What follows belongs to an exercise in optimizing a design on an open flow for small area; a production flow would make more cautious choices.
Function was checked by simulation only, so behaviour that the tests miss may differ from the original.
Some runs may be left out. An edit can pass the tests and still lose a function that they never use.
Power and IR drop assume default switching activity.

run_1/registers.png
(1 px per micron)
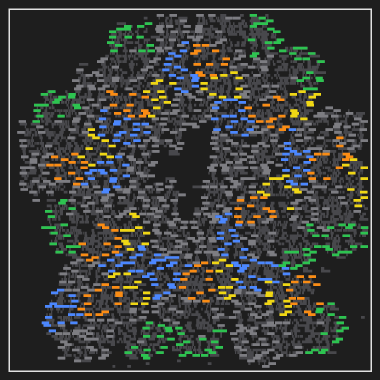
run_1/final_placement.png
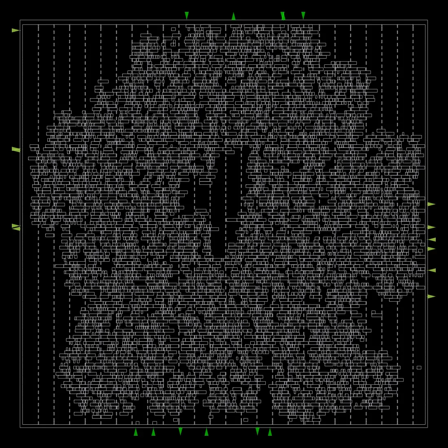
run_1/gate_families.png
(1.5 px per micron)
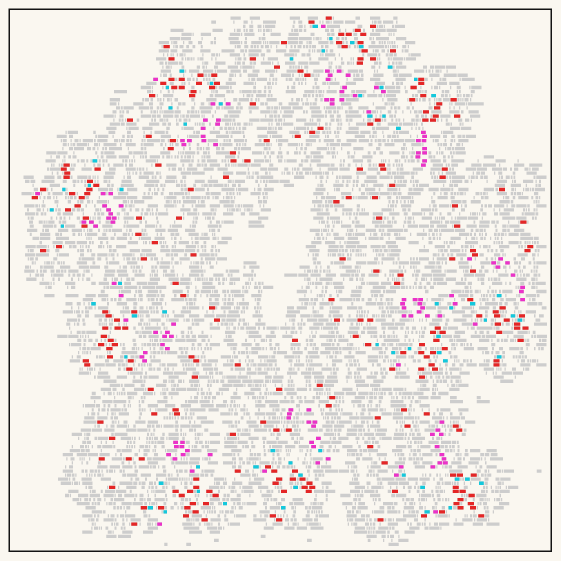
[flow/constraint.sdc]
create_clock -name core_clock -period 10.0 [get_ports {clk}]
set_input_delay 2.0000 -clock core_clock [delete_from_list [all_inputs] [get_ports {clk}]]
set_output_delay 2.0000 -clock core_clock [all_outputs]
set_load 0.01 [all_outputs]
[flow/config.mk]
export PLATFORM = sky130hd
export DESIGN_NAME = useless_boxes
export DESIGN_NICKNAME = useless_boxes
export VERILOG_FILES = /design/flow/design.v
export SDC_FILE = /design/flow/constraint.sdc
export NUM_CORES = 4
export LEC_CHECK = 0
export CAP_MARGIN = 20
export CORE_MARGIN = 2
export CORE_UTILIZATION = 40
export PLACE_DENSITY = 0.6
export SLEW_MARGIN = 20
[flow/run.sh]
#!/bin/bash
# synth_recipe.tcl (not shown) runs the flow's synth.tcl, then flattens the netlist and writes it again
# the make line also repeats each setting of config.mk as NAME=value (left out here)
make -C /OpenROAD-flow-scripts/flow DESIGN_CONFIG=/design/flow/config.mk WORK_HOME=/design/flow/orfs CLKGATE_MAP_FILE= SYNTH_SCRIPT=/design/flow/synth_recipe.tcl finish
[flow/design.v]
module useless_boxes(input logic clk,
						   input logic reset,
						   input logic [9:0] switch, 
						   output logic [9:0] PWM);
	genvar i;
	generate
		for (i = 0; i < 10; i = i+1) begin: box_gen_loop
			useless_box box(clk, reset, switch[i], PWM[i]);
		end
	endgenerate
endmodule
module useless_box(input logic clk,
						 input logic reset,
                   input logic switch,
						 output logic PWM);
	logic switch_pulse;
	level2pulse l2p(clk, reset, switch, switch_pulse);
	logic [2:0] behavior_select;
	lfsr_rng rng(clk, reset, switch_pulse, behavior_select);
	logic behavior_clear;
	assign behavior_clear = reset | switch_pulse;
	logic [11:0] behavior_1, behavior_2, behavior_3;
	quickpush behav1(clk, behavior_clear, behavior_1);
	slowpush behav2(clk, behavior_clear, behavior_2);
	slow_then_fast_push behav3(clk, behavior_clear, behavior_3);
	logic [11:0] behavior_duty_cycle;
	always_comb
		if (switch_pulse) behavior_duty_cycle = 12'd3200;
		else
		case(behavior_select[1:0])
			2'b01: behavior_duty_cycle = behavior_1;
			2'b10: behavior_duty_cycle = behavior_2;
			2'b11: behavior_duty_cycle = behavior_3;
			default: behavior_duty_cycle = behavior_1;
		endcase
	logic [11:0] duty_cycle;
	always_comb
		if (switch) duty_cycle = behavior_duty_cycle;
		else duty_cycle = 12'd3200;   
	logic [14:0] count;
	always_ff @ (posedge clk) begin
		if (reset || count == 15'd20000) count <= 15'b0;
		else count <= count + 1'b1;
	end	
	always_ff @ (posedge clk) begin
		if (count < duty_cycle) PWM <= 1'b1;
		else PWM <= 1'b0;
	end
endmodule 
module quickpush(input logic clk,
					 input logic reset,
					 output logic [11:0] duty_cycle);
	logic [16:0] q;
	logic step;
	assign step = (q == 17'h0FFFF);   
	always_ff @(posedge clk) begin
		if (reset) q <= 17'b0;
		else q <= q + 17'b1;
	end
	always_ff @(posedge clk) begin
		if (reset) begin
			duty_cycle <= 12'd3200;
		end else if (step) begin
			if (duty_cycle > 12'd2500) duty_cycle <= duty_cycle - 12'd35;  
			else duty_cycle <= 12'd1500;
		end 
	end
endmodule
module slowpush(input logic clk,
					 input logic reset,
					 output logic [11:0] duty_cycle);
	logic [16:0] q;
	logic step;
	assign step = (q == 17'h0FFFF);   
	always_ff @(posedge clk) begin
		if (reset) q <= 17'b0;
		else q <= q + 17'b1;
	end
	always_ff @(posedge clk) begin
		if (reset) begin
			duty_cycle <= 12'd3200;
		end else if (step) begin
			if (duty_cycle > 12'd1750) duty_cycle <= duty_cycle - 12'd29;  
			else duty_cycle <= 12'd1500;
		end 
	end
endmodule
module slow_then_fast_push(input logic clk,
					            input logic reset,
					            output logic [11:0] duty_cycle);
	logic [16:0] q;
	logic step;
	assign step = (q == 17'h0FFFF);   
	always_ff @(posedge clk) begin
		if (reset) q <= 17'b0;
		else q <= q + 17'b1;
	end
	always_ff @(posedge clk) begin
		if (reset) duty_cycle <= 12'd3200;
		else if (step) begin
			if (duty_cycle > 12'd2000) duty_cycle <= duty_cycle - 12'd60;   
		   else duty_cycle <= 12'd1500;
		end
	end
endmodule
module lfsr_rng(input logic clk, 
				    input logic reset,
				    input logic en,
				    output logic [2:0] q);
	always_ff @(posedge clk) begin
    if (reset)
      q <= 3'd1;  
    else if (en)
      q <= {q[1:0], q[2] ^ q[1]};  
	 else
	   q <= q;
	end
endmodule
module level2pulse(input clk,
				       input reset,
						 input level,
						 output pulse);
	typedef enum logic [1:0] {Low, Write, High} statetype;
	statetype state, nextstate;
	always_ff @(posedge clk) 
		if (reset) state <= Low;
		else       state <= nextstate; 
   always_comb
		case(state)
			Low:if (level) nextstate=Write;
				 else nextstate=Low;
			Write:nextstate=High;
			High:if (level) nextstate=High;
				  else nextstate=Low;
			default:nextstate=Low;
		endcase 
	assign pulse=(state==Write);
endmodule 
==> key figures, run 1 <==
Layout
  • Antenna fix cells: 0
  • Clock buffers: 171
  • Multi-input gates: roughly 4400
  • Area of the multi-input gates: between 0.02 and 0.03 sq mm
  • Leading cell kind: multi-input combinational cells
  • Nonclk buf count: 44
  • NonClk Buf Share: less than 1%
  • ClkCell Share: a little over 7%
  • Non-clk invs: 226
  • Area delta synth->final: 10.9%

Routing
  • Routed wl met2: about 43000 microns
  • Via/cell ratio: a little over 5
  • Drc violations: 0
  • Detailed-route wire length: 97400 microns
  • Routed Antenna Nets: 0
  • Via count: a little under 40000
  • Max Used Layer: met5
  • DR WL/cell: ~13 microns
  • Drt first-iter violations: 2114
  • TritonRoute pass-1 iters: 7
  • Metal3 WL: 3130 microns

Place
  • Dpl hpwl: around 65000 microns
  • Placement Setup Slack: approximately 5.6 ns
  • IO buf count: 21
  • Gp weighted congestion: 0.815
  • Inst Count DP: around 7400

STA
  • Final Max Tran Viols: 0
  • Hold slack: ~0.44 ns
  • Slew HR: 40.5%
  • Endpoints failing setup: 0
  • Fin crit period: approximately 3.7 ns
  • Unrepaired setup endpoints after global routing: no
  • Maximum clock rate: ~270 MHz
  • Setup WS post-layout: 6.25 ns

Floorplanning
  • Num ports: 22
  • Die ar.: ~0.13 sq mm
  • Row count: 130
  • Starting Density: 40.4%
  • Die extent in x: ~360 microns
  • Die span in y: roughly 360 microns

Setup path
  • WP data required: ~8.0 ns
  • Worst Setup Start Kind: flop
  • Critical path buffers and inverters: 1
  • Crit path max-delay family: buffers and inverters
  • Crit path DAT: 1.75 ns
  • Nature of the critical path endpoint: primary output
  • Worst Path Max Fanout: 1
  • Critical path class: flop to primary output
  • Critical-path top delay cell: clkdlybuf4s50_1

Synthesis
  • Syn. warnings: 6
  • Netlist cell types: 67
  • Largest cells by area after synthesis: dfxtp_1 (42%), xor2_1 (6.7%), nor2_1 (6.5%)
  • Cell taking the most area after synthesis: dfxtp_1
  • Syn Nets: roughly 6200
  • Netlist Area Pre-Place: just over 0.05 sq mm
  • Sequential element share of the synthesized area: between 40% and 50%
  • Number of synthesized register bits: around 1100
  • Post-Synthesis Cells: a little under 6000
  • Most common cell in the netlist: dfxtp_1
  • Top FF cell, synth: dfxtp_1
  • EDFF count, synth: 0
  • Syn_area_per_cell: roughly 8.5 sq um
  • Top cell type's share of synthesized area: 41.8%
  • FFs w/ async S/R, synth: 0%

Power and ir drop
  • Max IR drop VDD: around 0.14 mV
  • Cell Pwr Density: roughly 160 mW/mm^2
  • Sw Share: 22.0%
  • Logic gate share of total power: 3.3%
  • Leak Pwr: 20.4 nW
  • Clock Power Share: 48.7%
  • Combinational Power: approximately 0.3 mW
  • Switching Power: about 2.0 mW
  • Pint: 7.10 mW
  • Reg power frac: between 40 and 50%

Clock network
  • Clk latency of the worst-skew pair: slightly above 0.7 ns
  • Num CTS Buffers: roughly 120
  • Clk sinks: around 1100
  • Depth of the CTS H-tree: 3
  • Maximum clock path buffer count: 3
  • CTS root buffer: clkbuf_16
  • Post-CTS Resized: 0

Global routing
  • First-pass GRT wire length: about 170000 microns
  • Gr usage total: 14.8%
  • Grt met1 use: between 15 and 20%
  • Met3 Use GR: about 2.6%
  • Largest net degree at the start of global routing: 63

Status
  • Status: no timing/DRC/antenna violations

Hold path
  • Min-delay worst type: flop to flop

Run
  • Max-Cap Viols: 0
Notes on registers.png above:
| colour | name in the netlist | sequential cells |
|---|---|---|
| green | `box_gen_loop.box.count` | 150 |
| orange | `box_gen_loop.box.behav2.duty_cycle` | 120 |
| yellow | `box_gen_loop.box.behav3.duty_cycle` | 100 |
| blue | `box_gen_loop.box.behav2.q` | 170 |
not coloured: 520
Seq area share: 37.7%
power in sequential cells: 4.37 mW
final core occ: 44.7%
sequential cell area: 0.0212 sq mm

Notes on final_placement.png above:
# fillers: 12340
core area: 0.126 sq mm
Taps Inserted: 1650

Notes on gate_families.png above:
| colour | family | cells | where |
|---|---|---|---|
| red | adder and majority cells | 250 | spread over the die |
| cyan | AND-OR and OR-AND gates | 65 | spread over the die |
| magenta | multiplexers | 127 | spread over the die |
fraction of area in multi-input gates: 49.4%
commonest non-fill, non-tap cell in the layout: dfxtp_1
Final Instance Count excl. Fillers: 7619

==> run 1: cells in the final DEF (no fill, tap or decap), types with 72 or more instances in the layout <==
| cell type | count |
|---|---|
| dfxtp_1 | 1060 |
| nor2_1 | 878 |
| nand2_1 | 437 |
| xor2_1 | 390 |
| a21oi_1 | 354 |
| nand3_1 | 337 |
| xnor2_1 | 325 |
| ha_1 | 250 |
| inv_1 | 226 |
| o21ai_0 | 206 |
| nand4_1 | 147 |
| mux2i_1 | 127 |
| and3_1 | 124 |
| nor3_1 | 123 |
| clkbuf_16 | 119 |
| or3_1 | 95 |
| o211ai_1 | 76 |
| and2_1 | 72 |
==> run 1: per-stage QoR <==
stage	utilization [%]	power, mW	area, sq um
detailed placement	41.6	4.77	52300
finish	44.7	9.11	56300
floorplan	-	4.68	50800
CTS	44.7	9.27	56300
global route	44.7	9.48	56300
global placement	41.6	4.76	52300
==> run 1: worst paths after layout <==
kind / startpoint / end / cells past startpoint / slack [ns]
setup / recovery: box_gen_loop[0].box.PWM / PWM[0] / 1 / 6.25
hold / removal: box_gen_loop[6].box.behav1.q[0] / box_gen_loop[6].box.behav1.q[0] / 1 / 0.44
setup reg to reg: box_gen_loop[9].box.behav2.q[0] / box_gen_loop[9].box.behav2.duty_cycle[1] / 10 / 7.06
hold reg to reg: box_gen_loop[6].box.behav1.q[0] / box_gen_loop[6].box.behav1.q[0] / 1 / 0.44
==> run 1: state kept, by name (all words and copies together), names as in the netlist <==
register                            cells
box_gen_loop.box.behav1.duty_cycle    120
box_gen_loop.box.behav2.q             170
box_gen_loop.box.rng.q                 30
box_gen_loop.box.count                150
box_gen_loop.box.behav1.q             170
box_gen_loop.box.l2p.state             20
box_gen_loop.box.behav3.q             170
box_gen_loop.box.PWM                   10
box_gen_loop.box.behav3.duty_cycle    100
box_gen_loop.box.behav2.duty_cycle    120
==> run 1: cell families (layout without fill, tap and decap cells) <==
group / Yosys count / count (layout) / share of synthesized area [%]
AO/OA/AOI/OAI: 831 / 831 / 9.84
XOR/XNOR: 715 / 715 / 12.3
adder cells (fa/ha/maj): 250 / 250 / 6.16
buffers and inverters: 456 / 482 / 3.52
flip-flops: 1060 / 1060 / 41.8
multiplexers: 127 / 127 / 2.50
AND/OR/NAND/NOR: 2504 / 2504 / 23.9
==> run 1 -> run 2 <==
==> flow/design.v (replaced) <==
module useless_boxes(input  logic       clk,
                     input  logic       reset,
                     input  logic [9:0] switch,
                     output logic [9:0] PWM);
	logic [14:0] count;
	always_ff @(posedge clk)
		if (reset || count == 15'd20000) count <= 15'd0;
		else count <= count + 15'd1;
	logic lt3200, lt1500;
	assign lt3200 = count < 15'd3200;
	assign lt1500 = count < 15'd1500;
	logic [11:0] x;
	assign x = 12'd3199 - count[11:0];
	logic [5:0] kq, ks, kf;
	logic [5:0] dq, ds, df;
	assign dq = x / 12'd35;
	assign ds = x / 12'd29;
	assign df = x / 12'd60;
	assign kq = (dq > 6'd20) ? 6'd20 : dq;
	assign ks = (ds > 6'd50) ? 6'd50 : ds;
	assign kf = (df > 6'd20) ? 6'd20 : df;
	genvar i;
	generate
		for (i = 0; i < 10; i = i + 1) begin : box_gen_loop
			useless_box box(.clk(clk), .reset(reset), .sw(switch[i]),
			                .lt3200(lt3200), .lt1500(lt1500),
			                .kq(kq), .ks(ks), .kf(kf), .PWM(PWM[i]));
		end
	endgenerate
endmodule
module useless_box(input  logic       clk,
                   input  logic       reset,
                   input  logic       sw,
                   input  logic       lt3200,
                   input  logic       lt1500,
                   input  logic [5:0] kq, ks, kf,
                   output logic       PWM);
	logic w, h;
	always_ff @(posedge clk) begin
		w <= !reset && !w && !h && sw;
		h <= !reset && (w || (h && sw));
	end
	logic [2:0] s;
	always_ff @(posedge clk)
		if (reset) s <= 3'd1;
		else if (w) s <= {s[1:0], s[2] ^ s[1]};
	localparam logic [16:0] CLR = 17'h00204;
	localparam logic [16:0] INV = 17'h0AAAA;
	logic [16:0] r, q, qn;
	logic z, step;
	assign q = r ^ INV;
	assign z = (q[15:0] == 16'd0);
	assign step = z & !q[16];
	assign qn = {q[15:0], q[16] ^ q[13] ^ z};
	always_ff @(posedge clk)
		if (reset || w) r <= CLR ^ INV;
		else r <= qn ^ INV;
	logic [5:0] n;
	logic sat;
	assign sat = n[5] & n[4] & n[2];   
	always_ff @(posedge clk)
		if (reset || w) n <= 6'd0;
		else if (step && !sat) n <= n + 6'd1;
	logic [5:0] k;
	always_comb
		case (s[1:0])
			2'b10: k = ks;
			2'b11: k = kf;
			default: k = kq;
		endcase
	logic act;
	assign act = sw & !w;
	always_ff @(posedge clk)
		PWM <= lt3200 & (!act | lt1500 | (n <= k));
endmodule
run_2/registers.png
(2 px per micron)
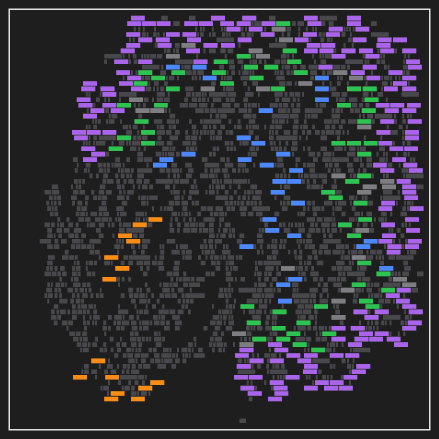
| colour | name in the netlist | sequential cells |
|---|---|---|
| blue | `box_gen_loop.box.s` | 30 |
| orange | `count` | 15 |
| green | `box_gen_loop.box.n` | 60 |
| purple | `box_gen_loop.box.r` | 170 |
not coloured: 30
final core occ: 44.5%
power in sequential cells: 1.30 mW
sequential cell area: 0.00611 sq mm
Seq area share: 32.9%

run_2/final_placement.png
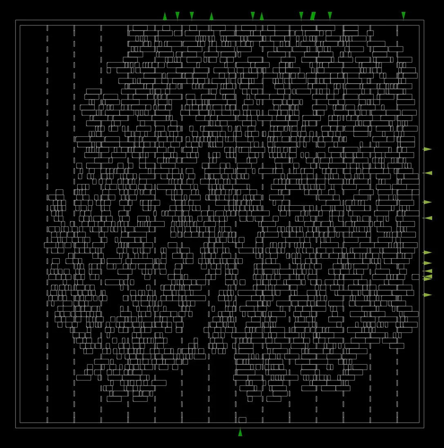
core area: 0.0418 sq mm
row count: 75
# fillers: 4128
FF+latch count: 305
Final Instance Count excl. Fillers: 2568

==> key figures, run 2 <==
Place
  • Gp weighted congestion: 0.925 (+13%)
  • DP Area: 0.0174 sq mm (-67%)
  • IO buf count: 21 (unchanged)
  • Dpl hpwl: 29400 microns (-55%)

Synthesis
  • Syn Nets: 2144 (-65%)
  • Syn_area_per_cell: 8.23 sq um (-3.7%)
  • Post-Synthesis Cells: 2051 (-65%)
  • Sequential element share of the synthesized area: 36.2% (-5.6 points)
  • Top FF cell, synth: dfxtp_1
  • Syn. warnings: 2 (-4)
  • Most common cell in the netlist: dfxtp_1
  • Top cell type's share of synthesized area: 36.2% (-5.6 points)
  • Netlist cell types: 102 (+52%)
  • FFs w/ async S/R, synth: 0% (unchanged)
  • Synth Area in XOR/XNOR: 6.37% (-6.0 points)
  • EDFF count, synth: 0 (unchanged)
  • Cell taking the most area after synthesis: dfxtp_1
  • Synth Area in Simple Gates: 23.8% (-0.14 points)
  • Netlist Area Pre-Place: 0.0169 sq mm (-67%)
  • Largest family of logic cells by synthesized area: simple AND/OR/NAND/NOR gates
  • Largest cells by area after synthesis: dfxtp_1 (36%), nor2_1 (6.4%), ha_1 (6.0%)
  • Adder-Cell Fraction of Synth Area: 6.24% (+0.083 points)
  • Synth Area in Compound Gates: 19.4% (+9.6 points)
  • Multiplexer share of the synthesized area: 3.65% (+1.2 points)
  • Number of synthesized register bits: 305 (-71%)

Floorplanning
  • Die ar.: 0.0439 sq mm (-66%)
  • Die extent in x: 209 microns (-42%)
  • Die span in y: 209 microns (-42%)
  • Num ports: 22 (unchanged)

Layout
  • Largest regs: box_gen_loop.box.r x170, box_gen_loop.box.n x60, box_gen_loop.box.s x30
  • Post-Layout Inst Area: 0.0186 sq mm (-67%)
  • Area delta synth->final: 10.0%
  • Commonest non-fill, non-tap cell in the layout: dfxtp_1
  • Most flop-heavy register: box_gen_loop.box.r
  • Commonest cells after routing, fill and taps aside: dfxtp_1 (305), nor2_1 (290), nand2_1 (207), o21ai_0 (97), xnor2_1 (81)
  • Antenna fix cells: 0 (unchanged)
  • Max reg flops: 170
  • NumNets Final: ~2100

Routing
  • Drt first-iter violations: 984 (-53%)
  • Routed Antenna Nets: 0 (unchanged)
  • Via count: 14679 (-62%)
  • TritonRoute pass-1 iters: 5 (-2)
  • DR WL/cell: 16.4 microns (+29%)
  • Detailed-route wire length: 42200 microns (-57%)
  • Via/cell ratio: 5.72 (+12%)
  • Drc violations: 0 (unchanged)

Clock network
  • Maximum clock path buffer count: 3 (unchanged)
  • Num CTS Buffers: 35 (-70%)
  • Depth of the CTS H-tree: 2 (-1)
  • Post-CTS Resized: 0 (unchanged)
  • Clk latency of the worst-skew pair: 0.53 ns (-0.18 ns)
  • Clk sinks: 305 (-71%)
  • CTS root buffer: clkbuf_16

Global routing
  • Grt ovf: 0
  • Gr usage total: 19.2% (+4.4 points)
  • First-pass GRT wire length: 70800 microns (-58%)
  • Largest net degree at the start of global routing: 62 (-1.6%)

Power and ir drop
  • Logic gate share of total power: 6.5% (+3.2 points)
  • Pint: 2.07 mW (-71%)
  • Switching Power: 0.657 mW (-67%)
  • Cell Pwr Density: 147 mW/mm^2 (-9.0%)
  • Max IR drop VDD: 0.103 mV (-27%)
  • Sw Share: 24.1% (+2.0 points)
  • Leak Pwr: 6.91 nW (-66%)
  • Reg power frac: 47.6% (-0.4 points)
  • Clock Power Share: 46.0% (-2.7 points)

Setup path
  • Critical path class: flop to flop
  • Crit path max-delay family: compound AO/OA/AOI/OAI gates
  • Worst reg2reg path startpoint: count[7]
  • Crit path DAT: 9.66 ns (+7.91 ns)
  • Crit path from: count[7]
  • Critical-path top delay cell: o31ai_4
  • WP data required: 10.38 ns (+2.38 ns)
  • Critical path buffers and inverters: 4 (+3)
  • Worst Setup Start Kind: flop
  • Nature of the critical path endpoint: flop
  • Worst Path Max Fanout: 19 (+18)

Hold path
  • Min-delay worst type: flop to flop
  • Hold Crit Start: box_gen_loop[6].box.r[6]

STA
  • Slew HR: 24.8% (-16 points)
  • Unrepaired setup endpoints after global routing: no
  • Endpoints failing setup: 0 (unchanged)
  • Final Max Tran Viols: 0 (unchanged)
  • Skew final: 0.0174 ns
  • Fin crit period: 9.28 ns (+5.53 ns)
  • Setup TNS: 0 ns
  • Maximum clock rate: 108 MHz (-60%)

Status
  • Status: no timing/DRC/antenna violations

Run
  • Max-Cap Viols: 0 (unchanged)
run_2/density.png
(2 px per micron) 21 x 21 tiles, from dark purple (low) to yellow (high), 0 to 100% covered.
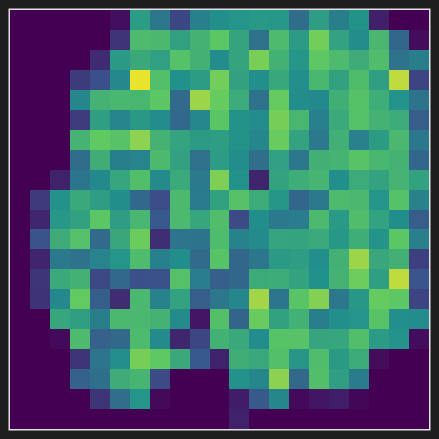
nearly empty tiles: 20%
fullest tile: 97%
tiles over 75% full: 5.4%
mean over tiles: 41%
Starting Density: 40.4%

[run 2: cell count changes in the layout (fill, tap and decap cells not counted), sizes merged, moves of 242 or more]
cell | before | now
a21oi | 354 | 80
dfxtp | 1060 | 305
nand3 | 338 | 58
nor2 | 878 | 290
xnor2 | 325 | 83
xor2 | 390 | 39
[run 2: stage by stage]
step / worst slack, ns / util [%] / total power [mW] / instances / hold slack, ns
after floorplan: 1.71 / - / 1.46 / 2051 / 0.358
after global placement: 0.763 / 41.7 / 1.50 / 2506 / 0.363
after detailed placement: 0.654 / 41.7 / 1.50 / 2506 / 0.366
after CTS: 0.577 / 44.4 / 2.77 / 2568 / 0.375
after global routing: 0.0252 / 44.5 / 2.84 / 2568 / 0.378
final: 0.719 / 44.5 / 2.73 / 2568 / 0.372
[run 2: per-layer routing]
metal / routed length [microns] / track usage, %
met3: 2190 / 2.51
met1: 19800 / 26.1
met5: 0 / 0
met4: 1120 / 6.04
met2: 19100 / 31.6
[run 2: cell type report]
cell class	count	area, sq um
clock buffer	45	975
clock inverter	17	165
timing repair buffer	43	370
multi-input combinational	1567	10100
fill	4128	23200
sequential	305	6110
inverter	52	195
tap	539	674
[run 2: cell families after synthesis]
logic type,after synthesis
AND/OR/NAND/NOR,838
AO/OA/AOI/OAI,462
flip-flops,305
buffers and inverters,179
XOR/XNOR,122
adder cells (fa/ha/maj),85
multiplexers,60
[run 2: power by group through the flow]
stage          Sequential [mW]  Clock, mW  Combinational (mW)
3_5_place_dp              1.32          0               0.177
3_3_place_gp              1.32          0               0.172
5_1_grt                   1.31       1.34               0.200
6_report                  1.30       1.26               0.177
4_1_cts                   1.30       1.29               0.178
2_1_floorplan             1.30          0               0.157
[run 2: worst reg2reg max path, delay by kind of cell (launching register included)]
family | cells | cell delay (ns)
fa+ha+maj | 3 | 1.03
compound gates | 12 | 3.54
simple gates | 12 | 2.78
mux | 2 | 0.57
buf+inv | 4 | 0.76
xor+xnor | 1 | 0.15
flops | 1 | 0.30
[run 2: path summary, 6_finish.rpt]
path | endpoint | slack, ns | depth (start not counted)
setup reg to reg | box_gen_loop[7].box.PWM | 0.72 | 34
hold / removal | box_gen_loop[6].box.r[7] | 0.37 | 1
hold reg to reg | box_gen_loop[6].box.r[7] | 0.37 | 1
setup / recovery | box_gen_loop[7].box.PWM | 0.72 | 34
==> run 2 -> run 3 <==
--- a/flow/design.v
+++ b/flow/design.v
@@ -9,16 +9,32 @@
 	logic lt3200, lt1500;
 	assign lt3200 = count < 15'd3200;
 	assign lt1500 = count < 15'd1500;
-	logic [11:0] x;
-	assign x = 12'd3199 - count[11:0];
-	logic [5:0] kq, ks, kf;
-	logic [5:0] dq, ds, df;
-	assign dq = x / 12'd35;
-	assign ds = x / 12'd29;
-	assign df = x / 12'd60;
-	assign kq = (dq > 6'd20) ? 6'd20 : dq;
-	assign ks = (ds > 6'd50) ? 6'd50 : ds;
-	assign kf = (df > 6'd20) ? 6'd20 : df;
+	logic frame0;
+	assign frame0 = reset || count == 15'd20000;
+	logic [5:0] rq, rf;
+	logic [4:0] rs;
+	logic [4:0] kq, kf;
+	logic [5:0] ks;
+	logic goq, gos, gof;
+	assign goq = count[11:0] >= 12'd2496;   
+	assign gos = count[11:0] >= 12'd1728;   
+	assign gof = count[11:0] >= 12'd1984;   
+	always_ff @(posedge clk)
+		if (frame0) begin
+			rq <= 6'd14;   
+			rs <= 5'd9;    
+			rf <= 6'd19;   
+			kq <= 5'd20;
+			ks <= 6'd50;
+			kf <= 5'd20;
+		end else begin
+			rq <= (rq == 6'd0) ? 6'd34 : rq - 6'd1;
+			rs <= (rs == 5'd0) ? 5'd28 : rs - 5'd1;
+			rf <= (rf == 6'd0) ? 6'd59 : rf - 6'd1;
+			if (rq == 6'd0 && goq) kq <= kq - 5'd1;
+			if (rs == 5'd0 && gos) ks <= ks - 6'd1;
+			if (rf == 6'd0 && gof) kf <= kf - 5'd1;
+		end
 	genvar i;
 	generate
 		for (i = 0; i < 10; i = i + 1) begin : box_gen_loop
@@ -33,7 +49,8 @@
                    input  logic       sw,
                    input  logic       lt3200,
                    input  logic       lt1500,
-                   input  logic [5:0] kq, ks, kf,
+                   input  logic [4:0] kq, kf,
+                   input  logic [5:0] ks,
                    output logic       PWM);
 	logic w, h;
 	always_ff @(posedge clk) begin
@@ -62,14 +79,17 @@
 		if (reset || w) n <= 6'd0;
 		else if (step && !sat) n <= n + 6'd1;
 	logic [5:0] k;
-	always_comb
-		case (s[1:0])
-			2'b10: k = ks;
-			2'b11: k = kf;
-			default: k = kq;
-		endcase
+	assign k = s[1] ? (s[0] ? {1'b0, kf} : ks) : {1'b0, kq};
+	logic [6:0] c;
+	assign c[0] = 1'b0;
+	genvar j;
+	generate
+		for (j = 0; j < 6; j = j + 1) begin : cmp
+			assign c[j+1] = (n[j] & !k[j]) | (n[j] & c[j]) | (!k[j] & c[j]);
+		end
+	endgenerate
 	logic act;
 	assign act = sw & !w;
 	always_ff @(posedge clk)
-		PWM <= lt3200 & (!act | lt1500 | (n <= k));
+		PWM <= lt3200 & (!act | lt1500 | !c[6]);
 endmodule
--- a/flow/config.mk
+++ b/flow/config.mk
@@ -8,5 +8,7 @@
 export CAP_MARGIN = 20
 export CORE_MARGIN = 2
 export CORE_UTILIZATION = 40
+export CTS_BUF_LIST = sky130_fd_sc_hd__clkbuf_8
+export CTS_CLUSTER_SIZE = 30
 export PLACE_DENSITY = 0.6
 export SLEW_MARGIN = 20
run_3/registers.png
(2 px per micron)
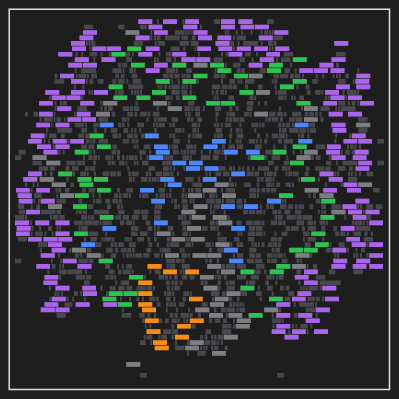
| colour | name in the netlist | sequential cells |
|---|---|---|
| purple | `box_gen_loop.box.r` | 170 |
| blue | `box_gen_loop.box.s` | 30 |
| green | `box_gen_loop.box.n` | 60 |
| orange | `count` | 15 |
Seq area share: 44.5%
final core occ: 45.1%
power in sequential cells: 1.44 mW
sequential cell area: 0.00677 sq mm

run_3/drive_strength.png
(3 px per micron)
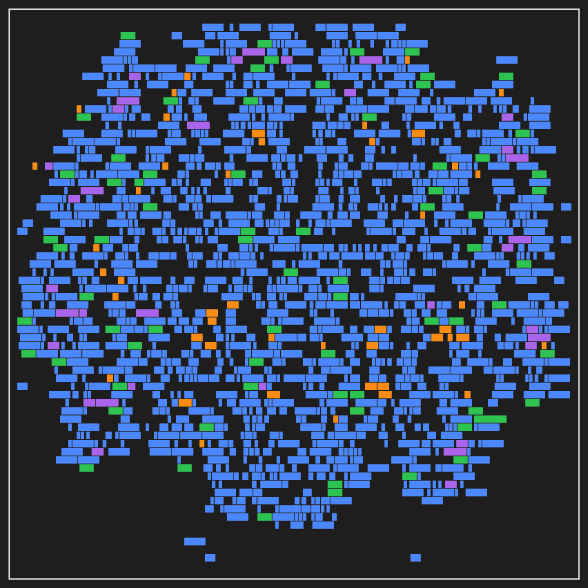
| colour | size | cells | share |
|---|---|---|---|
| orange | drive 2 | 46 | 3.0% |
| purple | drive 3 to 4 | 34 | 2.2% |
| blue | drive 1 or less | 1364 | 90% |
| green | drive 6 and up | 73 | 4.8% |
nonclk buf count: 23
Post-Layout Inst Area: 0.0152 sq mm
area delta synth->final: 10.6%

run_3/density.png
(2 px per micron) 19 x 19 tiles, from dark purple (low) to yellow (high), 0 to 100% covered.
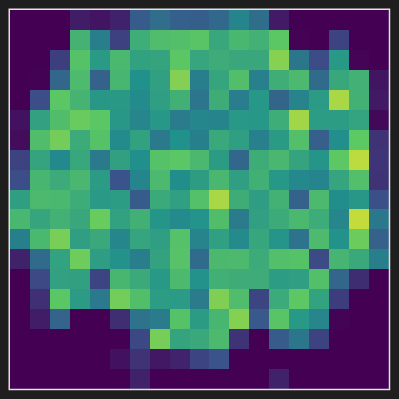
mean over tiles: 41%
tiles over 75% full: 4.7%
emptiest ninth of the die: south-west
fullest tile: 91%
Starting Density: 40.8%
core area: 0.0337 sq mm

==> key figures, run 3 <==
Layout
  • # fillers: 3321 (-20%)
  • Antenna fix cells: 0 (unchanged)
  • Commonest non-fill, non-tap cell in the layout: dfxtp_1
  • Area of the multi-input gates: 0.00638 sq mm (-37%)
  • Largest regs: box_gen_loop.box.r x170, box_gen_loop.box.n x60, box_gen_loop.box.s x30
  • NumNets Final: 1503 (-28%)
  • Max reg flops: 170 (unchanged)

Synthesis
  • Netlist Area Pre-Place: 0.0137 sq mm (-19%)
  • Most common cell in the netlist: dfxtp_1
  • Largest cells by area after synthesis: dfxtp_1 (49%), nor2_1 (7.3%), mux2i_1 (5.0%)
  • FFs w/ async S/R, synth: 0% (unchanged)
  • Top FF cell, synth: dfxtp_1
  • Syn. warnings: 2 (unchanged)
  • Sequential element share of the synthesized area: 49.2% (+13 points)
  • Netlist cell types: 64 (-37%)
  • Cell taking the most area after synthesis: dfxtp_1

Clock network
  • Depth of the CTS H-tree: 2 (unchanged)
  • Clk sinks: 338 (+11%)
  • CTS root buffer: clkbuf_8

Setup path
  • Critical path class: flop to primary output
  • Worst Setup Start Kind: flop
  • Critical path depth: 1 (-97%)
  • Nature of the critical path endpoint: primary output
  • Crit path from: box_gen_loop[2].box.PWM
  • Critical-path top delay cell: clkdlybuf4s50_1
  • R2R setup slack: 7.66 ns (+6.94 ns)
  • WP data required: 8.00 ns (-2.38 ns)
  • Worst Path Max Fanout: 1 (-18)
  • Crit path max-delay family: buffers and inverters
  • Worst setup path endpoint: PWM[2]
  • Worst reg2reg endpoint: box_gen_loop[5].box.PWM
  • R2R depth: 6 (-82%)
  • Critical path buffers and inverters: 1 (-3)
  • Crit path DAT: 1.46 ns (-8.20 ns)

STA
  • Maximum clock rate: 289 MHz (+170%)
  • Unrepaired setup endpoints after global routing: no
  • Final Max Tran Viols: 0 (unchanged)
  • Setup TNS: 0 ns (unchanged)
  • Endpoints failing setup: 0 (unchanged)

Routing
  • DR WL/cell: 14.1 microns (-14%)
  • TritonRoute pass-1 iters: 5 (unchanged)
  • Drc violations: 0 (unchanged)
  • Drt first-iter violations: 418 (-58%)
  • Via count: 9848 (-33%)

Power and ir drop
  • Leak Pwr: 5.98 nW (-13%)
  • Pint: 2.13 mW (+2.6%)
  • Clock Power Share: 43.2% (-2.8 points)
  • Cell Pwr Density: 185 mW/mm^2 (+26%)
  • Switching Power: 0.678 mW (+3.1%)

Global routing
  • Gr usage total: 15.8% (-3.4 points)
  • First-pass GRT wire length: 47200 microns (-33%)
  • Largest net degree at the start of global routing: 52 (-16%)

Floorplanning
  • Row count: 67 (-11%)
  • Die ar.: 0.0359 sq mm (-18%)
  • Num ports: 22 (unchanged)
  • Die extent in x: 189 microns (-9.6%)

Place
  • IO buf count: 21 (unchanged)
  • Dpl hpwl: 17900 microns (-39%)

Run
  • Max-Cap Viols: 0 (unchanged)

Hold path
  • Min-delay worst type: flop to flop

Status
  • Status: no timing/DRC/antenna violations
## run 3: layout make-up
type,count,share of cell area (%)
clock buffers,71,6.43
clock inverters,31,1.16
repair buffers,23,1.45
flip-flops and latches,338,44.5
inverters,34,0.839
multi-input cells,1020,41.9
well taps,448,3.69
## run 3: how the worst min path moves through the flow
stage / startpoint / endpoint / slack, ns / depth (start not counted)
after global routing: box_gen_loop[8].box.r[6] / box_gen_loop[8].box.r[7] / 0.39 / 1
after floorplan: box_gen_loop[0].box.r[0] / box_gen_loop[0].box.r[1] / 0.35 / 1
after global placement: box_gen_loop[4].box.r[12] / box_gen_loop[4].box.r[13] / 0.36 / 1
final: box_gen_loop[2].box.r[10] / box_gen_loop[2].box.r[11] / 0.38 / 1
after CTS: box_gen_loop[2].box.r[10] / box_gen_loop[2].box.r[11] / 0.38 / 1
after detailed placement: box_gen_loop[7].box.r[6] / box_gen_loop[7].box.r[7] / 0.37 / 1
## run 3: per-stage QoR
stage	cells	hold WS (ns)	power, mW	setup slack [ns]	util (%)
5_1_grt	1965	0.391	2.94	6.46	45.1
4_1_cts	1965	0.377	2.85	6.42	45.1
6_report	1965	0.377	2.81	6.54	45.1
3_3_place_gp	1863	0.362	1.62	5.82	41.7
2_1_floorplan	1492	0.352	1.60	6.98	-
3_5_place_dp	1863	0.366	1.63	5.75	41.7
## run 3: kinds of logic after synthesis
logic type	count (synthesis)	synth area share, %
flops	338	49.2
simple gates	622	22.8
compound gates	187	8.66
fa+ha+maj	34	2.86
xor+xnor	103	6.56
mux	74	5.44
buf+inv	134	4.45
## run 3: power groups by stage
stage / Clock (mW) / Combinational (mW) / Sequential (mW)
CTS: 1.25 / 0.157 / 1.44
detailed placement: 0 / 0.157 / 1.47
global route: 1.32 / 0.175 / 1.45
global placement: 0 / 0.154 / 1.47
finish: 1.21 / 0.155 / 1.44
floorplan: 0 / 0.155 / 1.44
## run 3: worst reg2reg max path, cell delays in order (launching register included)
cell and delay (ns):
dfxtp_1 0.74, mux2i_1 0.22, a31o_1 0.27, maj3_2 0.30, maj3_2 0.29, a211o_1 0.27
a21oi_1 0.18
## run 3: metal layers
layer	vias up	global-route usage [%]	routed length [microns]
met1	4600	21.6	13800
met3	54	3.04	1080
li1	5038	-	-
met5	-	0	0
met4	0	5.43	647
met2	156	25.1	12100
run_3/final_placement.png
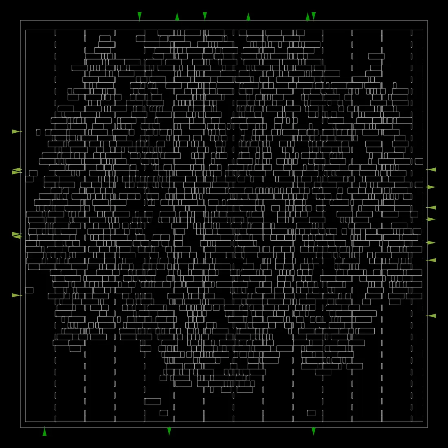

==> run 3 -> run 4 <==
--- a/flow/config.mk
+++ b/flow/config.mk
@@ -8,7 +8,5 @@
 export CAP_MARGIN = 20
 export CORE_MARGIN = 2
 export CORE_UTILIZATION = 40
-export CTS_BUF_LIST = sky130_fd_sc_hd__clkbuf_8
-export CTS_CLUSTER_SIZE = 30
 export PLACE_DENSITY = 0.6
 export SLEW_MARGIN = 20
run_4/final_placement.png
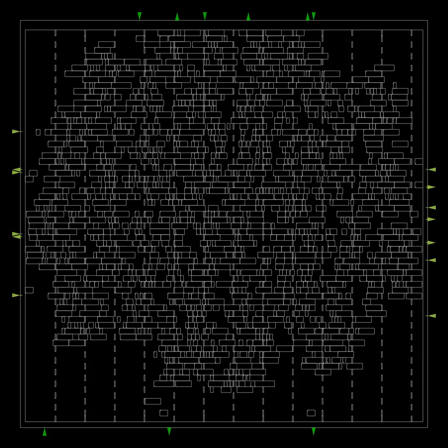
final core occ: 45.5%
Final Instance Count excl. Fillers: 1929
Seq area share: 44.1%
FF+latch count: 338
# fillers: 3271

run_4/density.png
(2 px per micron) 19 x 19 tiles, from dark purple (low) to yellow (high), 0 to 100% covered.
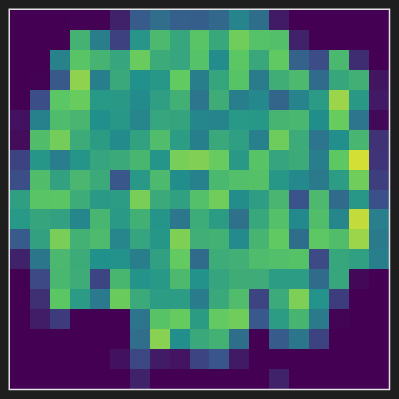
densest ninth of the die: centre
mean over tiles: 41%
emptiest ninth of the die: south-west
tiles over 75% full: 8.0%
fullest tile: 94%
nearly empty tiles: 21%

run_4/registers.png
(2 px per micron)
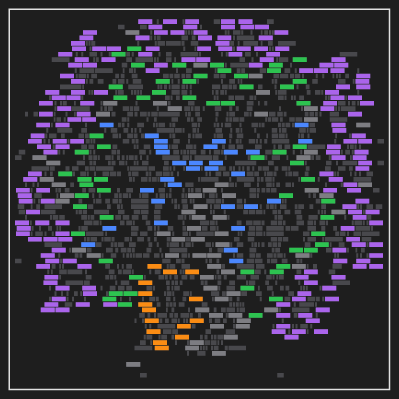
| colour | name in the netlist | sequential cells |
|---|---|---|
| orange | `count` | 15 |
| purple | `box_gen_loop.box.r` | 170 |
| blue | `box_gen_loop.box.s` | 30 |
| green | `box_gen_loop.box.n` | 60 |

==> key figures, run 4 <==
Hold path
  • Hold Crit Start: box_gen_loop[4].box.r[6]
  • Hold Path Depth: 1 (unchanged)
  • Hold EP: box_gen_loop[4].box.r[7]
  • Min-delay worst type: flop to flop

Floorplanning
  • Starting Density: 40.8% (unchanged)
  • Die extent in x: 189 microns (unchanged)
  • Num ports: 22 (unchanged)
  • Core area: 0.0337 sq mm (unchanged)
  • Die ar.: 0.0359 sq mm (unchanged)
  • Row count: 67 (unchanged)

Setup path
  • Worst reg2reg endpoint: box_gen_loop[5].box.PWM
  • Critical path depth: 1 (unchanged)
  • Max incr delay on CP: around 0.54 ns
  • Worst Setup Start Kind: flop
  • Worst Path Max Fanout: 1 (unchanged)
  • R2R depth: 6 (unchanged)
  • WP data required: 8.00 ns (about the same)
  • Nature of the critical path endpoint: primary output
  • Crit path max-delay family: buffers and inverters
  • Critical-path top delay cell: clkdlybuf4s50_1
  • Crit path DAT: 1.38 ns (-0.08 ns)
  • Critical path buffers and inverters: 1 (unchanged)
  • R2R setup slack: 7.67 ns (about the same)
  • Critical path class: flop to primary output

STA
  • Endpoints failing setup: 0 (unchanged)
  • Hold slack: 0.376 ns (-0.00137 ns)
  • Maximum clock rate: 296 MHz (+2.5%)
  • Setup TNS: 0 ns (unchanged)
  • Unrepaired setup endpoints after global routing: no
  • Final Max Tran Viols: 0 (unchanged)

Synthesis
  • Multiplexer share of the synthesized area: 5.44% (unchanged)
  • Most common cell in the netlist: dfxtp_1
  • Sequential element share of the synthesized area: 49.2% (unchanged)
  • FFs w/ async S/R, synth: 0% (unchanged)
  • Synth Area in Compound Gates: 8.66% (unchanged)
  • Cell taking the most area after synthesis: dfxtp_1
  • Synth Area in XOR/XNOR: 6.56% (unchanged)
  • Top FF cell, synth: dfxtp_1
  • Largest family of logic cells by synthesized area: simple AND/OR/NAND/NOR gates
  • Largest cells by area after synthesis: dfxtp_1 (49%), nor2_1 (7.3%), mux2i_1 (5.0%)
  • Synth Area in Simple Gates: 22.8% (unchanged)
  • Netlist Area Pre-Place: 0.0137 sq mm (unchanged)
  • Adder-Cell Fraction of Synth Area: 2.86% (unchanged)
  • Syn. warnings: 2 (unchanged)
  • Netlist cell types: 64 (unchanged)

Layout
  • Sequential cell area: 0.00677 sq mm (unchanged)
  • Most flop-heavy register: box_gen_loop.box.r
  • Post-Layout Inst Area: 0.0153 sq mm (+0.86%)
  • Antenna fix cells: 0 (unchanged)
  • Area of the multi-input gates: 0.00638 sq mm (unchanged)
  • Largest regs: box_gen_loop.box.r x170, box_gen_loop.box.n x60, box_gen_loop.box.s x30
  • Commonest non-fill, non-tap cell in the layout: dfxtp_1
  • Area delta synth->final: 11.6%
  • NumNets Final: 1485 (-1.2%)
  • Max reg flops: 170 (unchanged)

Routing
  • TritonRoute pass-1 iters: 5 (unchanged)
  • Drt first-iter violations: 401 (-4.1%)
  • Via count: 9723 (-1.3%)
  • Drc violations: 0 (unchanged)
  • DR WL/cell: 14.3 microns (+1.3%)

Global routing
  • Gr usage total: 15.7% (-0.15 points)
  • First-pass GRT wire length: 46900 microns (-0.61%)
  • Largest net degree at the start of global routing: 52 (unchanged)

Power and ir drop
  • Leak Pwr: 5.96 nW (-0.31%)
  • Cell Pwr Density: 196 mW/mm^2 (+6.0%)

Clock network
  • Setup bufs post-CTS: 0
  • Depth of the CTS H-tree: 2 (unchanged)
  • Maximum clock path buffer count: 3
  • Clk sinks: 338 (unchanged)

Place
  • Gp weighted congestion: 0.760
  • Inst Count DP: 1863 (unchanged)
  • IO buf count: 21 (unchanged)
  • Dpl hpwl: 17900 microns (unchanged)

Status
  • Status: no timing/DRC/antenna violations
run 4: power by group:
part | internal (mW) | switching, mW | leakage [nW]
clock network | 0.870 | 0.536 | 0.630
registers | 1.39 | 0.0489 | 2.75
logic | 0.0719 | 0.0827 | 2.58
run 4: cells by family after synthesis:
family,Yosys count
and+or+nand+nor,622
AOI/OAI and AO/OA,187
buffers and inverters,134
adders and majority gates,34
muxes,74
DFF,338
xor gates and xnor gates,103
run 4: routing by layer:
| metal | vias up | wire length (microns) | GRT usage, % |
|---|---|---|---|
| li1 | 4989 | - | - |
| met1 | 4530 | 13700 | 21.8 |
| met2 | 147 | 12100 | 24.9 |
| met3 | 57 | 1000 | 2.35 |
| met4 | 0 | 769 | 5.10 |
| met5 | - | 0 | 0 |
run 4: layout make-up:
cell class | instances | area share [%]
tap | 448 | 3.65
multi-input combinational | 1020 | 41.6
inverter | 34 | 0.832
clock buffer | 56 | 7.50
clock inverter | 10 | 0.873
sequential | 338 | 44.1
timing repair buffer | 23 | 1.44
run 4: stage by stage:
stage          power (mW)  setup WS [ns]
2_1_floorplan        1.60           6.98
3_3_place_gp         1.62           5.82
3_5_place_dp         1.63           5.75
4_1_cts              3.04           6.31
5_1_grt              3.12           6.47
6_report             3.00           6.62
run 4: how the worst max path moves through the flow:
stage                                 start                  endpoint  slack, ns
floorplan                             reset  box_gen_loop[1].box.n[3]       6.98
global placement                      reset                     rq[1]       5.82
detailed placement                    reset                  count[9]       5.75
CTS                                   reset                  count[9]       6.31
global route                          reset                     rq[1]       6.47
finish              box_gen_loop[2].box.PWM                    PWM[2]       6.62
==> run 4 -> run 5 <==
==> flow/flow/run.sh (new file) <==
#!/bin/bash
# Layout: the standard flow (standard.sh, unchanged synthesis), with
# clock tree synthesis told not to insert dummy loads, and power recovery
# (downsizing of cells off the critical paths) after global routing.
set -uo pipefail
bash standard.sh \
  "CTS_ARGS=-sink_clustering_enable -repair_clock_nets -dont_use_dummy_load" \
  RECOVER_POWER=100 \
  finish > standard.log 2>&1
==> flow/standard.sh (new file) <==
#!/bin/bash
# synth_recipe.tcl (not shown) runs the flow's synth.tcl, then flattens the netlist and writes it again
# the make line also repeats each setting of config.mk as NAME=value (left out here)
make -C /OpenROAD-flow-scripts/flow DESIGN_CONFIG=/design/flow/config.mk WORK_HOME=/design/flow/orfs CLKGATE_MAP_FILE= SYNTH_SCRIPT=/design/flow/synth_recipe.tcl "${@:-finish}"
removed: flow/run.sh
==> key figures, run 5 <==
Status
  • Status: complete, but fails checks
  • Failing Checks: max-capacitance violations, max-slew violations

Routing
  • DR WL/cell: 14.3 microns (+0.54%)
  • Via/cell ratio: 5.08
  • Via count: 9661 (-0.64%)
  • Drt first-iter violations: 479 (+19%)
  • TritonRoute pass-1 iters: 4 (-1)
  • Routed Antenna Nets: 0
  • Detailed-route wire length: 27300 microns
  • Drc violations: 0 (unchanged)

Floorplanning
  • Die ar.: 0.0359 sq mm (unchanged)
  • Num ports: 22 (unchanged)
  • Starting Density: 40.8% (unchanged)
  • Die span in y: ~190 microns
  • Core area: 0.0337 sq mm (unchanged)
  • Die extent in x: 189 microns (unchanged)

Place
  • Gp weighted congestion: 0.760 (unchanged)
  • Dpl hpwl: 17900 microns (unchanged)
  • IO buf count: 21 (unchanged)
  • DP Area: approximately 0.014 sq mm

Global routing
  • Vias in the first global route: 9491
  • First-pass GRT wire length: 46600 microns (-0.66%)
  • Grt ovf: 0
  • Largest net degree at the start of global routing: 52 (unchanged)
  • Gr usage total: 15.6% (-0.091 points)
  • Initial antenna violation count: 0

Hold path
  • Hold EP: box_gen_loop[2].box.r[3]
  • Min-delay worst type: flop to flop
  • Hold Path Depth: 1 (unchanged)
  • Hold Crit Start: box_gen_loop[2].box.r[2]

Synthesis
  • Top FF cell, synth: dfxtp_1
  • Largest cells by area after synthesis: dfxtp_1 (49%), nor2_1 (7.3%), mux2i_1 (5.0%)
  • Top cell type's share of synthesized area: 49.2%
  • Sequential element share of the synthesized area: 49.2% (unchanged)
  • Cell taking the most area after synthesis: dfxtp_1
  • Netlist Area Pre-Place: 0.0137 sq mm (unchanged)
  • Number of synthesized register bits: between 300 and 400
  • Most common cell in the netlist: dfxtp_1
  • Syn. warnings: 2 (unchanged)
  • Post-Synthesis Cells: roughly 1500
  • Syn Nets: about 1500
  • FFs w/ async S/R, synth: 0% (unchanged)
  • Commonest cells post-synth: dfxtp_1 (338), nor2_1 (268), nand2_1 (168), mux2i_1 (68), clkbuf_1 (63)
  • EDFF count, synth: 0
  • Syn_area_per_cell: between 9 and 10 sq um
  • Netlist cell types: 64 (unchanged)

Layout
  • Post-Layout Inst Area: 0.0150 sq mm (-2.4%)
  • NumNets Final: 1485 (unchanged)
  • Max reg flops: 170 (unchanged)
  • Antenna fix cells: 0 (unchanged)
  • Most flop-heavy register: box_gen_loop.box.r
  • Largest regs: box_gen_loop.box.r x170, box_gen_loop.box.n x60, box_gen_loop.box.s x30
  • Commonest non-fill, non-tap cell in the layout: dfxtp_1
  • Area delta synth->final: 8.86%
  • Commonest cells after routing, fill and taps aside: dfxtp_1 (338), nor2_1 (268), nand2_1 (168), mux2i_1 (68), xnor2_1 (56)

Clock network
  • Num CTS Buffers: 37
  • CTS root buffer: clkbuf_16
  • CTS tree: yes
  • CTS Hold Bufs: 0
  • Clk latency of the worst-skew pair: around 0.51 ns
  • Clk sinks: 338 (unchanged)
  • Setup bufs post-CTS: 0 (unchanged)
  • Reg clk slew, reported paths: 0.06 ns
  • Maximum clock path buffer count: 3 (unchanged)
  • Depth of the CTS H-tree: 2 (unchanged)

STA
  • Setup TNS: 0 ns (unchanged)
  • Maximum clock rate: 178 MHz (-40%)
  • Hold slack: 0.368 ns (-0.00834 ns)
  • Skew final: between 0.02 and 0.03 ns
  • Fin. Hold Viols: 0
  • Slew HR: -70.9%
  • Slew at the pin closest to its max-slew limit: between 2 and 3 ns
  • Endpoints failing setup: 0 (unchanged)
  • Unrepaired setup endpoints after global routing: no
  • Fin crit share: between 50% and 60%
  • Final Max Tran Viols: 52 (+52)

Run
  • Max-Cap Viols: 1

Setup path
  • Worst Path Max Fanout: 51 (+50)
  • Critical path class: input port to flop
  • Crit path from: reset
  • WP data required: 10.34 ns (+2.34 ns)
  • Crit path DAT: 5.96 ns (+4.58 ns)
  • Worst Setup Start Kind: input port
  • R2R setup slack: 7.68 ns (about the same)
  • R2R depth: 6 (unchanged)
  • Worst reg2reg endpoint: box_gen_loop[5].box.PWM
  • Nature of the critical path endpoint: flop

Power and ir drop
  • Leak Pwr: 5.74 nW (-3.7%)
  • Cell Pwr Density: 182 mW/mm^2 (-7.0%)
  • Max IR drop VDD: approximately 0.12 mV
==> run 5: changes by cell type in the layout (fill, tap and decap cells not counted), sizes merged, moves of 2 or more <==
cell           delta
clkinvlp          -2
clkinv            -4
dlygate4sd3      +20
clkbuf           -18
clkdlybuf4s50    -20
bufinv            -3
==> run 5: worst max-delay path, cell delays in order <==
cell and delay [ns]:
buf_2 0.07, clkbuf_1 1.81, inv_1 0.82, nand2_1 1.10, nor2_1 0.11
==> run 5: layer usage <==
| metal | track usage, % | up-vias | wire length (microns) |
|---|---|---|---|
| li1 | - | 4962 | - |
| met1 | 21.8 | 4511 | 13800 |
| met4 | 5.07 | 0 | 751 |
| met2 | 24.7 | 132 | 11900 |
| met5 | 0 | - | 0 |
| met3 | 2.34 | 56 | 851 |
==> run 5: how the worst max path moves through the flow <==
stage,to,cells after the start
CTS,count[9],5
global placement,rq[1],6
floorplan,box_gen_loop[1].box.n[3],5
global route,rq[1],6
finish,count[7],5
detailed placement,count[9],5
==> run 5: area by class of cell <==
cell class,instances,area (sq um)
multi-input cells,1020,6370
repair buffers,23,216
inverters,34,128
fillers,3312,18700
well taps,448,561
clock buffers,37,926
flip-flops and latches,338,6770
==> run 5: cell families (layout without fill, tap and decap cells) <==
| family | count (synthesis) | in the layout | synth area share (%) |
|---|---|---|---|
| AOI/OAI and AO/OA | 187 | 187 | 8.66 |
| xor gates and xnor gates | 103 | 103 | 6.56 |
| adders and majority gates | 34 | 34 | 2.86 |
| buffers and inverters | 134 | 94 | 4.45 |
| DFF | 338 | 338 | 49.2 |
| muxes | 74 | 74 | 5.44 |
| and+or+nand+nor | 622 | 622 | 22.8 |
==> run 5: through the flow <==
| stage | total power [mW] | setup slack, ns | instances | utilization [%] |
|---|---|---|---|---|
| final | 2.72 | 4.38 | 1900 | 44.4 |
| after global routing | 2.84 | 3.81 | 1900 | 44.4 |
| after CTS | 2.76 | 6.29 | 1900 | 44.4 |
| after detailed placement | 1.63 | 5.75 | 1863 | 41.7 |
| after global placement | 1.62 | 5.82 | 1863 | 41.7 |
| after floorplan | 1.60 | 6.98 | 1492 | - |
==> run 5: power by group <==
| part | total [mW] | switching (mW) | internal, mW |
|---|---|---|---|
| Sequential | 1.44 | 0.0489 | 1.39 |
| Combinational | 0.153 | 0.0825 | 0.0705 |
| Clock | 1.13 | 0.482 | 0.648 |
run_5/final_placement.png
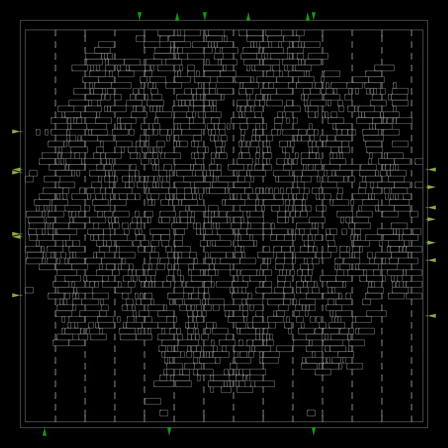
row count: 67
Taps Inserted: 448

run_5/registers.png
(2 px per micron)
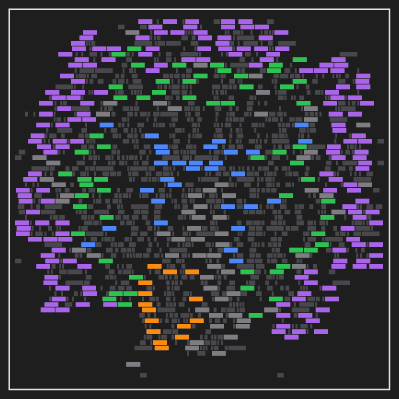
| colour | name in the netlist | sequential cells |
|---|---|---|
| purple | `box_gen_loop.box.r` | 170 |
| orange | `count` | 15 |
| green | `box_gen_loop.box.n` | 60 |
| blue | `box_gen_loop.box.s` | 30 |
not coloured: 63
final core occ: 44.4%
Seq area share: 45.2%

run_5/density.png
(2 px per micron) 19 x 19 tiles, from dark purple (low) to yellow (high), 0 to 100% covered.
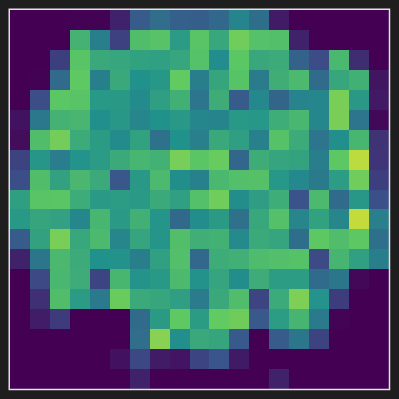
mean over tiles: 40%
fullest tile: 91%
emptiest ninth of the die: south-west
tiles over 75% full: 4.7%

==> run 5 -> run 6 <==
==> flow/flow/run.sh (replaced) <==
#!/bin/bash
# Layout: the standard flow (standard.sh) with two changes:
#  - synthesis maps logic with an area-oriented ABC script (area_synth.tcl);
#  - clock tree synthesis inserts no dummy loads.
set -uo pipefail
work=$(pwd)
bash standard.sh \
  "SYNTH_SCRIPT=$work/flow/area_synth.tcl" \
  "CTS_ARGS=-sink_clustering_enable -repair_clock_nets -dont_use_dummy_load" \
  finish > standard.log 2>&1
==> flow/flow/area.abc (new file) <==
strash
&get -n
&fraig -x
&put
scorr
dc2
strash
&get -n
&dch -f
&nf -R 1000
&put
strash
dc2
&get -n
&dch -f
&nf -R 1000
&put
topo
stime -c
==> flow/flow/area_synth.tcl (new file) <==
# The standard synthesis (synth_recipe.tcl, sourced unchanged), except
# that ABC maps the logic with the area-oriented script area.abc beside
# this file. Registers, their names and cell types are not affected: ABC
# only remaps the combinational logic between them.
set area_abc [file join [file dirname [file normalize [info script]]] area.abc]
proc abc {args} {
  global area_abc
  set i [lsearch -exact $args -script]
  if {$i >= 0} {
    set args [lreplace $args $i [expr {$i + 1}] -script $area_abc]
  }
  yosys abc {*}$args
}
source [file join [pwd] synth_recipe.tcl]
==> key figures, run 6 <==
Status
  • Error: ERROR: TCL interpreter returned an error: couldn't read file "/OpenROAD-flow-scripts/flow/synth_recipe.tcl": no such file or directory
  • Last stage: 1_2_yosys
  • Status: did not finish

Synthesis
  • Syn. warnings: 2 (unchanged)
==> run 6 -> run 7 <==
--- a/flow/flow/area_synth.tcl
+++ b/flow/flow/area_synth.tcl
@@ -11,4 +11,4 @@
   }
   yosys abc {*}$args
 }
-source [file join [pwd] synth_recipe.tcl]
+source [file join [file dirname [file dirname $area_abc]] synth_recipe.tcl]
run_7/gate_families.png
(3 px per micron)
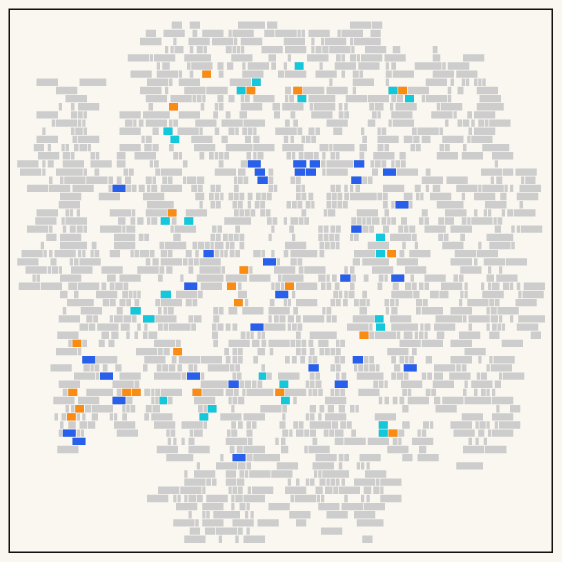
| colour | family | cells |
|---|---|---|
| orange | XOR/XNOR gates | 22 |
| blue | adder and majority cells | 32 |
| cyan | AND-OR and OR-AND gates | 25 |
Final Instance Count excl. Fillers: 1850
fraction of area in multi-input gates: 38.8%

run_7/final_placement.png
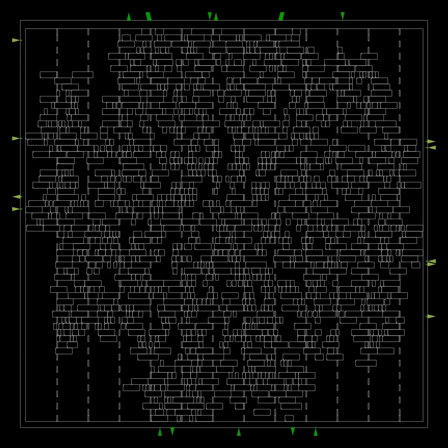
# fillers: 2946
Taps Inserted: 396
row count: 64
final core occ: 45.8%
Seq area share: 48.1%

run_7/drive_strength.png
(3 px per micron)
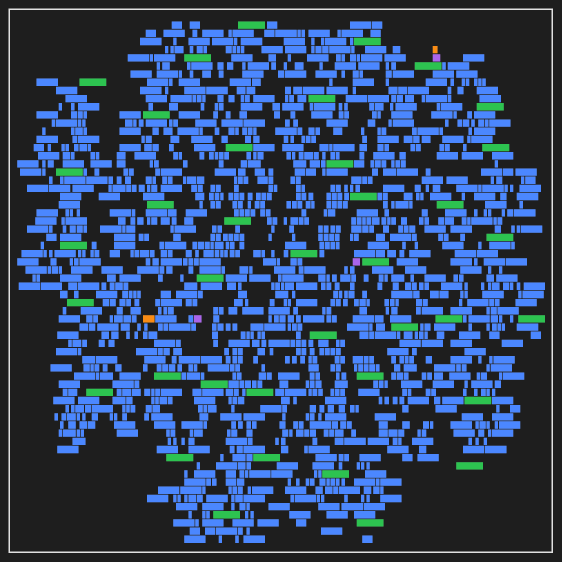
| colour | size | cells | share |
|---|---|---|---|
| green | drive 6 and up | 38 | 2.6% |
| orange | drive 2 | 2 | 0.14% |
| purple | drive 3 to 4 | 3 | 0.21% |
| blue | drive 1 or less | 1411 | 97% |
Setup WS post-layout: 6.61 ns
nonclk buf count: 24
area delta synth->final: 12.8%
Post-Layout Inst Area: 0.0141 sq mm

==> key figures, run 7 <==
Status
  • Status: no timing/DRC/antenna violations

Setup path
  • Worst reg2reg endpoint: ks[5]
  • R2R setup slack: between 7 and 8 ns
  • Crit path DAT: about 1.4 ns
  • Worst Setup Start Kind: flop
  • Crit path max-delay family: buffers and inverters
  • Critical path class: flop to primary output
  • Critical-path top delay cell: clkdlybuf4s50_1
  • Worst Path Max Fanout: 1
  • WP data required: ~8 ns
  • Critical path buffers and inverters: 1
  • Worst reg2reg path startpoint: rs[0]
  • CP Cell Sequence: clkdlybuf4s50_1
  • Max incr delay on CP: approximately 0.54 ns
  • Nature of the critical path endpoint: primary output
  • R2R depth: 9

Synthesis
  • FFs w/ async S/R, synth: 0%
  • Cell taking the most area after synthesis: dfxtp_1
  • Largest cells by area after synthesis: dfxtp_1 (54%), a21oi_1 (7.7%), o21ai_0 (5.5%)
  • Sequential element share of the synthesized area: a little over half
  • Number of synthesized register bits: about 340
  • Syn_area_per_cell: between 8 and 9 sq um
  • Top cell type's share of synthesized area: 54.3%
  • Netlist Area Pre-Place: approximately 0.012 sq mm
  • EDFF count, synth: 0
  • Commonest cells post-synth: dfxtp_1 (338), a21oi_1 (191), nor2_1 (177), nand2_1 (149), o21ai_0 (138)
  • Syn Nets: 1433
  • Netlist cell types: 44
  • Post-Synthesis Cells: between 1000 and 1500
  • Syn. warnings: 2 (unchanged)
  • Top FF cell, synth: dfxtp_1
  • Most common cell in the netlist: dfxtp_1

Clock network
  • Reg clk slew, reported paths: ~0.05 ns
  • Post-CTS Resized: 0
  • Depth of the CTS H-tree: 2
  • Num CTS Buffers: 38
  • Clk latency of the worst-skew pair: roughly 0.52 ns
  • CTS Hold Bufs: 0
  • Clk sinks: 338
  • Setup bufs post-CTS: 0
  • CTS root buffer: clkbuf_16
  • CTS tree: yes
  • Maximum clock path buffer count: 3

STA
  • Maximum clock rate: about 300 MHz
  • Slew HR: ~34%
  • Final Max Tran Viols: 0
  • Slew at the pin closest to its max-slew limit: a little under 1 ns
  • Endpoints failing setup: 0
  • Setup TNS: 0 ns
  • Fin. Hold Viols: 0
  • Unrepaired setup endpoints after global routing: no
  • Fin crit period: between 3 and 4 ns
  • Fin crit share: approximately 34%
  • Skew final: 0.0514 ns

Hold path
  • Hold Crit Start: box_gen_loop[0].box.r[2]
  • Hold EP: box_gen_loop[0].box.r[3]
  • Hold Path Depth: 1
  • Min-delay worst type: flop to flop

Power and ir drop
  • Leak Pwr: between 5 and 6 nW
  • Max IR drop VDD: 0.0945 mV
  • Tot Pwr: about 2.7 mW
  • Cell Pwr Density: about 190 mW/mm^2

Routing
  • Routed Antenna Nets: 0
  • Detailed-route wire length: around 27000 microns
  • TritonRoute pass-1 iters: 5
  • Drc violations: 0
  • Via/cell ratio: 5.33
  • Via count: between 9000 and 10000
  • DR WL/cell: roughly 14 microns
  • Drt first-iter violations: between 500 and 600

Floorplanning
  • Die span in y: 181 microns
  • Starting Density: 40.6%
  • Num ports: 22
  • Die extent in x: 181 microns
  • Die ar.: 0.0326 sq mm
  • Core area: just over 0.03 sq mm

Global routing
  • Vias in the first global route: approximately 9400
  • Grt ovf: 0
  • First-pass GRT wire length: ~46000 microns
  • Largest net degree at the start of global routing: 43
  • Gr usage total: 16.4%
  • Initial antenna violation count: 0

Layout
  • Antenna fix cells: 0
  • Share of layout cells above drive strength 1: ~3.0%
  • Commonest cells after routing, fill and taps aside: dfxtp_1 (338), a21oi_1 (191), nor2_1 (177), nand2_1 (149), o21ai_0 (137)
  • NumNets Final: roughly 1500
  • Largest regs: box_gen_loop.box.r x170, box_gen_loop.box.n x60, box_gen_loop.box.s x30
  • Most flop-heavy register: box_gen_loop.box.r
  • Max reg flops: 170
  • Commonest non-fill, non-tap cell in the layout: dfxtp_1

Place
  • Placement Setup Slack: 6.19 ns
  • Gp weighted congestion: slightly below 0.8
  • IO buf count: 21
  • Dpl hpwl: about 17000 microns

Run
  • Max-Cap Viols: 0
==> run 7: worst max path at each step <==
stage,startpoint,endpoint,slack (ns),depth (start not counted)
2_1_floorplan,reset,count[11],7.07,3
5_1_grt,box_gen_loop[2].box.PWM,PWM[2],6.55,1
4_1_cts,box_gen_loop[2].box.PWM,PWM[2],6.58,1
3_5_place_dp,reset,rf[0],6.19,5
6_report,box_gen_loop[2].box.PWM,PWM[2],6.61,1
3_3_place_gp,reset,rf[0],6.24,5
==> run 7: area by class of cell <==
cell class,instances,area [sq um]
Fill cell,2946,16600
Sequential cell,338,6770
Multi-Input combinational cell,1011,5460
Clock buffer,38,951
Tap cell,396,495
Timing Repair Buffer,24,228
Inverter,43,161
==> run 7: per-layer routing <==
layer / GRT usage, % / vias up / share of wire (%)
li1: - / 5103 / -
met1: 22.7 / 4566 / 50
met2: 26.1 / 146 / 44
met3: 2.91 / 53 / 4.1
met4: 4.81 / 0 / 2.2
met5: 0 / - / 0
==> run 7: power by group <==
group	internal, mW	total (mW)	switching, mW
clock network	0.665	1.15	0.483
logic	0.0586	0.140	0.0813
registers	1.39	1.44	0.0462
total	2.12	2.73	0.611
==> run 7: cell families (layout without fill, tap and decap cells) <==
logic type                 Yosys count  after routing  share of synthesized area [%]
muxes                                2              2                          0.161
adders and majority gates           32             32                           2.95
buffers and inverters               53            105                           1.90
AOI/OAI and AO/OA                  412            412                           18.5
and+or+nand+nor                    543            543                           20.7
xor gates and xnor gates            22             22                           1.55
DFF                                338            338                           54.3
==> run 7: worst register-to-register path, stage by stage, from the launching register on <==
cell and delay, ns:
dfxtp_1 0.33, clkinv_1 0.05, ha_1 0.16, nand2b_1 0.10, or3_1 0.37, nor3_1 0.64
nor4b_1 0.52, nand2b_1 0.12, or3_1 0.32, nand3_1 0.08
==> run 7: per-stage QoR <==
step	util (%)	instance area, sq um	hold WS, ns	instances
final	45.8	14100	0.366	1850
after global placement	42.7	13100	0.357	1812
after detailed placement	42.7	13100	0.363	1812
after floorplan	-	12500	0.352	1402
after global routing	45.8	14100	0.377	1850
after CTS	45.8	14100	0.368	1850
==> run 7 -> run 8 <==
--- a/flow/flow/run.sh
+++ b/flow/flow/run.sh
@@ -6,5 +6,5 @@
 work=$(pwd)
 bash standard.sh \
   "SYNTH_SCRIPT=$work/flow/area_synth.tcl" \
-  "CTS_ARGS=-sink_clustering_enable -repair_clock_nets -dont_use_dummy_load" \
+  "CTS_ARGS=-sink_clustering_enable -repair_clock_nets -dont_use_dummy_load -buf_list sky130_fd_sc_hd__clkbuf_8 -sink_clustering_size 16 -sink_clustering_max_diameter 60" \
   finish > standard.log 2>&1
run_8/gate_families.png
(3 px per micron)
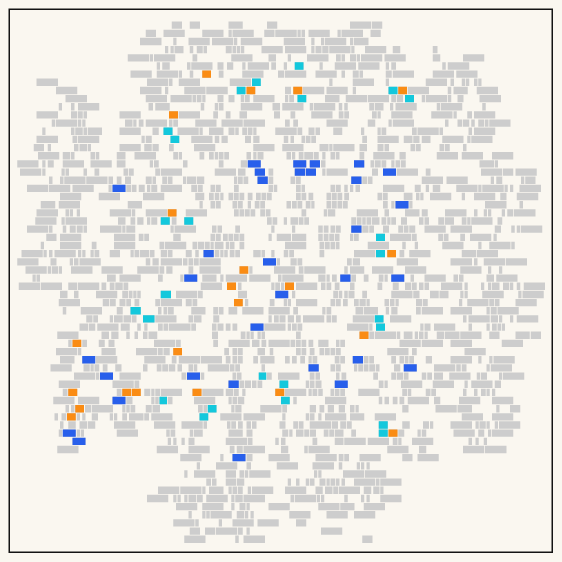
| colour | family | cells |
|---|---|---|
| cyan | AND-OR and OR-AND gates | 25 |
| blue | adder and majority cells | 32 |
| orange | XOR/XNOR gates | 22 |
fraction of area in multi-input gates: 40.4%
Final Instance Count excl. Fillers: 1841

run_8/registers.png
(2 px per micron)
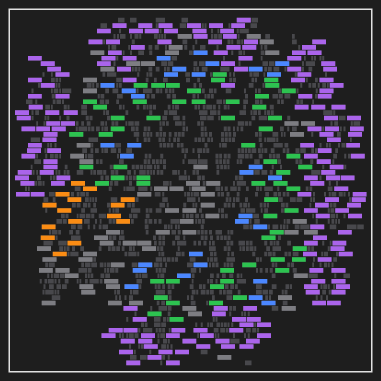
| colour | name in the netlist | sequential cells |
|---|---|---|
| green | `box_gen_loop.box.n` | 60 |
| purple | `box_gen_loop.box.r` | 170 |
| blue | `box_gen_loop.box.s` | 30 |
| orange | `count` | 15 |
not coloured: 63
final core occ: 44.0%
Seq area share: 50.1%

==> key figures, run 8 <==
Setup path
  • Crit path DAT: 1.46 ns (+0.07 ns)
  • Worst reg2reg path startpoint: kq[0]
  • Crit path max-delay family: buffers and inverters
  • CP Cell Sequence: clkdlybuf4s50_1
  • Critical path buffers and inverters: 1 (unchanged)
  • Max incr delay on CP: 0.54 ns (about the same)
  • Worst Path Max Fanout: 1 (unchanged)

Routing
  • Routed Antenna Nets: 0 (unchanged)
  • TritonRoute pass-1 iters: 6 (+1)
  • Drt first-iter violations: 621 (+4.7%)
  • Detailed-route wire length: 26100 microns (-1.5%)

STA
  • Fin. Hold Viols: 0 (unchanged)
  • Maximum clock rate: 289 MHz (-2.0%)
  • Slew HR: 30.4% (-4.0 points)
  • Slew at the pin closest to its max-slew limit: 1.04 ns (+0.0591 ns)
  • Final Max Tran Viols: 0 (unchanged)
  • Fin crit period: 3.46 ns (+0.0683 ns)
  • Endpoints failing setup: 0 (unchanged)

Floorplanning
  • Row count: 64 (unchanged)
  • Die ar.: 0.0326 sq mm (unchanged)
  • Num ports: 22 (unchanged)
  • Die extent in x: 181 microns (unchanged)
  • Starting Density: 40.6% (unchanged)

Hold path
  • Hold Crit Start: box_gen_loop[8].box.r[14]

Place
  • Gp weighted congestion: 0.776 (unchanged)
  • Placement Setup Slack: 6.19 ns (unchanged)
  • Dpl hpwl: 17400 microns (unchanged)

Synthesis
  • Syn_area_per_cell: 8.89 sq um (unchanged)
  • Top FF cell, synth: dfxtp_1
  • FFs w/ async S/R, synth: 0% (unchanged)
  • Netlist Area Pre-Place: 0.0125 sq mm (unchanged)
  • Post-Synthesis Cells: 1402 (unchanged)
  • Syn. warnings: 2 (unchanged)

Clock network
  • CTS root buffer: clkbuf_8
  • Clk sinks: 338 (unchanged)
  • Depth of the CTS H-tree: 1 (-1)
  • Setup bufs post-CTS: 0 (unchanged)
  • Clk latency of the worst-skew pair: 0.59 ns (+0.07 ns)
  • Num CTS Buffers: 29 (-24%)
  • Post-CTS Resized: 0 (unchanged)

Status
  • Status: no timing/DRC/antenna violations

Run
  • Max-Cap Viols: 0 (unchanged)

Layout
  • NumNets Final: 1478 (-0.61%)
  • Share of layout cells above drive strength 1: 2.35% (-0.60 points)
  • # fillers: 3000 (+1.8%)
  • Commonest non-fill, non-tap cell in the layout: dfxtp_1

Power and ir drop
  • Tot Pwr: 2.25 mW (-18%)
  • Cell Pwr Density: 167 mW/mm^2 (-14%)
  • Leak Pwr: 4.98 nW (-5.0%)

Global routing
  • First-pass GRT wire length: 45000 microns (-1.4%)
  • Grt ovf: 0 (unchanged)
  • Vias in the first global route: 9239 (-1.4%)
run_8/drive_strength.png
(3 px per micron)
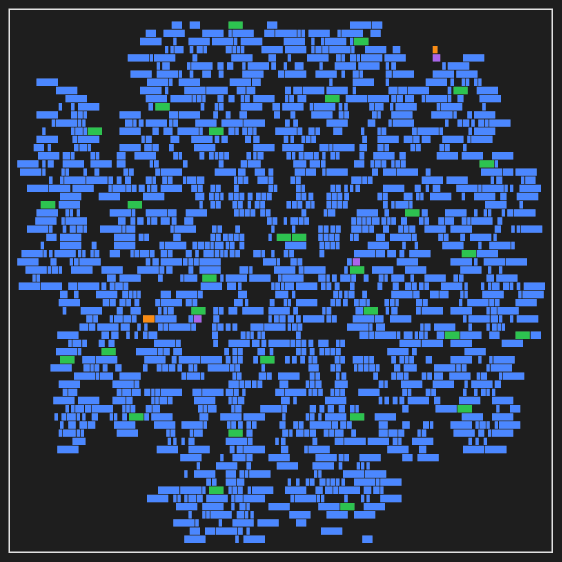
| colour | size | cells | share |
|---|---|---|---|
| blue | drive 1 or less | 1411 | 98% |
| purple | drive 3 to 4 | 3 | 0.21% |
| green | drive 6 and up | 29 | 2.0% |
| orange | drive 2 | 2 | 0.14% |
Setup WS post-layout: 6.54 ns
Post-Layout Inst Area: 0.0135 sq mm
area delta synth->final: 8.41%

## run 8: cell count changes in the layout (fill, tap and decap cells not counted), sizes merged
cell and change:
clkbuf -9
## run 8: layer usage
layer  up-vias  part of all wire, %  global-route usage (%)
li1       5074                    -                       -
met1      4527                   51                    22.7
met2       115                   44                    25.7
met3        42                  3.2                    2.36
met4         0                  2.0                    3.61
met5         -                    0                       0
## run 8: kinds of logic (layout without fill, tap and decap cells)
kind of cell	Yosys count	after routing	synth area share, %
compound gates	412	412	18.5
xor+xnor	22	22	1.55
fa+ha+maj	32	32	2.95
buf+inv	53	96	1.90
flops	338	338	54.3
mux	2	2	0.161
simple gates	543	543	20.7
## run 8: where the power goes
part	total (mW)	internal [mW]	switching [mW]
logic	0.140	0.0586	0.0811
clock network	0.674	0.258	0.416
registers	1.44	1.39	0.0462
total	2.25	1.71	0.543
## run 8: final timing paths
path | endpoint | depth (start not counted) | slack (ns)
worst max-delay path | PWM[2] | 1 | 6.54
worst min-delay path | box_gen_loop[8].box.r[15] | 1 | 0.38
worst max register to register | box_gen_loop[8].box.PWM | 9 | 7.25
worst min register to register | box_gen_loop[8].box.r[15] | 1 | 0.38
## run 8: final cells by class
cell class,count,share of cell area (%)
well taps,396,3.67
clock buffers,29,2.95
repair buffers,24,1.69
multi-input cells,1011,40.4
inverters,43,1.19
flip-flops and latches,338,50.1
## run 8: stage by stage
stage          hold WS, ns  cells  utilization, %
2_1_floorplan        0.352   1402               -
3_3_place_gp         0.357   1812            42.7
3_5_place_dp         0.363   1812            42.7
4_1_cts              0.384   1841            44.0
5_1_grt              0.395   1841            44.0
6_report             0.379   1841            44.0
## run 8: worst reg2reg max path, stage by stage, from the launching register on
cell	delay, ns
dfxtp_1	0.53
clkinv_1	0.36
o21ai_0	0.24
a21oi_1	0.06
maj3_1	0.37
maj3_1	0.36
maj3_1	0.36
o21ai_0	0.08
nand3_1	0.10
a31oi_1	0.20
==> run 8 -> run 9 <==
==> flow/flow/run.sh (replaced) <==
#!/bin/bash
# Layout: the standard flow (standard.sh) with two changes:
#  - synthesis maps logic with an area-oriented ABC script (area_synth.tcl);
#  - clock tree synthesis inserts no dummy loads.
set -uo pipefail
work=$(pwd)
bash standard.sh \
  "SYNTH_SCRIPT=$work/flow/area_synth.tcl" \
  "CTS_ARGS=-sink_clustering_enable -repair_clock_nets -dont_use_dummy_load -buf_list sky130_fd_sc_hd__clkbuf_16 -sink_clustering_size 30 -sink_clustering_max_diameter 80" \
  finish > standard.log 2>&1
run_9/density.png
(2 px per micron) 18 x 18 tiles, from dark purple (low) to yellow (high), 0 to 100% covered.
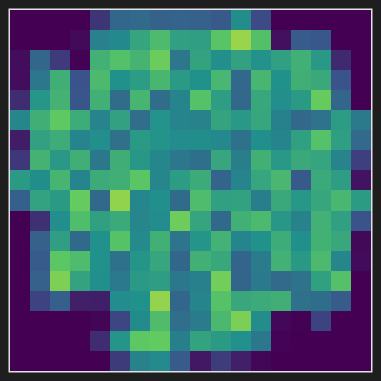
nearly empty tiles: 16%
emptiest ninth of the die: south-west
tiles over 75% full: 3.4%
mean over tiles: 40%
core area: 0.0307 sq mm
final core occ: 44.3%
Starting Density: 40.6%

run_9/final_placement.png
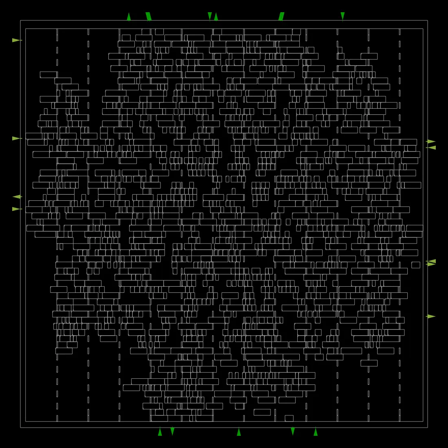
# fillers: 2990
Final Instance Count excl. Fillers: 1831
Seq area share: 49.8%

run_9/gate_families.png
(3 px per micron)
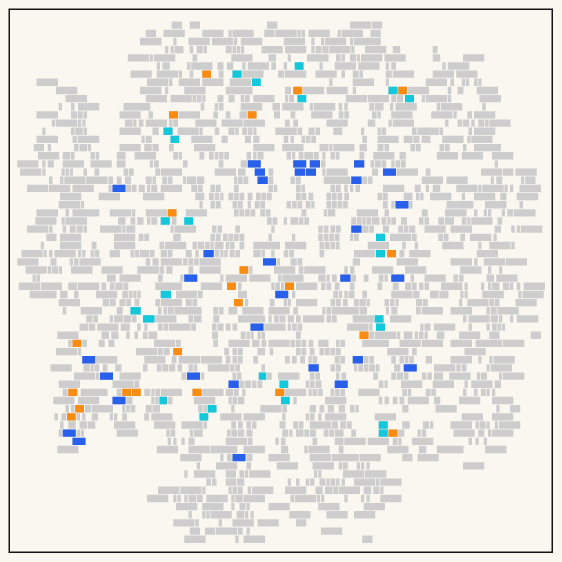
| colour | family | cells |
|---|---|---|
| orange | XOR/XNOR gates | 22 |
| cyan | AND-OR and OR-AND gates | 25 |
| blue | adder and majority cells | 32 |
fraction of area in multi-input gates: 40.2%

==> key figures, run 9 <==
Global routing
  • Grt ovf: 0 (unchanged)
  • First-pass GRT wire length: 44700 microns (-0.83%)
  • Gr usage total: about 16%
  • Vias in the first global route: 9133 (-1.1%)
  • Largest net degree at the start of global routing: 43
  • Initial antenna violation count: 0

Power and ir drop
  • Cell Pwr Density: 171 mW/mm^2 (+2.9%)
  • Switching Power: 0.539 mW (-0.80%)
  • Clock Power Share: 32.3% (+2.4 points)
  • Leak Pwr: 5.01 nW (+0.51%)
  • Sw Share: 23.1% (-0.99 points)
  • Reg power frac: 61.7% (-2.1 points)
  • Pint: 1.79 mW (+4.8%)
  • Logic gate share of total power: 6.0% (-0.2 points)
  • Max IR drop VDD: roughly 0.12 mV

Synthesis
  • Netlist cell types: 44
  • FFs w/ async S/R, synth: 0% (unchanged)
  • Most common cell in the netlist: dfxtp_1
  • Largest cells by area after synthesis: dfxtp_1 (54%), a21oi_1 (7.7%), o21ai_0 (5.5%)
  • EDFF count, synth: 0
  • Top FF cell, synth: dfxtp_1
  • Syn_area_per_cell: 8.89 sq um (unchanged)
  • Syn. warnings: 2 (unchanged)
  • Number of synthesized register bits: between 300 and 400
  • Post-Synthesis Cells: 1402 (unchanged)
  • Top cell type's share of synthesized area: about 54%
  • Sequential element share of the synthesized area: 54.3%
  • Commonest cells post-synth: dfxtp_1 (338), a21oi_1 (191), nor2_1 (177), nand2_1 (149), o21ai_0 (138)
  • Syn Nets: between 1000 and 1500
  • Netlist Area Pre-Place: 0.0125 sq mm (unchanged)
  • Cell taking the most area after synthesis: dfxtp_1

Setup path
  • Critical-path top delay cell: clkdlybuf4s50_1
  • Critical path buffers and inverters: 1 (unchanged)
  • Worst Setup Start Kind: flop
  • Crit path from: box_gen_loop[2].box.PWM
  • Worst reg2reg path startpoint: rs[1]
  • CP Cell Sequence: clkdlybuf4s50_1
  • Crit path DAT: 1.41 ns (-0.05 ns)
  • WP data required: around 8 ns
  • Worst Path Max Fanout: 1 (unchanged)
  • Critical path class: flop to primary output
  • Nature of the critical path endpoint: primary output
  • Crit path max-delay family: buffers and inverters
  • Max incr delay on CP: 0.54 ns (about the same)

Layout
  • Max reg flops: 170
  • Antenna fix cells: 0
  • Commonest cells after routing, fill and taps aside: dfxtp_1 (338), a21oi_1 (191), nor2_1 (177), nand2_1 (149), o21ai_0 (137)
  • Largest regs: box_gen_loop.box.r x170, box_gen_loop.box.n x60, box_gen_loop.box.s x30
  • Area of the multi-input gates: 0.00546 sq mm
  • Sequential cell area: just under 0.007 sq mm
  • Area delta synth->final: 9.03%
  • Commonest non-fill, non-tap cell in the layout: dfxtp_1
  • NumNets Final: 1468 (-0.68%)
  • Share of layout cells above drive strength 1: 1.67% (-0.68 points)
  • Most flop-heavy register: box_gen_loop.box.r

Place
  • Dpl hpwl: 17400 microns (unchanged)
  • Inst Count DP: 1812 (unchanged)
  • Placement Setup Slack: 6.19 ns (unchanged)
  • Gp weighted congestion: 0.776 (unchanged)
  • IO buf count: 21

Routing
  • TritonRoute pass-1 iters: 5 (-1)
  • Drc violations: 0
  • Via/cell ratio: 5.30
  • Via count: 9709
  • DR WL/cell: 14.2 microns
  • Drt first-iter violations: 637 (+2.6%)
  • Detailed-route wire length: 26000 microns (-0.52%)
  • Routed Antenna Nets: 0 (unchanged)

STA
  • Endpoints failing setup: 0 (unchanged)
  • Fin crit period: 3.41 ns (-0.0487 ns)
  • Skew final: approximately 0.068 ns
  • Unrepaired setup endpoints after global routing: no
  • Fin. Hold Viols: 0 (unchanged)
  • Slew at the pin closest to its max-slew limit: 0.966 ns (-0.0712 ns)
  • Fin crit share: 34.1%
  • Maximum clock rate: 293 MHz (+1.4%)
  • Slew HR: 35.3% (+5.0 points)
  • Setup WS post-layout: 6.59 ns (+0.0487 ns)
  • Setup TNS: 0 ns
  • Final Max Tran Viols: 0 (unchanged)

Floorplanning
  • Num ports: 22 (unchanged)
  • Die extent in x: 181 microns (unchanged)
  • Row count: 64 (unchanged)
  • Die ar.: 0.0326 sq mm (unchanged)
  • Die span in y: approximately 180 microns

Hold path
  • Hold Crit Start: box_gen_loop[2].box.r[11]
  • Min-delay worst type: flop to flop

Run
  • Max-Cap Viols: 0 (unchanged)

Clock network
  • CTS Hold Bufs: 0
  • CTS tree: yes
  • Num CTS Buffers: 19 (-34%)
  • Reg clk slew, reported paths: about 0.10 ns
  • Post-CTS Resized: 0 (unchanged)
  • Clk latency of the worst-skew pair: 0.52 ns (-0.07 ns)
  • Setup bufs post-CTS: 0 (unchanged)
  • CTS root buffer: clkbuf_16
  • Depth of the CTS H-tree: 1 (unchanged)
  • Maximum clock path buffer count: 3
  • Clk sinks: 338 (unchanged)

Status
  • Status: no timing/DRC/antenna violations
## run 9: logic make-up (layout without fill, tap and decap cells)
| group | count (synthesis) | after routing | share of synthesized area, % |
|---|---|---|---|
| DFF | 338 | 338 | 54.3 |
| buffers and inverters | 53 | 86 | 1.90 |
| xor gates and xnor gates | 22 | 22 | 1.55 |
| adders and majority gates | 32 | 32 | 2.95 |
| AOI/OAI and AO/OA | 412 | 412 | 18.5 |
| and+or+nand+nor | 543 | 543 | 20.7 |
| muxes | 2 | 2 | 0.161 |
## run 9: power by group through the flow
stage / Combinational [mW] / Sequential, mW / Clock [mW]
finish: 0.140 / 1.44 / 0.751
global route: 0.164 / 1.45 / 0.826
CTS: 0.142 / 1.44 / 0.781
detailed placement: 0.141 / 1.47 / 0
global placement: 0.138 / 1.47 / 0
floorplan: 0.107 / 1.46 / 0
## run 9: metal layers
| layer | part of all wire [%] | vias to the layer above | track usage (%) | wire length [microns] |
|---|---|---|---|---|
| li1 | - | 5069 | - | - |
| met1 | 51 | 4519 | 22.5 | 13300 |
| met2 | 44 | 94 | 25.8 | 11500 |
| met3 | 3.0 | 27 | 2.26 | 770 |
| met4 | 1.5 | 0 | 3.13 | 397 |
| met5 | 0 | - | 0 | 0 |
## run 9: through the flow
step / cell area (sq um) / utilization [%] / hold slack, ns / total power [mW]
after floorplan: 12500 / - / 0.352 / 1.56
after global placement: 13100 / 42.7 / 0.357 / 1.61
after detailed placement: 13100 / 42.7 / 0.363 / 1.61
after CTS: 13600 / 44.3 / 0.329 / 2.36
after global routing: 13600 / 44.3 / 0.325 / 2.44
final: 13600 / 44.3 / 0.327 / 2.33
## run 9: cell type report
class | count | share of cell area [%]
flip-flops and latches | 338 | 49.8
multi-input cells | 1011 | 40.2
well taps | 396 | 3.65
clock buffers | 19 | 3.50
repair buffers | 24 | 1.68
inverters | 43 | 1.19
## run 9: path summary, 6_finish.rpt
check,slack [ns],endpoint,cells after the start
min reg2reg,0.33,box_gen_loop[2].box.r[12],1
max,6.59,PWM[2],1
min,0.33,box_gen_loop[2].box.r[12],1
max reg2reg,7.26,ks[5],9
==> run 9 -> run 10 <==
==> flow/flow/run.sh (replaced) <==
#!/bin/bash
# Layout: the standard flow (standard.sh) with two changes:
#  - synthesis maps logic with an area-oriented ABC script (area_synth.tcl);
#  - clock tree synthesis inserts no dummy loads.
set -uo pipefail
work=$(pwd)
bash standard.sh \
  "SYNTH_SCRIPT=$work/flow/area_synth.tcl" \
  "CTS_ARGS=-sink_clustering_enable -repair_clock_nets -dont_use_dummy_load -buf_list sky130_fd_sc_hd__clkbuf_4 -sink_clustering_size 10 -sink_clustering_max_diameter 50" \
  finish > standard.log 2>&1
run_10/final_placement.png
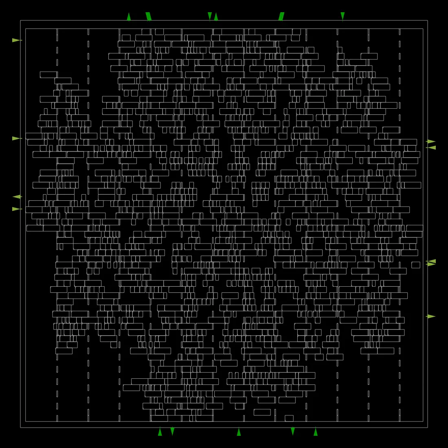
Seq area share: 50.4%
Final Instance Count excl. Fillers: 1855
# fillers: 3029
final core occ: 43.8%

run_10/density.png
(2 px per micron) 18 x 18 tiles, from dark purple (low) to yellow (high), 0 to 100% covered.
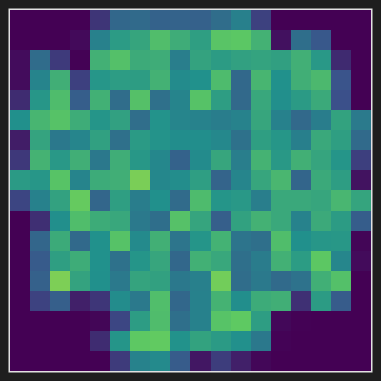
mean over tiles: 40%
tiles over 75% full: 1.9%
nearly empty tiles: 17%
fullest tile: 80%

run_10/registers.png
(2 px per micron)
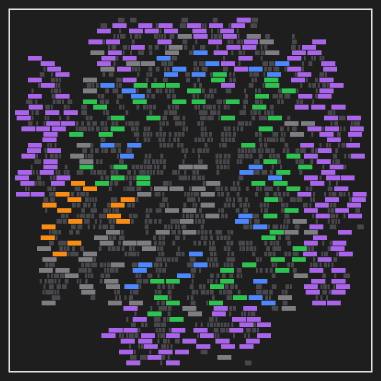
| colour | name in the netlist | sequential cells |
|---|---|---|
| purple | `box_gen_loop.box.r` | 170 |
| green | `box_gen_loop.box.n` | 60 |
| blue | `box_gen_loop.box.s` | 30 |
| orange | `count` | 15 |
not coloured: 63

==> key figures, run 10 <==
Status
  • Status: no timing/DRC/antenna violations

STA
  • Slew at the pin closest to its max-slew limit: 0.988 ns (+0.0217 ns)
  • Skew final: 0.0607 ns (-0.00757 ns)
  • Slew HR: 33.7% (-1.6 points)
  • Setup TNS: 0 ns (unchanged)
  • Maximum clock rate: 281 MHz (-4.2%)
  • Fin crit share: 35.6% (+1.5 points)
  • Final Max Tran Viols: 0 (unchanged)
  • Endpoints failing setup: 0 (unchanged)
  • Fin. Hold Viols: 0 (unchanged)
  • Unrepaired setup endpoints after global routing: no
  • Fin crit period: 3.56 ns (+0.150 ns)

Layout
  • Commonest cells after routing, fill and taps aside: dfxtp_1 (338), a21oi_1 (191), nor2_1 (177), nand2_1 (149), o21ai_0 (137)
  • Most flop-heavy register: box_gen_loop.box.r
  • Commonest non-fill, non-tap cell in the layout: dfxtp_1
  • NumNets Final: 1491 (+1.6%)
  • Max reg flops: 170 (unchanged)
  • Largest regs: box_gen_loop.box.r x170, box_gen_loop.box.n x60, box_gen_loop.box.s x30
  • Share of layout cells above drive strength 1: 3.22% (+1.6 points)
  • Area delta synth->final: 7.76%

Routing
  • TritonRoute pass-1 iters: 5 (unchanged)
  • Via count: 9881 (+1.8%)
  • Drc violations: 0 (unchanged)
  • Drt first-iter violations: 653 (+2.5%)
  • DR WL/cell: 14.1 microns (-0.31%)
  • Routed Antenna Nets: 0 (unchanged)
  • Detailed-route wire length: 26200 microns (+0.99%)
  • Via/cell ratio: 5.33 (+0.45%)

Clock network
  • CTS Hold Bufs: 0 (unchanged)
  • Depth of the CTS H-tree: 2 (+1)
  • Setup bufs post-CTS: 0 (unchanged)
  • Num CTS Buffers: 42 (+23)
  • CTS root buffer: clkbuf_4
  • Clk latency of the worst-skew pair: 0.69 ns (+0.17 ns)
  • Maximum clock path buffer count: 3 (unchanged)
  • Reg clk slew, reported paths: 0.10 ns (about the same)
  • CTS tree: yes
  • Post-CTS Resized: 0 (unchanged)
  • Clk sinks: 338 (unchanged)

Synthesis
  • Netlist Area Pre-Place: 0.0125 sq mm (unchanged)
  • Syn_area_per_cell: 8.89 sq um (unchanged)
  • Syn Nets: 1433 (unchanged)
  • Synth Area in XOR/XNOR: 1.55% (unchanged)
  • Largest cells by area after synthesis: dfxtp_1 (54%), a21oi_1 (7.7%), o21ai_0 (5.5%)
  • Post-Synthesis Cells: 1402 (unchanged)
  • Largest family of logic cells by synthesized area: simple AND/OR/NAND/NOR gates
  • Cell taking the most area after synthesis: dfxtp_1
  • Commonest cells post-synth: dfxtp_1 (338), a21oi_1 (191), nor2_1 (177), nand2_1 (149), o21ai_0 (138)
  • Top cell type's share of synthesized area: 54.3% (unchanged)
  • EDFF count, synth: 0 (unchanged)
  • Sequential element share of the synthesized area: 54.3% (unchanged)
  • Syn. warnings: 2 (unchanged)
  • Synth Area in Simple Gates: 20.7% (unchanged)
  • Number of synthesized register bits: 338 (unchanged)
  • Netlist cell types: 44 (unchanged)
  • Multiplexer share of the synthesized area: 0.161% (unchanged)
  • Top FF cell, synth: dfxtp_1
  • FFs w/ async S/R, synth: 0% (unchanged)
  • Adder-Cell Fraction of Synth Area: 2.95% (unchanged)
  • Most common cell in the netlist: dfxtp_1
  • Synth Area in Compound Gates: 18.5% (unchanged)

Setup path
  • R2R setup slack: 7.25 ns (about the same)
  • Worst Path Max Fanout: 1 (unchanged)
  • Critical-path top delay cell: clkdlybuf4s50_1
  • Worst Setup Start Kind: flop
  • Worst reg2reg path startpoint: ks[1]
  • R2R depth: 9 (unchanged)
  • Nature of the critical path endpoint: primary output
  • Crit path max-delay family: buffers and inverters
  • CP Cell Sequence: clkdlybuf4s50_1
  • Critical path class: flop to primary output
  • Critical path buffers and inverters: 1 (unchanged)
  • Worst reg2reg endpoint: box_gen_loop[8].box.PWM
  • Max incr delay on CP: 0.53 ns (about the same)
  • WP data required: 8.00 ns (about the same)
  • Crit path DAT: 1.56 ns (+0.15 ns)

Place
  • Dpl hpwl: 17400 microns (unchanged)
  • Gp weighted congestion: 0.776 (unchanged)
  • IO buf count: 21 (unchanged)

Global routing
  • First-pass GRT wire length: 45400 microns (+1.7%)
  • Initial antenna violation count: 1 (+1)
  • Grt ovf: 0 (unchanged)
  • Largest net degree at the start of global routing: 43 (unchanged)
  • Gr usage total: 16.3% (+0.45 points)
  • Vias in the first global route: 9390 (+2.8%)

Floorplanning
  • Starting Density: 40.6% (unchanged)
  • Num ports: 22 (unchanged)
  • Die ar.: 0.0326 sq mm (unchanged)
  • Die extent in x: 181 microns (unchanged)
  • Core area: 0.0307 sq mm (unchanged)
  • Die span in y: 181 microns (unchanged)
  • Row count: 64 (unchanged)

Hold path
  • Min-delay worst type: flop to flop
  • Hold Crit Start: box_gen_loop[8].box.r[10]
  • Hold Path Depth: 1 (unchanged)
  • Hold EP: box_gen_loop[8].box.r[11]

Power and ir drop
  • Leak Pwr: 4.97 nW (-0.82%)
  • Tot Pwr: 2.19 mW (-6.1%)
  • Cell Pwr Density: 163 mW/mm^2 (-5.0%)
  • Max IR drop VDD: 0.0958 mV (-22%)

Run
  • Max-Cap Viols: 0 (unchanged)
==> run 10: how the worst max path moves through the flow <==
stage | start | end | slack, ns | cells after the start
6_report | box_gen_loop[4].box.PWM | PWM[4] | 6.44 | 1
5_1_grt | box_gen_loop[4].box.PWM | PWM[4] | 6.35 | 1
3_5_place_dp | reset | rf[0] | 6.19 | 5
2_1_floorplan | reset | count[11] | 7.07 | 3
3_3_place_gp | reset | rf[0] | 6.24 | 5
4_1_cts | box_gen_loop[0].box.PWM | PWM[0] | 6.38 | 1
==> run 10: cells by family (layout without fill, tap and decap cells) <==
logic type	count (synthesis)	after routing
and+or+nand+nor	543	543
AOI/OAI and AO/OA	412	412
DFF	338	338
buffers and inverters	53	109
adders and majority gates	32	32
xor gates and xnor gates	22	22
muxes	2	2
other	0	1
==> run 10: area by class of cell <==
cell class,count,area (sq um)
diodes,1,2.50
clock buffers,42,315
fillers,3029,17200
inverters,43,161
multi-input cells,1011,5460
flip-flops and latches,338,6770
well taps,396,495
repair buffers,24,228
==> run 10: through the flow <==
stage / utilization [%] / hold WS [ns] / setup slack, ns / std cells / instance area [sq um]
after floorplan: - / 0.352 / 7.07 / 1402 / 12500
after global placement: 42.7 / 0.357 / 6.24 / 1812 / 13100
after detailed placement: 42.7 / 0.363 / 6.19 / 1812 / 13100
after CTS: 43.8 / 0.379 / 6.38 / 1854 / 13400
after global routing: 43.8 / 0.383 / 6.35 / 1855 / 13400
final: 43.8 / 0.370 / 6.44 / 1855 / 13400
==> run 10: report_power, final <==
| group | switching, mW | internal, mW | total [mW] |
|---|---|---|---|
| Sequential | 0.0463 | 1.39 | 1.44 |
| Clock | 0.417 | 0.194 | 0.610 |
| Combinational | 0.0810 | 0.0586 | 0.140 |
| Total | 0.544 | 1.64 | 2.19 |
==> run 10: metal layers <==
| layer | share of wire (%) | up-vias | GRT usage, % |
|---|---|---|---|
| li1 | - | 5130 | - |
| met1 | 50 | 4554 | 22.5 |
| met2 | 44 | 151 | 25.9 |
| met3 | 4.1 | 46 | 3.21 |
| met4 | 2.1 | 0 | 4.94 |
| met5 | 0 | - | 0 |
==> run 10 -> run 11 <==
==> flow/flow/run.sh (replaced) <==
#!/bin/bash
# Layout: the standard flow (standard.sh) with two changes:
#  - synthesis maps logic with an area-oriented ABC script (area_synth.tcl);
#  - clock tree synthesis inserts no dummy loads.
set -uo pipefail
work=$(pwd)
bash standard.sh \
  "SYNTH_SCRIPT=$work/flow/area_synth.tcl" \
  "CTS_ARGS=-sink_clustering_enable -repair_clock_nets -dont_use_dummy_load -buf_list sky130_fd_sc_hd__clkbuf_8 -sink_clustering_size 20 -sink_clustering_max_diameter 50" \
  finish > standard.log 2>&1
run_11/registers.png
(2 px per micron)
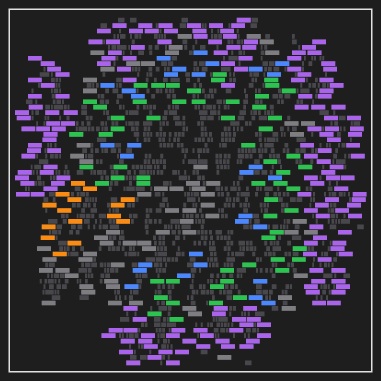
| colour | name in the netlist | sequential cells |
|---|---|---|
| purple | `box_gen_loop.box.r` | 170 |
| orange | `count` | 15 |
| green | `box_gen_loop.box.n` | 60 |
| blue | `box_gen_loop.box.s` | 30 |
not coloured: 63
final core occ: 44.3%
Seq area share: 49.8%

run_11/gate_families.png
(3 px per micron)
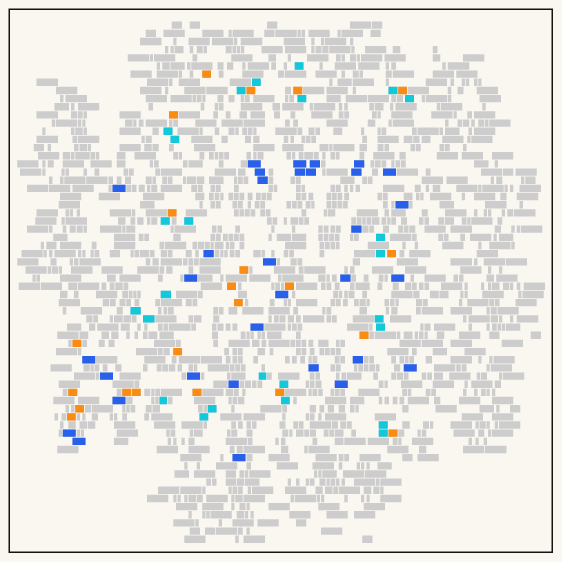
| colour | family | cells |
|---|---|---|
| orange | XOR/XNOR gates | 22 |
| cyan | AND-OR and OR-AND gates | 25 |
| blue | adder and majority cells | 32 |
Final Instance Count excl. Fillers: 1847
fraction of area in multi-input gates: 40.2%

==> key figures, run 11 <==
Status
  • Status: no timing/DRC/antenna violations

Routing
  • Metal3 WL: 925 microns (-13%)
  • Via count: 9800 (-0.82%)
  • Detailed-route wire length: 26100 microns (-0.63%)
  • Drt first-iter violations: 662 (+1.4%)
  • Routed Antenna Nets: 0 (unchanged)
  • Via/cell ratio: 5.31 (-0.39%)
  • TritonRoute pass-1 iters: 5 (unchanged)
  • Drc violations: 0 (unchanged)
  • Max Used Layer: met4
  • Routed wl met2: 11600 microns (+0.96%)
  • Metal1 wirelength: 13100 microns (-0.23%)
  • DR WL/cell: 14.1 microns (-0.19%)

STA
  • Final Max Tran Viols: 0 (unchanged)
  • Slew HR: 33.8% (+0.13 points)
  • Fin. Hold Viols: 0 (unchanged)
  • Fin crit period: 3.44 ns (-0.128 ns)
  • Setup TNS: 0 ns (unchanged)
  • Maximum clock rate: 291 MHz (+3.7%)
  • Skew final: 0.0799 ns (+0.0192 ns)
  • Fin crit share: 34.4% (-1.3 points)
  • Slew at the pin closest to its max-slew limit: 0.986 ns (-0.00192 ns)
  • Unrepaired setup endpoints after global routing: no
  • Endpoints failing setup: 0 (unchanged)

Synthesis
  • FFs w/ async S/R, synth: 0% (unchanged)
  • Top cell type's share of synthesized area: 54.3% (unchanged)
  • Netlist cell types: 44 (unchanged)
  • Syn Nets: 1433 (unchanged)
  • EDFF count, synth: 0 (unchanged)
  • Number of synthesized register bits: 338 (unchanged)
  • Largest cells by area after synthesis: dfxtp_1 (54%), a21oi_1 (7.7%), o21ai_0 (5.5%)
  • Sequential element share of the synthesized area: 54.3% (unchanged)
  • Most common cell in the netlist: dfxtp_1
  • Commonest cells post-synth: dfxtp_1 (338), a21oi_1 (191), nor2_1 (177), nand2_1 (149), o21ai_0 (138)
  • Netlist Area Pre-Place: 0.0125 sq mm (unchanged)
  • Cell taking the most area after synthesis: dfxtp_1
  • Top FF cell, synth: dfxtp_1
  • Syn. warnings: 2 (unchanged)
  • Post-Synthesis Cells: 1402 (unchanged)
  • Syn_area_per_cell: 8.89 sq um (unchanged)

Setup path
  • R2R depth: 9 (unchanged)
  • Crit path max-delay family: buffers and inverters
  • Critical-path top delay cell: clkdlybuf4s50_1
  • WP data required: 8.00 ns (about the same)
  • Worst Path Max Fanout: 1 (unchanged)
  • Critical path buffers and inverters: 1 (unchanged)
  • Crit path DAT: 1.44 ns (-0.12 ns)
  • Critical path depth: 1 (unchanged)
  • CP Cell Sequence: clkdlybuf4s50_1
  • Max incr delay on CP: 0.53 ns (about the same)
  • Worst Setup Start Kind: flop
  • Critical path class: flop to primary output
  • Nature of the critical path endpoint: primary output

Clock network
  • Reg clk slew, reported paths: 0.11 ns (about the same)
  • Post-CTS Resized: 0 (unchanged)
  • CTS root buffer: clkbuf_8
  • Setup bufs post-CTS: 0 (unchanged)
  • Num CTS Buffers: 35 (-17%)
  • Clk latency of the worst-skew pair: 0.56 ns (-0.13 ns)
  • CTS Hold Bufs: 0 (unchanged)
  • CTS tree: yes
  • Clk sinks: 338 (unchanged)
  • Maximum clock path buffer count: 3 (unchanged)
  • Depth of the CTS H-tree: 2 (unchanged)

Global routing
  • Initial antenna violation count: 0 (-1)
  • Grt ovf: 0 (unchanged)
  • Gr usage total: 16.0% (-0.28 points)
  • Largest net degree at the start of global routing: 43 (unchanged)
  • First-pass GRT wire length: 44900 microns (-1.2%)
  • Vias in the first global route: 9253 (-1.5%)

Power and ir drop
  • Leak Pwr: 5.02 nW (+1.2%)
  • Max IR drop VDD: 0.0919 mV (-4.1%)
  • Cell Pwr Density: 170 mW/mm^2 (+4.5%)

Layout
  • Largest regs: box_gen_loop.box.r x170, box_gen_loop.box.n x60, box_gen_loop.box.s x30
  • Commonest cells after routing, fill and taps aside: dfxtp_1 (338), a21oi_1 (191), nor2_1 (177), nand2_1 (149), o21ai_0 (137)
  • Commonest non-fill, non-tap cell in the layout: dfxtp_1
  • # fillers: 2995 (-1.1%)
  • Share of layout cells above drive strength 1: 2.76% (-0.47 points)
  • Max reg flops: 170 (unchanged)
  • Antenna fix cells: 0 (-1)
  • Most flop-heavy register: box_gen_loop.box.r
  • NumNets Final: 1484 (-0.47%)

Floorplanning
  • Starting Density: 40.6% (unchanged)
  • Core area: 0.0307 sq mm (unchanged)
  • Row count: 64 (unchanged)
  • Die extent in x: 181 microns (unchanged)
  • Num ports: 22 (unchanged)
  • Die ar.: 0.0326 sq mm (unchanged)
  • Die span in y: 181 microns (unchanged)

Place
  • Dpl hpwl: 17400 microns (unchanged)
  • Gp weighted congestion: 0.776 (unchanged)
  • IO buf count: 21 (unchanged)

Run
  • Max-Cap Viols: 0 (unchanged)

Hold path
  • Hold Path Depth: 1 (unchanged)
  • Min-delay worst type: flop to flop
run_11/drive_strength.png
(3 px per micron)
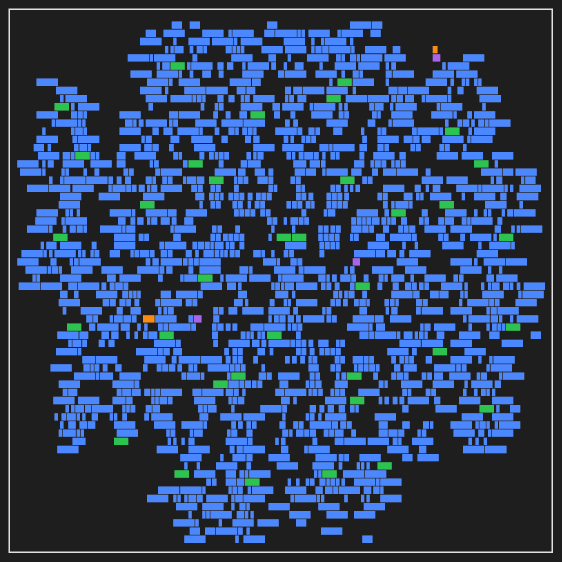
| colour | size | cells | share |
|---|---|---|---|
| purple | drive 3 to 4 | 3 | 0.21% |
| green | drive 6 and up | 35 | 2.4% |
| blue | drive 1 or less | 1411 | 97% |
| orange | drive 2 | 2 | 0.14% |
area delta synth->final: 9.08%
Post-Layout Inst Area: 0.0136 sq mm
Setup WS post-layout: 6.56 ns

[run 11: final timing paths]
kind | slack [ns] | to | startpoint
worst min register to register | 0.36 | box_gen_loop[7].box.r[2] | box_gen_loop[7].box.r[1]
worst max register to register | 7.27 | ks[5] | rs[0]
worst min-delay path | 0.36 | box_gen_loop[7].box.r[2] | box_gen_loop[7].box.r[1]
worst max-delay path | 6.56 | PWM[3] | box_gen_loop[3].box.PWM
[run 11: kinds of logic (layout without fill, tap and decap cells)]
| logic type | count (synthesis) | count (layout) | synth area share, % |
|---|---|---|---|
| DFF | 338 | 338 | 54.3 |
| adders and majority gates | 32 | 32 | 2.95 |
| muxes | 2 | 2 | 0.161 |
| and+or+nand+nor | 543 | 543 | 20.7 |
| AOI/OAI and AO/OA | 412 | 412 | 18.5 |
| xor gates and xnor gates | 22 | 22 | 1.55 |
| buffers and inverters | 53 | 102 | 1.90 |
[run 11: through the flow]
| step | instances | power, mW | instance area [sq um] | hold slack, ns | setup slack [ns] |
|---|---|---|---|---|---|
| 2_1_floorplan | 1402 | 1.56 | 12500 | 0.352 | 7.07 |
| 4_1_cts | 1847 | 2.35 | 13600 | 0.363 | 6.52 |
| 3_3_place_gp | 1812 | 1.61 | 13100 | 0.357 | 6.24 |
| 6_report | 1847 | 2.31 | 13600 | 0.361 | 6.56 |
| 3_5_place_dp | 1812 | 1.61 | 13100 | 0.363 | 6.19 |
| 5_1_grt | 1847 | 2.43 | 13600 | 0.376 | 6.48 |
[run 11: report_power, final]
part           total (mW)  switching, mW  internal [mW]  leakage, nW
Sequential           1.44         0.0461           1.39         2.76
Combinational       0.140         0.0813         0.0586         2.02
Clock               0.736          0.424          0.313        0.252
Total                2.31          0.551           1.76         5.02
[run 11: final cells by class]
| cell class | instances | area, sq um | area share (%) |
|---|---|---|---|
| Clock buffer | 35 | 482 | 3.54 |
| Inverter | 43 | 161 | 1.19 |
| Multi-Input combinational cell | 1011 | 5460 | 40.2 |
| Sequential cell | 338 | 6770 | 49.8 |
| Tap cell | 396 | 495 | 3.65 |
| Timing Repair Buffer | 24 | 228 | 1.68 |
[run 11: layer usage]
layer	track usage (%)	up-vias
li1	-	5100
met1	22.4	4532
met2	25.8	128
met3	2.73	40
met4	4.10	0
met5	0	-
==> run 11 -> run 12 <==
==> flow/flow/run.sh (replaced) <==
#!/bin/bash
# Layout: the standard flow (standard.sh) with two changes:
#  - synthesis maps logic with an area-oriented ABC script (area_synth.tcl);
#  - clock tree synthesis inserts no dummy loads.
set -uo pipefail
work=$(pwd)
bash standard.sh \
  "SYNTH_SCRIPT=$work/flow/area_synth.tcl" \
  "CTS_ARGS=-sink_clustering_enable -repair_clock_nets -dont_use_dummy_load -buf_list sky130_fd_sc_hd__clkbuf_8 -sink_clustering_size 25 -sink_clustering_max_diameter 100" \
  finish > standard.log 2>&1
--- a/flow/flow/area_synth.tcl
+++ b/flow/flow/area_synth.tcl
@@ -11,4 +11,4 @@
   }
   yosys abc {*}$args
 }
-source [file join [file dirname [file dirname $area_abc]] synth_recipe.tcl]
+source [file join [pwd] synth_recipe.tcl]
==> key figures, run 12 <==
Status
  • Last stage: 1_2_yosys
  • Status: did not finish
  • Error: ERROR: TCL interpreter returned an error: couldn't read file "/OpenROAD-flow-scripts/flow/synth_recipe.tcl": no such file or directory

Synthesis
  • Syn. warnings: 2 (unchanged)
==> run 12 -> run 13 <==
--- a/flow/design.v
+++ b/flow/design.v
@@ -2,38 +2,43 @@
                      input  logic       reset,
                      input  logic [9:0] switch,
                      output logic [9:0] PWM);
-	logic [14:0] count;
+	logic [8:0] fa;
+	logic [5:0] fb;
+	logic frame0;
+	assign frame0 = reset || (fa == 9'd333 && fb == 6'd20);   
 	always_ff @(posedge clk)
-		if (reset || count == 15'd20000) count <= 15'd0;
-		else count <= count + 15'd1;
+		if (frame0) begin
+			fa <= 9'd0;
+			fb <= 6'd0;
+		end else if (fb == 6'd59) begin
+			fa <= fa + 9'd1;
+			fb <= 6'd0;
+		end else
+			fb <= fb + 6'd1;
 	logic lt3200, lt1500;
-	assign lt3200 = count < 15'd3200;
-	assign lt1500 = count < 15'd1500;
-	logic frame0;
-	assign frame0 = reset || count == 15'd20000;
-	logic [5:0] rq, rf;
+	assign lt3200 = fa < 9'd53 || (fa == 9'd53 && fb < 6'd20);   
+	assign lt1500 = fa < 9'd25;                                  
+	logic [5:0] rq;
 	logic [4:0] rs;
 	logic [4:0] kq, kf;
 	logic [5:0] ks;
 	logic goq, gos, gof;
-	assign goq = count[11:0] >= 12'd2496;   
-	assign gos = count[11:0] >= 12'd1728;   
-	assign gof = count[11:0] >= 12'd1984;   
+	assign goq = fa > 9'd41 || (fa == 9'd41 && fb > 6'd4);   
+	assign gos = fa >= 9'd29;                               
+	assign gof = fa >= 9'd33;                               
 	always_ff @(posedge clk)
 		if (frame0) begin
 			rq <= 6'd14;   
 			rs <= 5'd9;    
-			rf <= 6'd19;   
 			kq <= 5'd20;
 			ks <= 6'd50;
 			kf <= 5'd20;
 		end else begin
 			rq <= (rq == 6'd0) ? 6'd34 : rq - 6'd1;
 			rs <= (rs == 5'd0) ? 5'd28 : rs - 5'd1;
-			rf <= (rf == 6'd0) ? 6'd59 : rf - 6'd1;
 			if (rq == 6'd0 && goq) kq <= kq - 5'd1;
 			if (rs == 5'd0 && gos) ks <= ks - 6'd1;
-			if (rf == 6'd0 && gof) kf <= kf - 5'd1;
+			if (fb == 6'd19 && gof) kf <= kf - 5'd1;   
 		end
 	genvar i;
 	generate
@@ -79,7 +84,7 @@
 		if (reset || w) n <= 6'd0;
 		else if (step && !sat) n <= n + 6'd1;
 	logic [5:0] k;
-	assign k = s[1] ? (s[0] ? {1'b0, kf} : ks) : {1'b0, kq};
+	assign k = ({6{!s[1]}} & {1'b0, kq}) | ({6{s[1] & !s[0]}} & ks) | ({6{s[1] & s[0]}} & {1'b0, kf});
 	logic [6:0] c;
 	assign c[0] = 1'b0;
 	genvar j;
==> flow/flow/run.sh (replaced) <==
#!/bin/bash
# Layout: the standard flow (standard.sh) with two changes:
#  - synthesis maps logic with an area-oriented ABC script (area_synth.tcl);
#  - clock tree synthesis inserts no dummy loads.
set -uo pipefail
work=$(pwd)
bash standard.sh \
  "SYNTH_SCRIPT=$work/flow/area_synth.tcl" \
  "CTS_ARGS=-sink_clustering_enable -repair_clock_nets -dont_use_dummy_load -buf_list sky130_fd_sc_hd__clkbuf_4 -sink_clustering_size 12 -sink_clustering_max_diameter 40" \
  finish > standard.log 2>&1
==> flow/flow/area.abc (replaced) <==
strash
&get -n
&fraig -x
&put
scorr
dc2
strash
balance
rewrite
refactor
balance
rewrite
rewrite -z
balance
refactor -z
rewrite -z
balance
&get -n
&dch -f
&nf -R 1000 -a
&put
strash
balance
rewrite
refactor
balance
rewrite
rewrite -z
balance
refactor -z
rewrite -z
balance
&get -n
&dch -f
&nf -R 1000 -a
&put
topo
stime -c
--- a/flow/flow/area_synth.tcl
+++ b/flow/flow/area_synth.tcl
@@ -11,4 +11,4 @@
   }
   yosys abc {*}$args
 }
-source [file join [pwd] synth_recipe.tcl]
+source [file join [file dirname [file dirname $area_abc]] synth_recipe.tcl]
==> key figures, run 13 <==
Status
  • Status: no timing/DRC/antenna violations

Routing
  • Detailed-route wire length: roughly 26000 microns
  • Via count: between 9000 and 10000
  • DR WL/cell: ~15 microns
  • Via/cell ratio: 5.48
  • TritonRoute pass-1 iters: 6
  • Routed Antenna Nets: 0
  • Drt first-iter violations: 627
  • Drc violations: 0

Setup path
  • Max incr delay on CP: 0.53 ns
  • Critical path class: flop to primary output
  • Nature of the critical path endpoint: primary output
  • Critical-path top delay cell: clkdlybuf4s50_1
  • Crit path DAT: 1.58 ns
  • WP data required: 8.00 ns
  • CP Cell Sequence: clkdlybuf4s50_1
  • Worst Setup Start Kind: flop
  • Critical path buffers and inverters: 1
  • Worst Path Max Fanout: 1
  • Crit path max-delay family: buffers and inverters

STA
  • Endpoints failing setup: 0
  • Maximum clock rate: about 280 MHz
  • Unrepaired setup endpoints after global routing: no
  • Hold slack: 0.333 ns
  • Slew HR: roughly 45%
  • Skew final: between 0.1 and 0.15 ns
  • Fin crit period: 3.58 ns
  • Final Max Tran Viols: 0
  • Setup TNS: 0 ns
  • Fin. Hold Viols: 0
  • Slew at the pin closest to its max-slew limit: 0.825 ns
  • Fin crit share: ~36%

Place
  • IO buf count: 21
  • DP Area: between 0.01 and 0.015 sq mm
  • Placement Setup Slack: roughly 6.3 ns
  • Dpl hpwl: approximately 16000 microns
  • Gp weighted congestion: 0.769

Hold path
  • Min-delay worst type: flop to flop

Clock network
  • Num CTS Buffers: between 40 and 50
  • CTS tree: yes
  • Post-CTS Resized: 0
  • Clk latency of the worst-skew pair: between 0.6 and 0.7 ns
  • Clk sinks: between 300 and 400
  • Maximum clock path buffer count: 3
  • Depth of the CTS H-tree: 2
  • CTS root buffer: clkbuf_4
  • Setup bufs post-CTS: 0
  • CTS Hold Bufs: 0
  • Reg clk slew, reported paths: around 0.11 ns

Power and ir drop
  • Clock Power Share: roughly 28%
  • Cell Pwr Density: 167 mW/mm^2
  • Logic gate share of total power: about 6.4%
  • Leak Pwr: about 4.6 nW
  • Max IR drop VDD: between 0.07 and 0.08 mV
  • Reg power frac: between 60% and 70%
  • Sw Share: between 20% and 30%
  • Pint: 1.63 mW
  • Switching Power: about 0.53 mW

Synthesis
  • Synth Area in Simple Gates: 18.1%
  • Netlist Area Pre-Place: 0.0120 sq mm
  • Syn. warnings: 2 (unchanged)
  • Largest cells by area after synthesis: dfxtp_1 (56%), nor2_1 (5.7%), a21oi_1 (4.9%)
  • Syn_area_per_cell: 9.37 sq um
  • Most common cell in the netlist: dfxtp_1
  • Syn Nets: about 1300
  • Largest family of logic cells by synthesized area: compound AO/OA/AOI/OAI gates
  • FFs w/ async S/R, synth: 0%
  • Synth Area in XOR/XNOR: 1.61%
  • Top FF cell, synth: dfxtp_1
  • Top cell type's share of synthesized area: between 50% and 60%
  • Netlist cell types: 47
  • Multiplexer share of the synthesized area: 0.837%
  • Commonest cells post-synth: dfxtp_1 (332), nor2_1 (180), nand2_1 (122), a21oi_1 (118), o21ai_0 (93)
  • Adder-Cell Fraction of Synth Area: 2.07%
  • Post-Synthesis Cells: around 1300
  • Cell taking the most area after synthesis: dfxtp_1
  • EDFF count, synth: 0
  • Synth Area in Compound Gates: between 10% and 20%
  • Sequential element share of the synthesized area: 55.6%
  • Number of synthesized register bits: roughly 330

Floorplanning
  • Num ports: 22
  • Die ar.: about 0.031 sq mm
  • Die span in y: around 180 microns
  • Die extent in x: 177 microns
  • Row count: 63

Layout
  • # fillers: around 2900
  • NumNets Final: 1367
  • Max reg flops: 170
  • Most flop-heavy register: box_gen_loop.box.r
  • Largest regs: box_gen_loop.box.r x170, box_gen_loop.box.n x60, box_gen_loop.box.s x30
  • Commonest cells after routing, fill and taps aside: dfxtp_1 (332), nor2_1 (180), nand2_1 (122), a21oi_1 (118), o21ai_0 (91)
  • Commonest non-fill, non-tap cell in the layout: dfxtp_1
  • Area of the multi-input gates: 0.00505 sq mm
  • Share of layout cells above drive strength 1: 3.67%
  • Area delta synth->final: 8.21%

Global routing
  • First-pass GRT wire length: ~43000 microns
  • Vias in the first global route: between 8000 and 9000
  • Gr usage total: around 17%
  • Initial antenna violation count: 1
  • Largest net degree at the start of global routing: 63
  • Grt ovf: 0

Run
  • Max-Cap Viols: 0
## run 13: worst paths after layout
check	from	end	slack, ns	cells past startpoint
min	box_gen_loop[2].box.r[4]	box_gen_loop[2].box.r[5]	0.33	1
max reg2reg	rq[1]	kq[4]	7.53	10
min reg2reg	box_gen_loop[2].box.r[4]	box_gen_loop[2].box.r[5]	0.33	1
max	box_gen_loop[9].box.PWM	PWM[9]	6.42	1
## run 13: through the flow
stage	power, mW	std cells
global placement	1.57	1680
detailed placement	1.57	1680
global route	2.27	1725
CTS	2.19	1724
finish	2.15	1725
floorplan	1.53	1275
## run 13: cell families (layout without fill, tap and decap cells)
logic type,Yosys count,in the layout
multiplexers,10,10
AO/OA/AOI/OAI,366,366
other,0,1
XOR/XNOR,22,22
flip-flops,332,332
buffers and inverters,58,117
adder cells (fa/ha/maj),20,20
AND/OR/NAND/NOR,467,467
## run 13: cell type report
type | instances | area share [%]
Antenna cell | 1 | 0.0193
Clock buffer | 44 | 2.55
Inverter | 48 | 1.39
Multi-Input combinational cell | 885 | 39.1
Sequential cell | 332 | 51.4
Tap cell | 390 | 3.77
Timing Repair Buffer | 25 | 1.82
## run 13: power groups by stage
stage	Sequential, mW	Combinational, mW	Clock, mW
after floorplan	1.42	0.105	0
after global placement	1.43	0.135	0
after detailed placement	1.43	0.139	0
after CTS	1.40	0.139	0.647
after global routing	1.41	0.159	0.699
final	1.40	0.138	0.612
## run 13: layer usage
layer / global-route usage, % / part of all wire [%]
met1: 22.0 / 48
met2: 27.6 / 45
met3: 2.86 / 5.3
met4: 5.44 / 2.2
met5: 0 / 0
run_13/density.png
(2 px per micron) 18 x 18 tiles, from dark purple (low) to yellow (high), 0 to 100% covered.
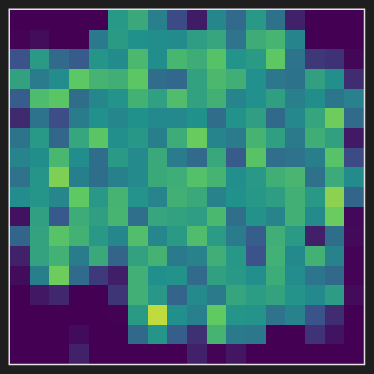
fullest tile: 90%
nearly empty tiles: 15%
mean over tiles: 40%
emptiest ninth of the die: south-west
tiles over 75% full: 2.5%
Starting Density: 40.4%
core area: 0.0296 sq mm
final core occ: 43.8%

run_13/drive_strength.png
(3 px per micron)
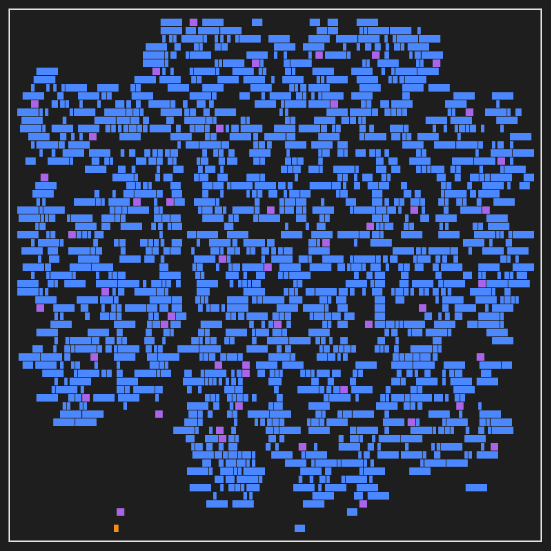
| colour | size | cells | share |
|---|---|---|---|
| purple | drive 3 to 4 | 48 | 3.6% |
| blue | drive 1 or less | 1285 | 96% |
| orange | drive 2 | 1 | 0.075% |
Setup WS post-layout: 6.42 ns
nonclk buf count: 25
Post-Layout Inst Area: 0.0129 sq mm

run_13/registers.png
(2 px per micron)
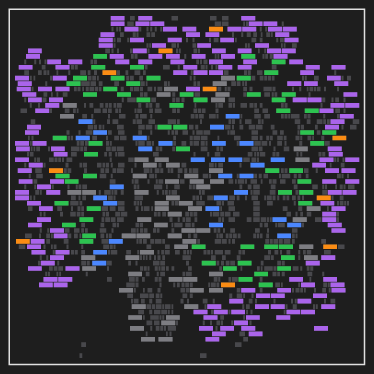
| colour | name in the netlist | sequential cells |
|---|---|---|
| green | `box_gen_loop.box.n` | 60 |
| purple | `box_gen_loop.box.r` | 170 |
| blue | `box_gen_loop.box.s` | 30 |
| orange | `box_gen_loop.box.PWM` | 10 |
Seq area share: 51.4%
sequential cell area: 0.00665 sq mm
power in sequential cells: 1.40 mW


## Gallery

Placement density heat map.
Plate I
(2 px per micron) 18 x 18 tiles, from dark purple (low) to yellow (high), 0 to 100% covered.
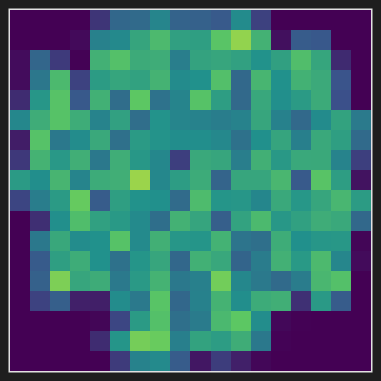
Plate II
(1 px per micron) 36 x 36 tiles, from dark purple (low) to yellow (high), 0 to 100% covered.
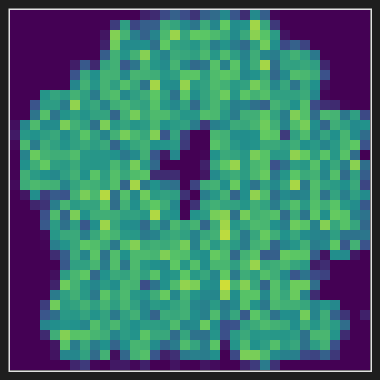
Of these, largest die: Plate II
| from | picture |
|---|---|
| run 1 | Plate II |
| run 8 | Plate I |


## Gallery

Selected gate families.
(3 px per micron)
image #1
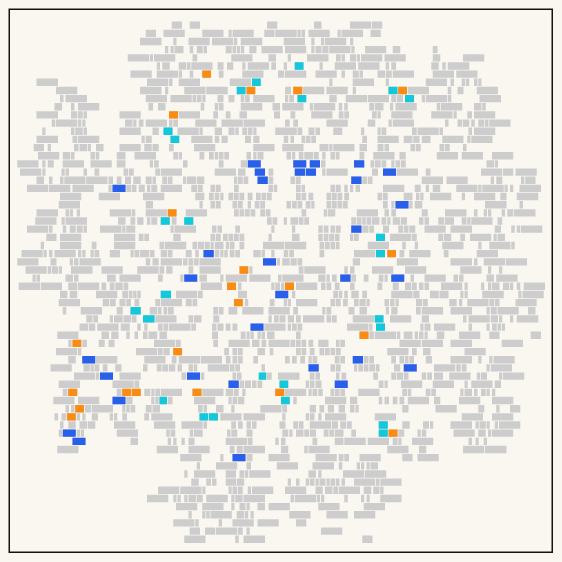
image #2
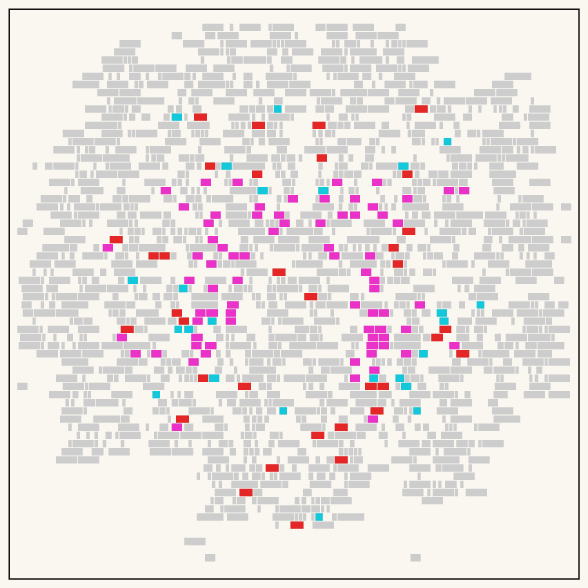
image #3
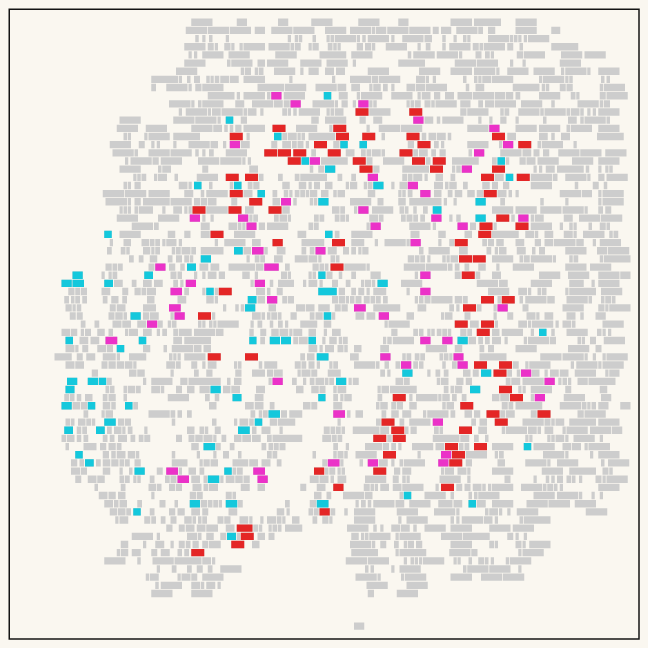
image #4
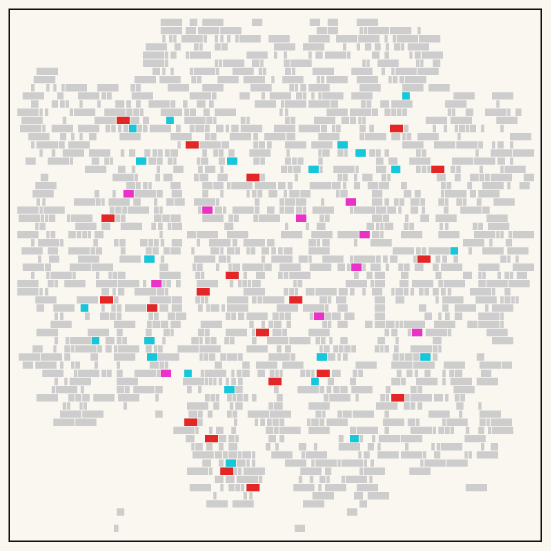
image #3: run 2
image #4: run 13
image #2: run 4
image #1: run 10
The one with the largest die is image #3.

## afterwards: timing with drivers on the ports
How much do the figures lean on ideal ports? The routed layouts below were timed once more, with nothing changed but the port constraints.
Step 1, drivers: a clkbuf_16 drives clk and a buf_2 each remaining input, both assumed.
Step 2 moves the port delays by t, midway between the first and last clock arrival at a register: inputs arrive t later, outputs are due t later. That takes back most of the time a late clock gives input paths.
Slacks: ideal ports / drivers / drivers and shift; pairs: ideal ports / drivers.
| run | shift t [ns] | slack for setup (ns) | worst data-port slew with drivers (ns) |
|---|---|---|---|
| run 1 | 0.774 | 6.252 / 6.185 / 5.587 | 0.06 |
| run 2 | 0.574 | 0.719 / 0.719 / 0.719 | 0.04 |
| run 3 | 0.627 | 6.535 / 6.492 / 6.139 | 0.04 |
| run 4 | 0.564 | 6.619 / 6.572 / 6.139 | 0.05 |
| run 5 | 0.547 | 4.380 / 4.405 / 3.857 | 0.04 |
| run 7 | 0.546 | 6.605 / 6.555 / 6.394 | 0.05 |
| run 8 | 0.609 | 6.537 / 6.494 / 6.391 | 0.05 |
| run 9 | 0.537 | 6.585 / 6.539 / 6.355 | 0.05 |
| run 10 | 0.710 | 6.436 / 6.389 / 6.393 | 0.05 |
| run 11 | 0.562 | 6.564 / 6.520 / 6.355 | 0.05 |
| run 13 | 0.689 | 6.425 / 6.378 / 6.267 | 0.04 |
For run 1, which loses most, drivers alone change the setup slack by -0.067 ns; drivers and shift together by -0.665 ns.
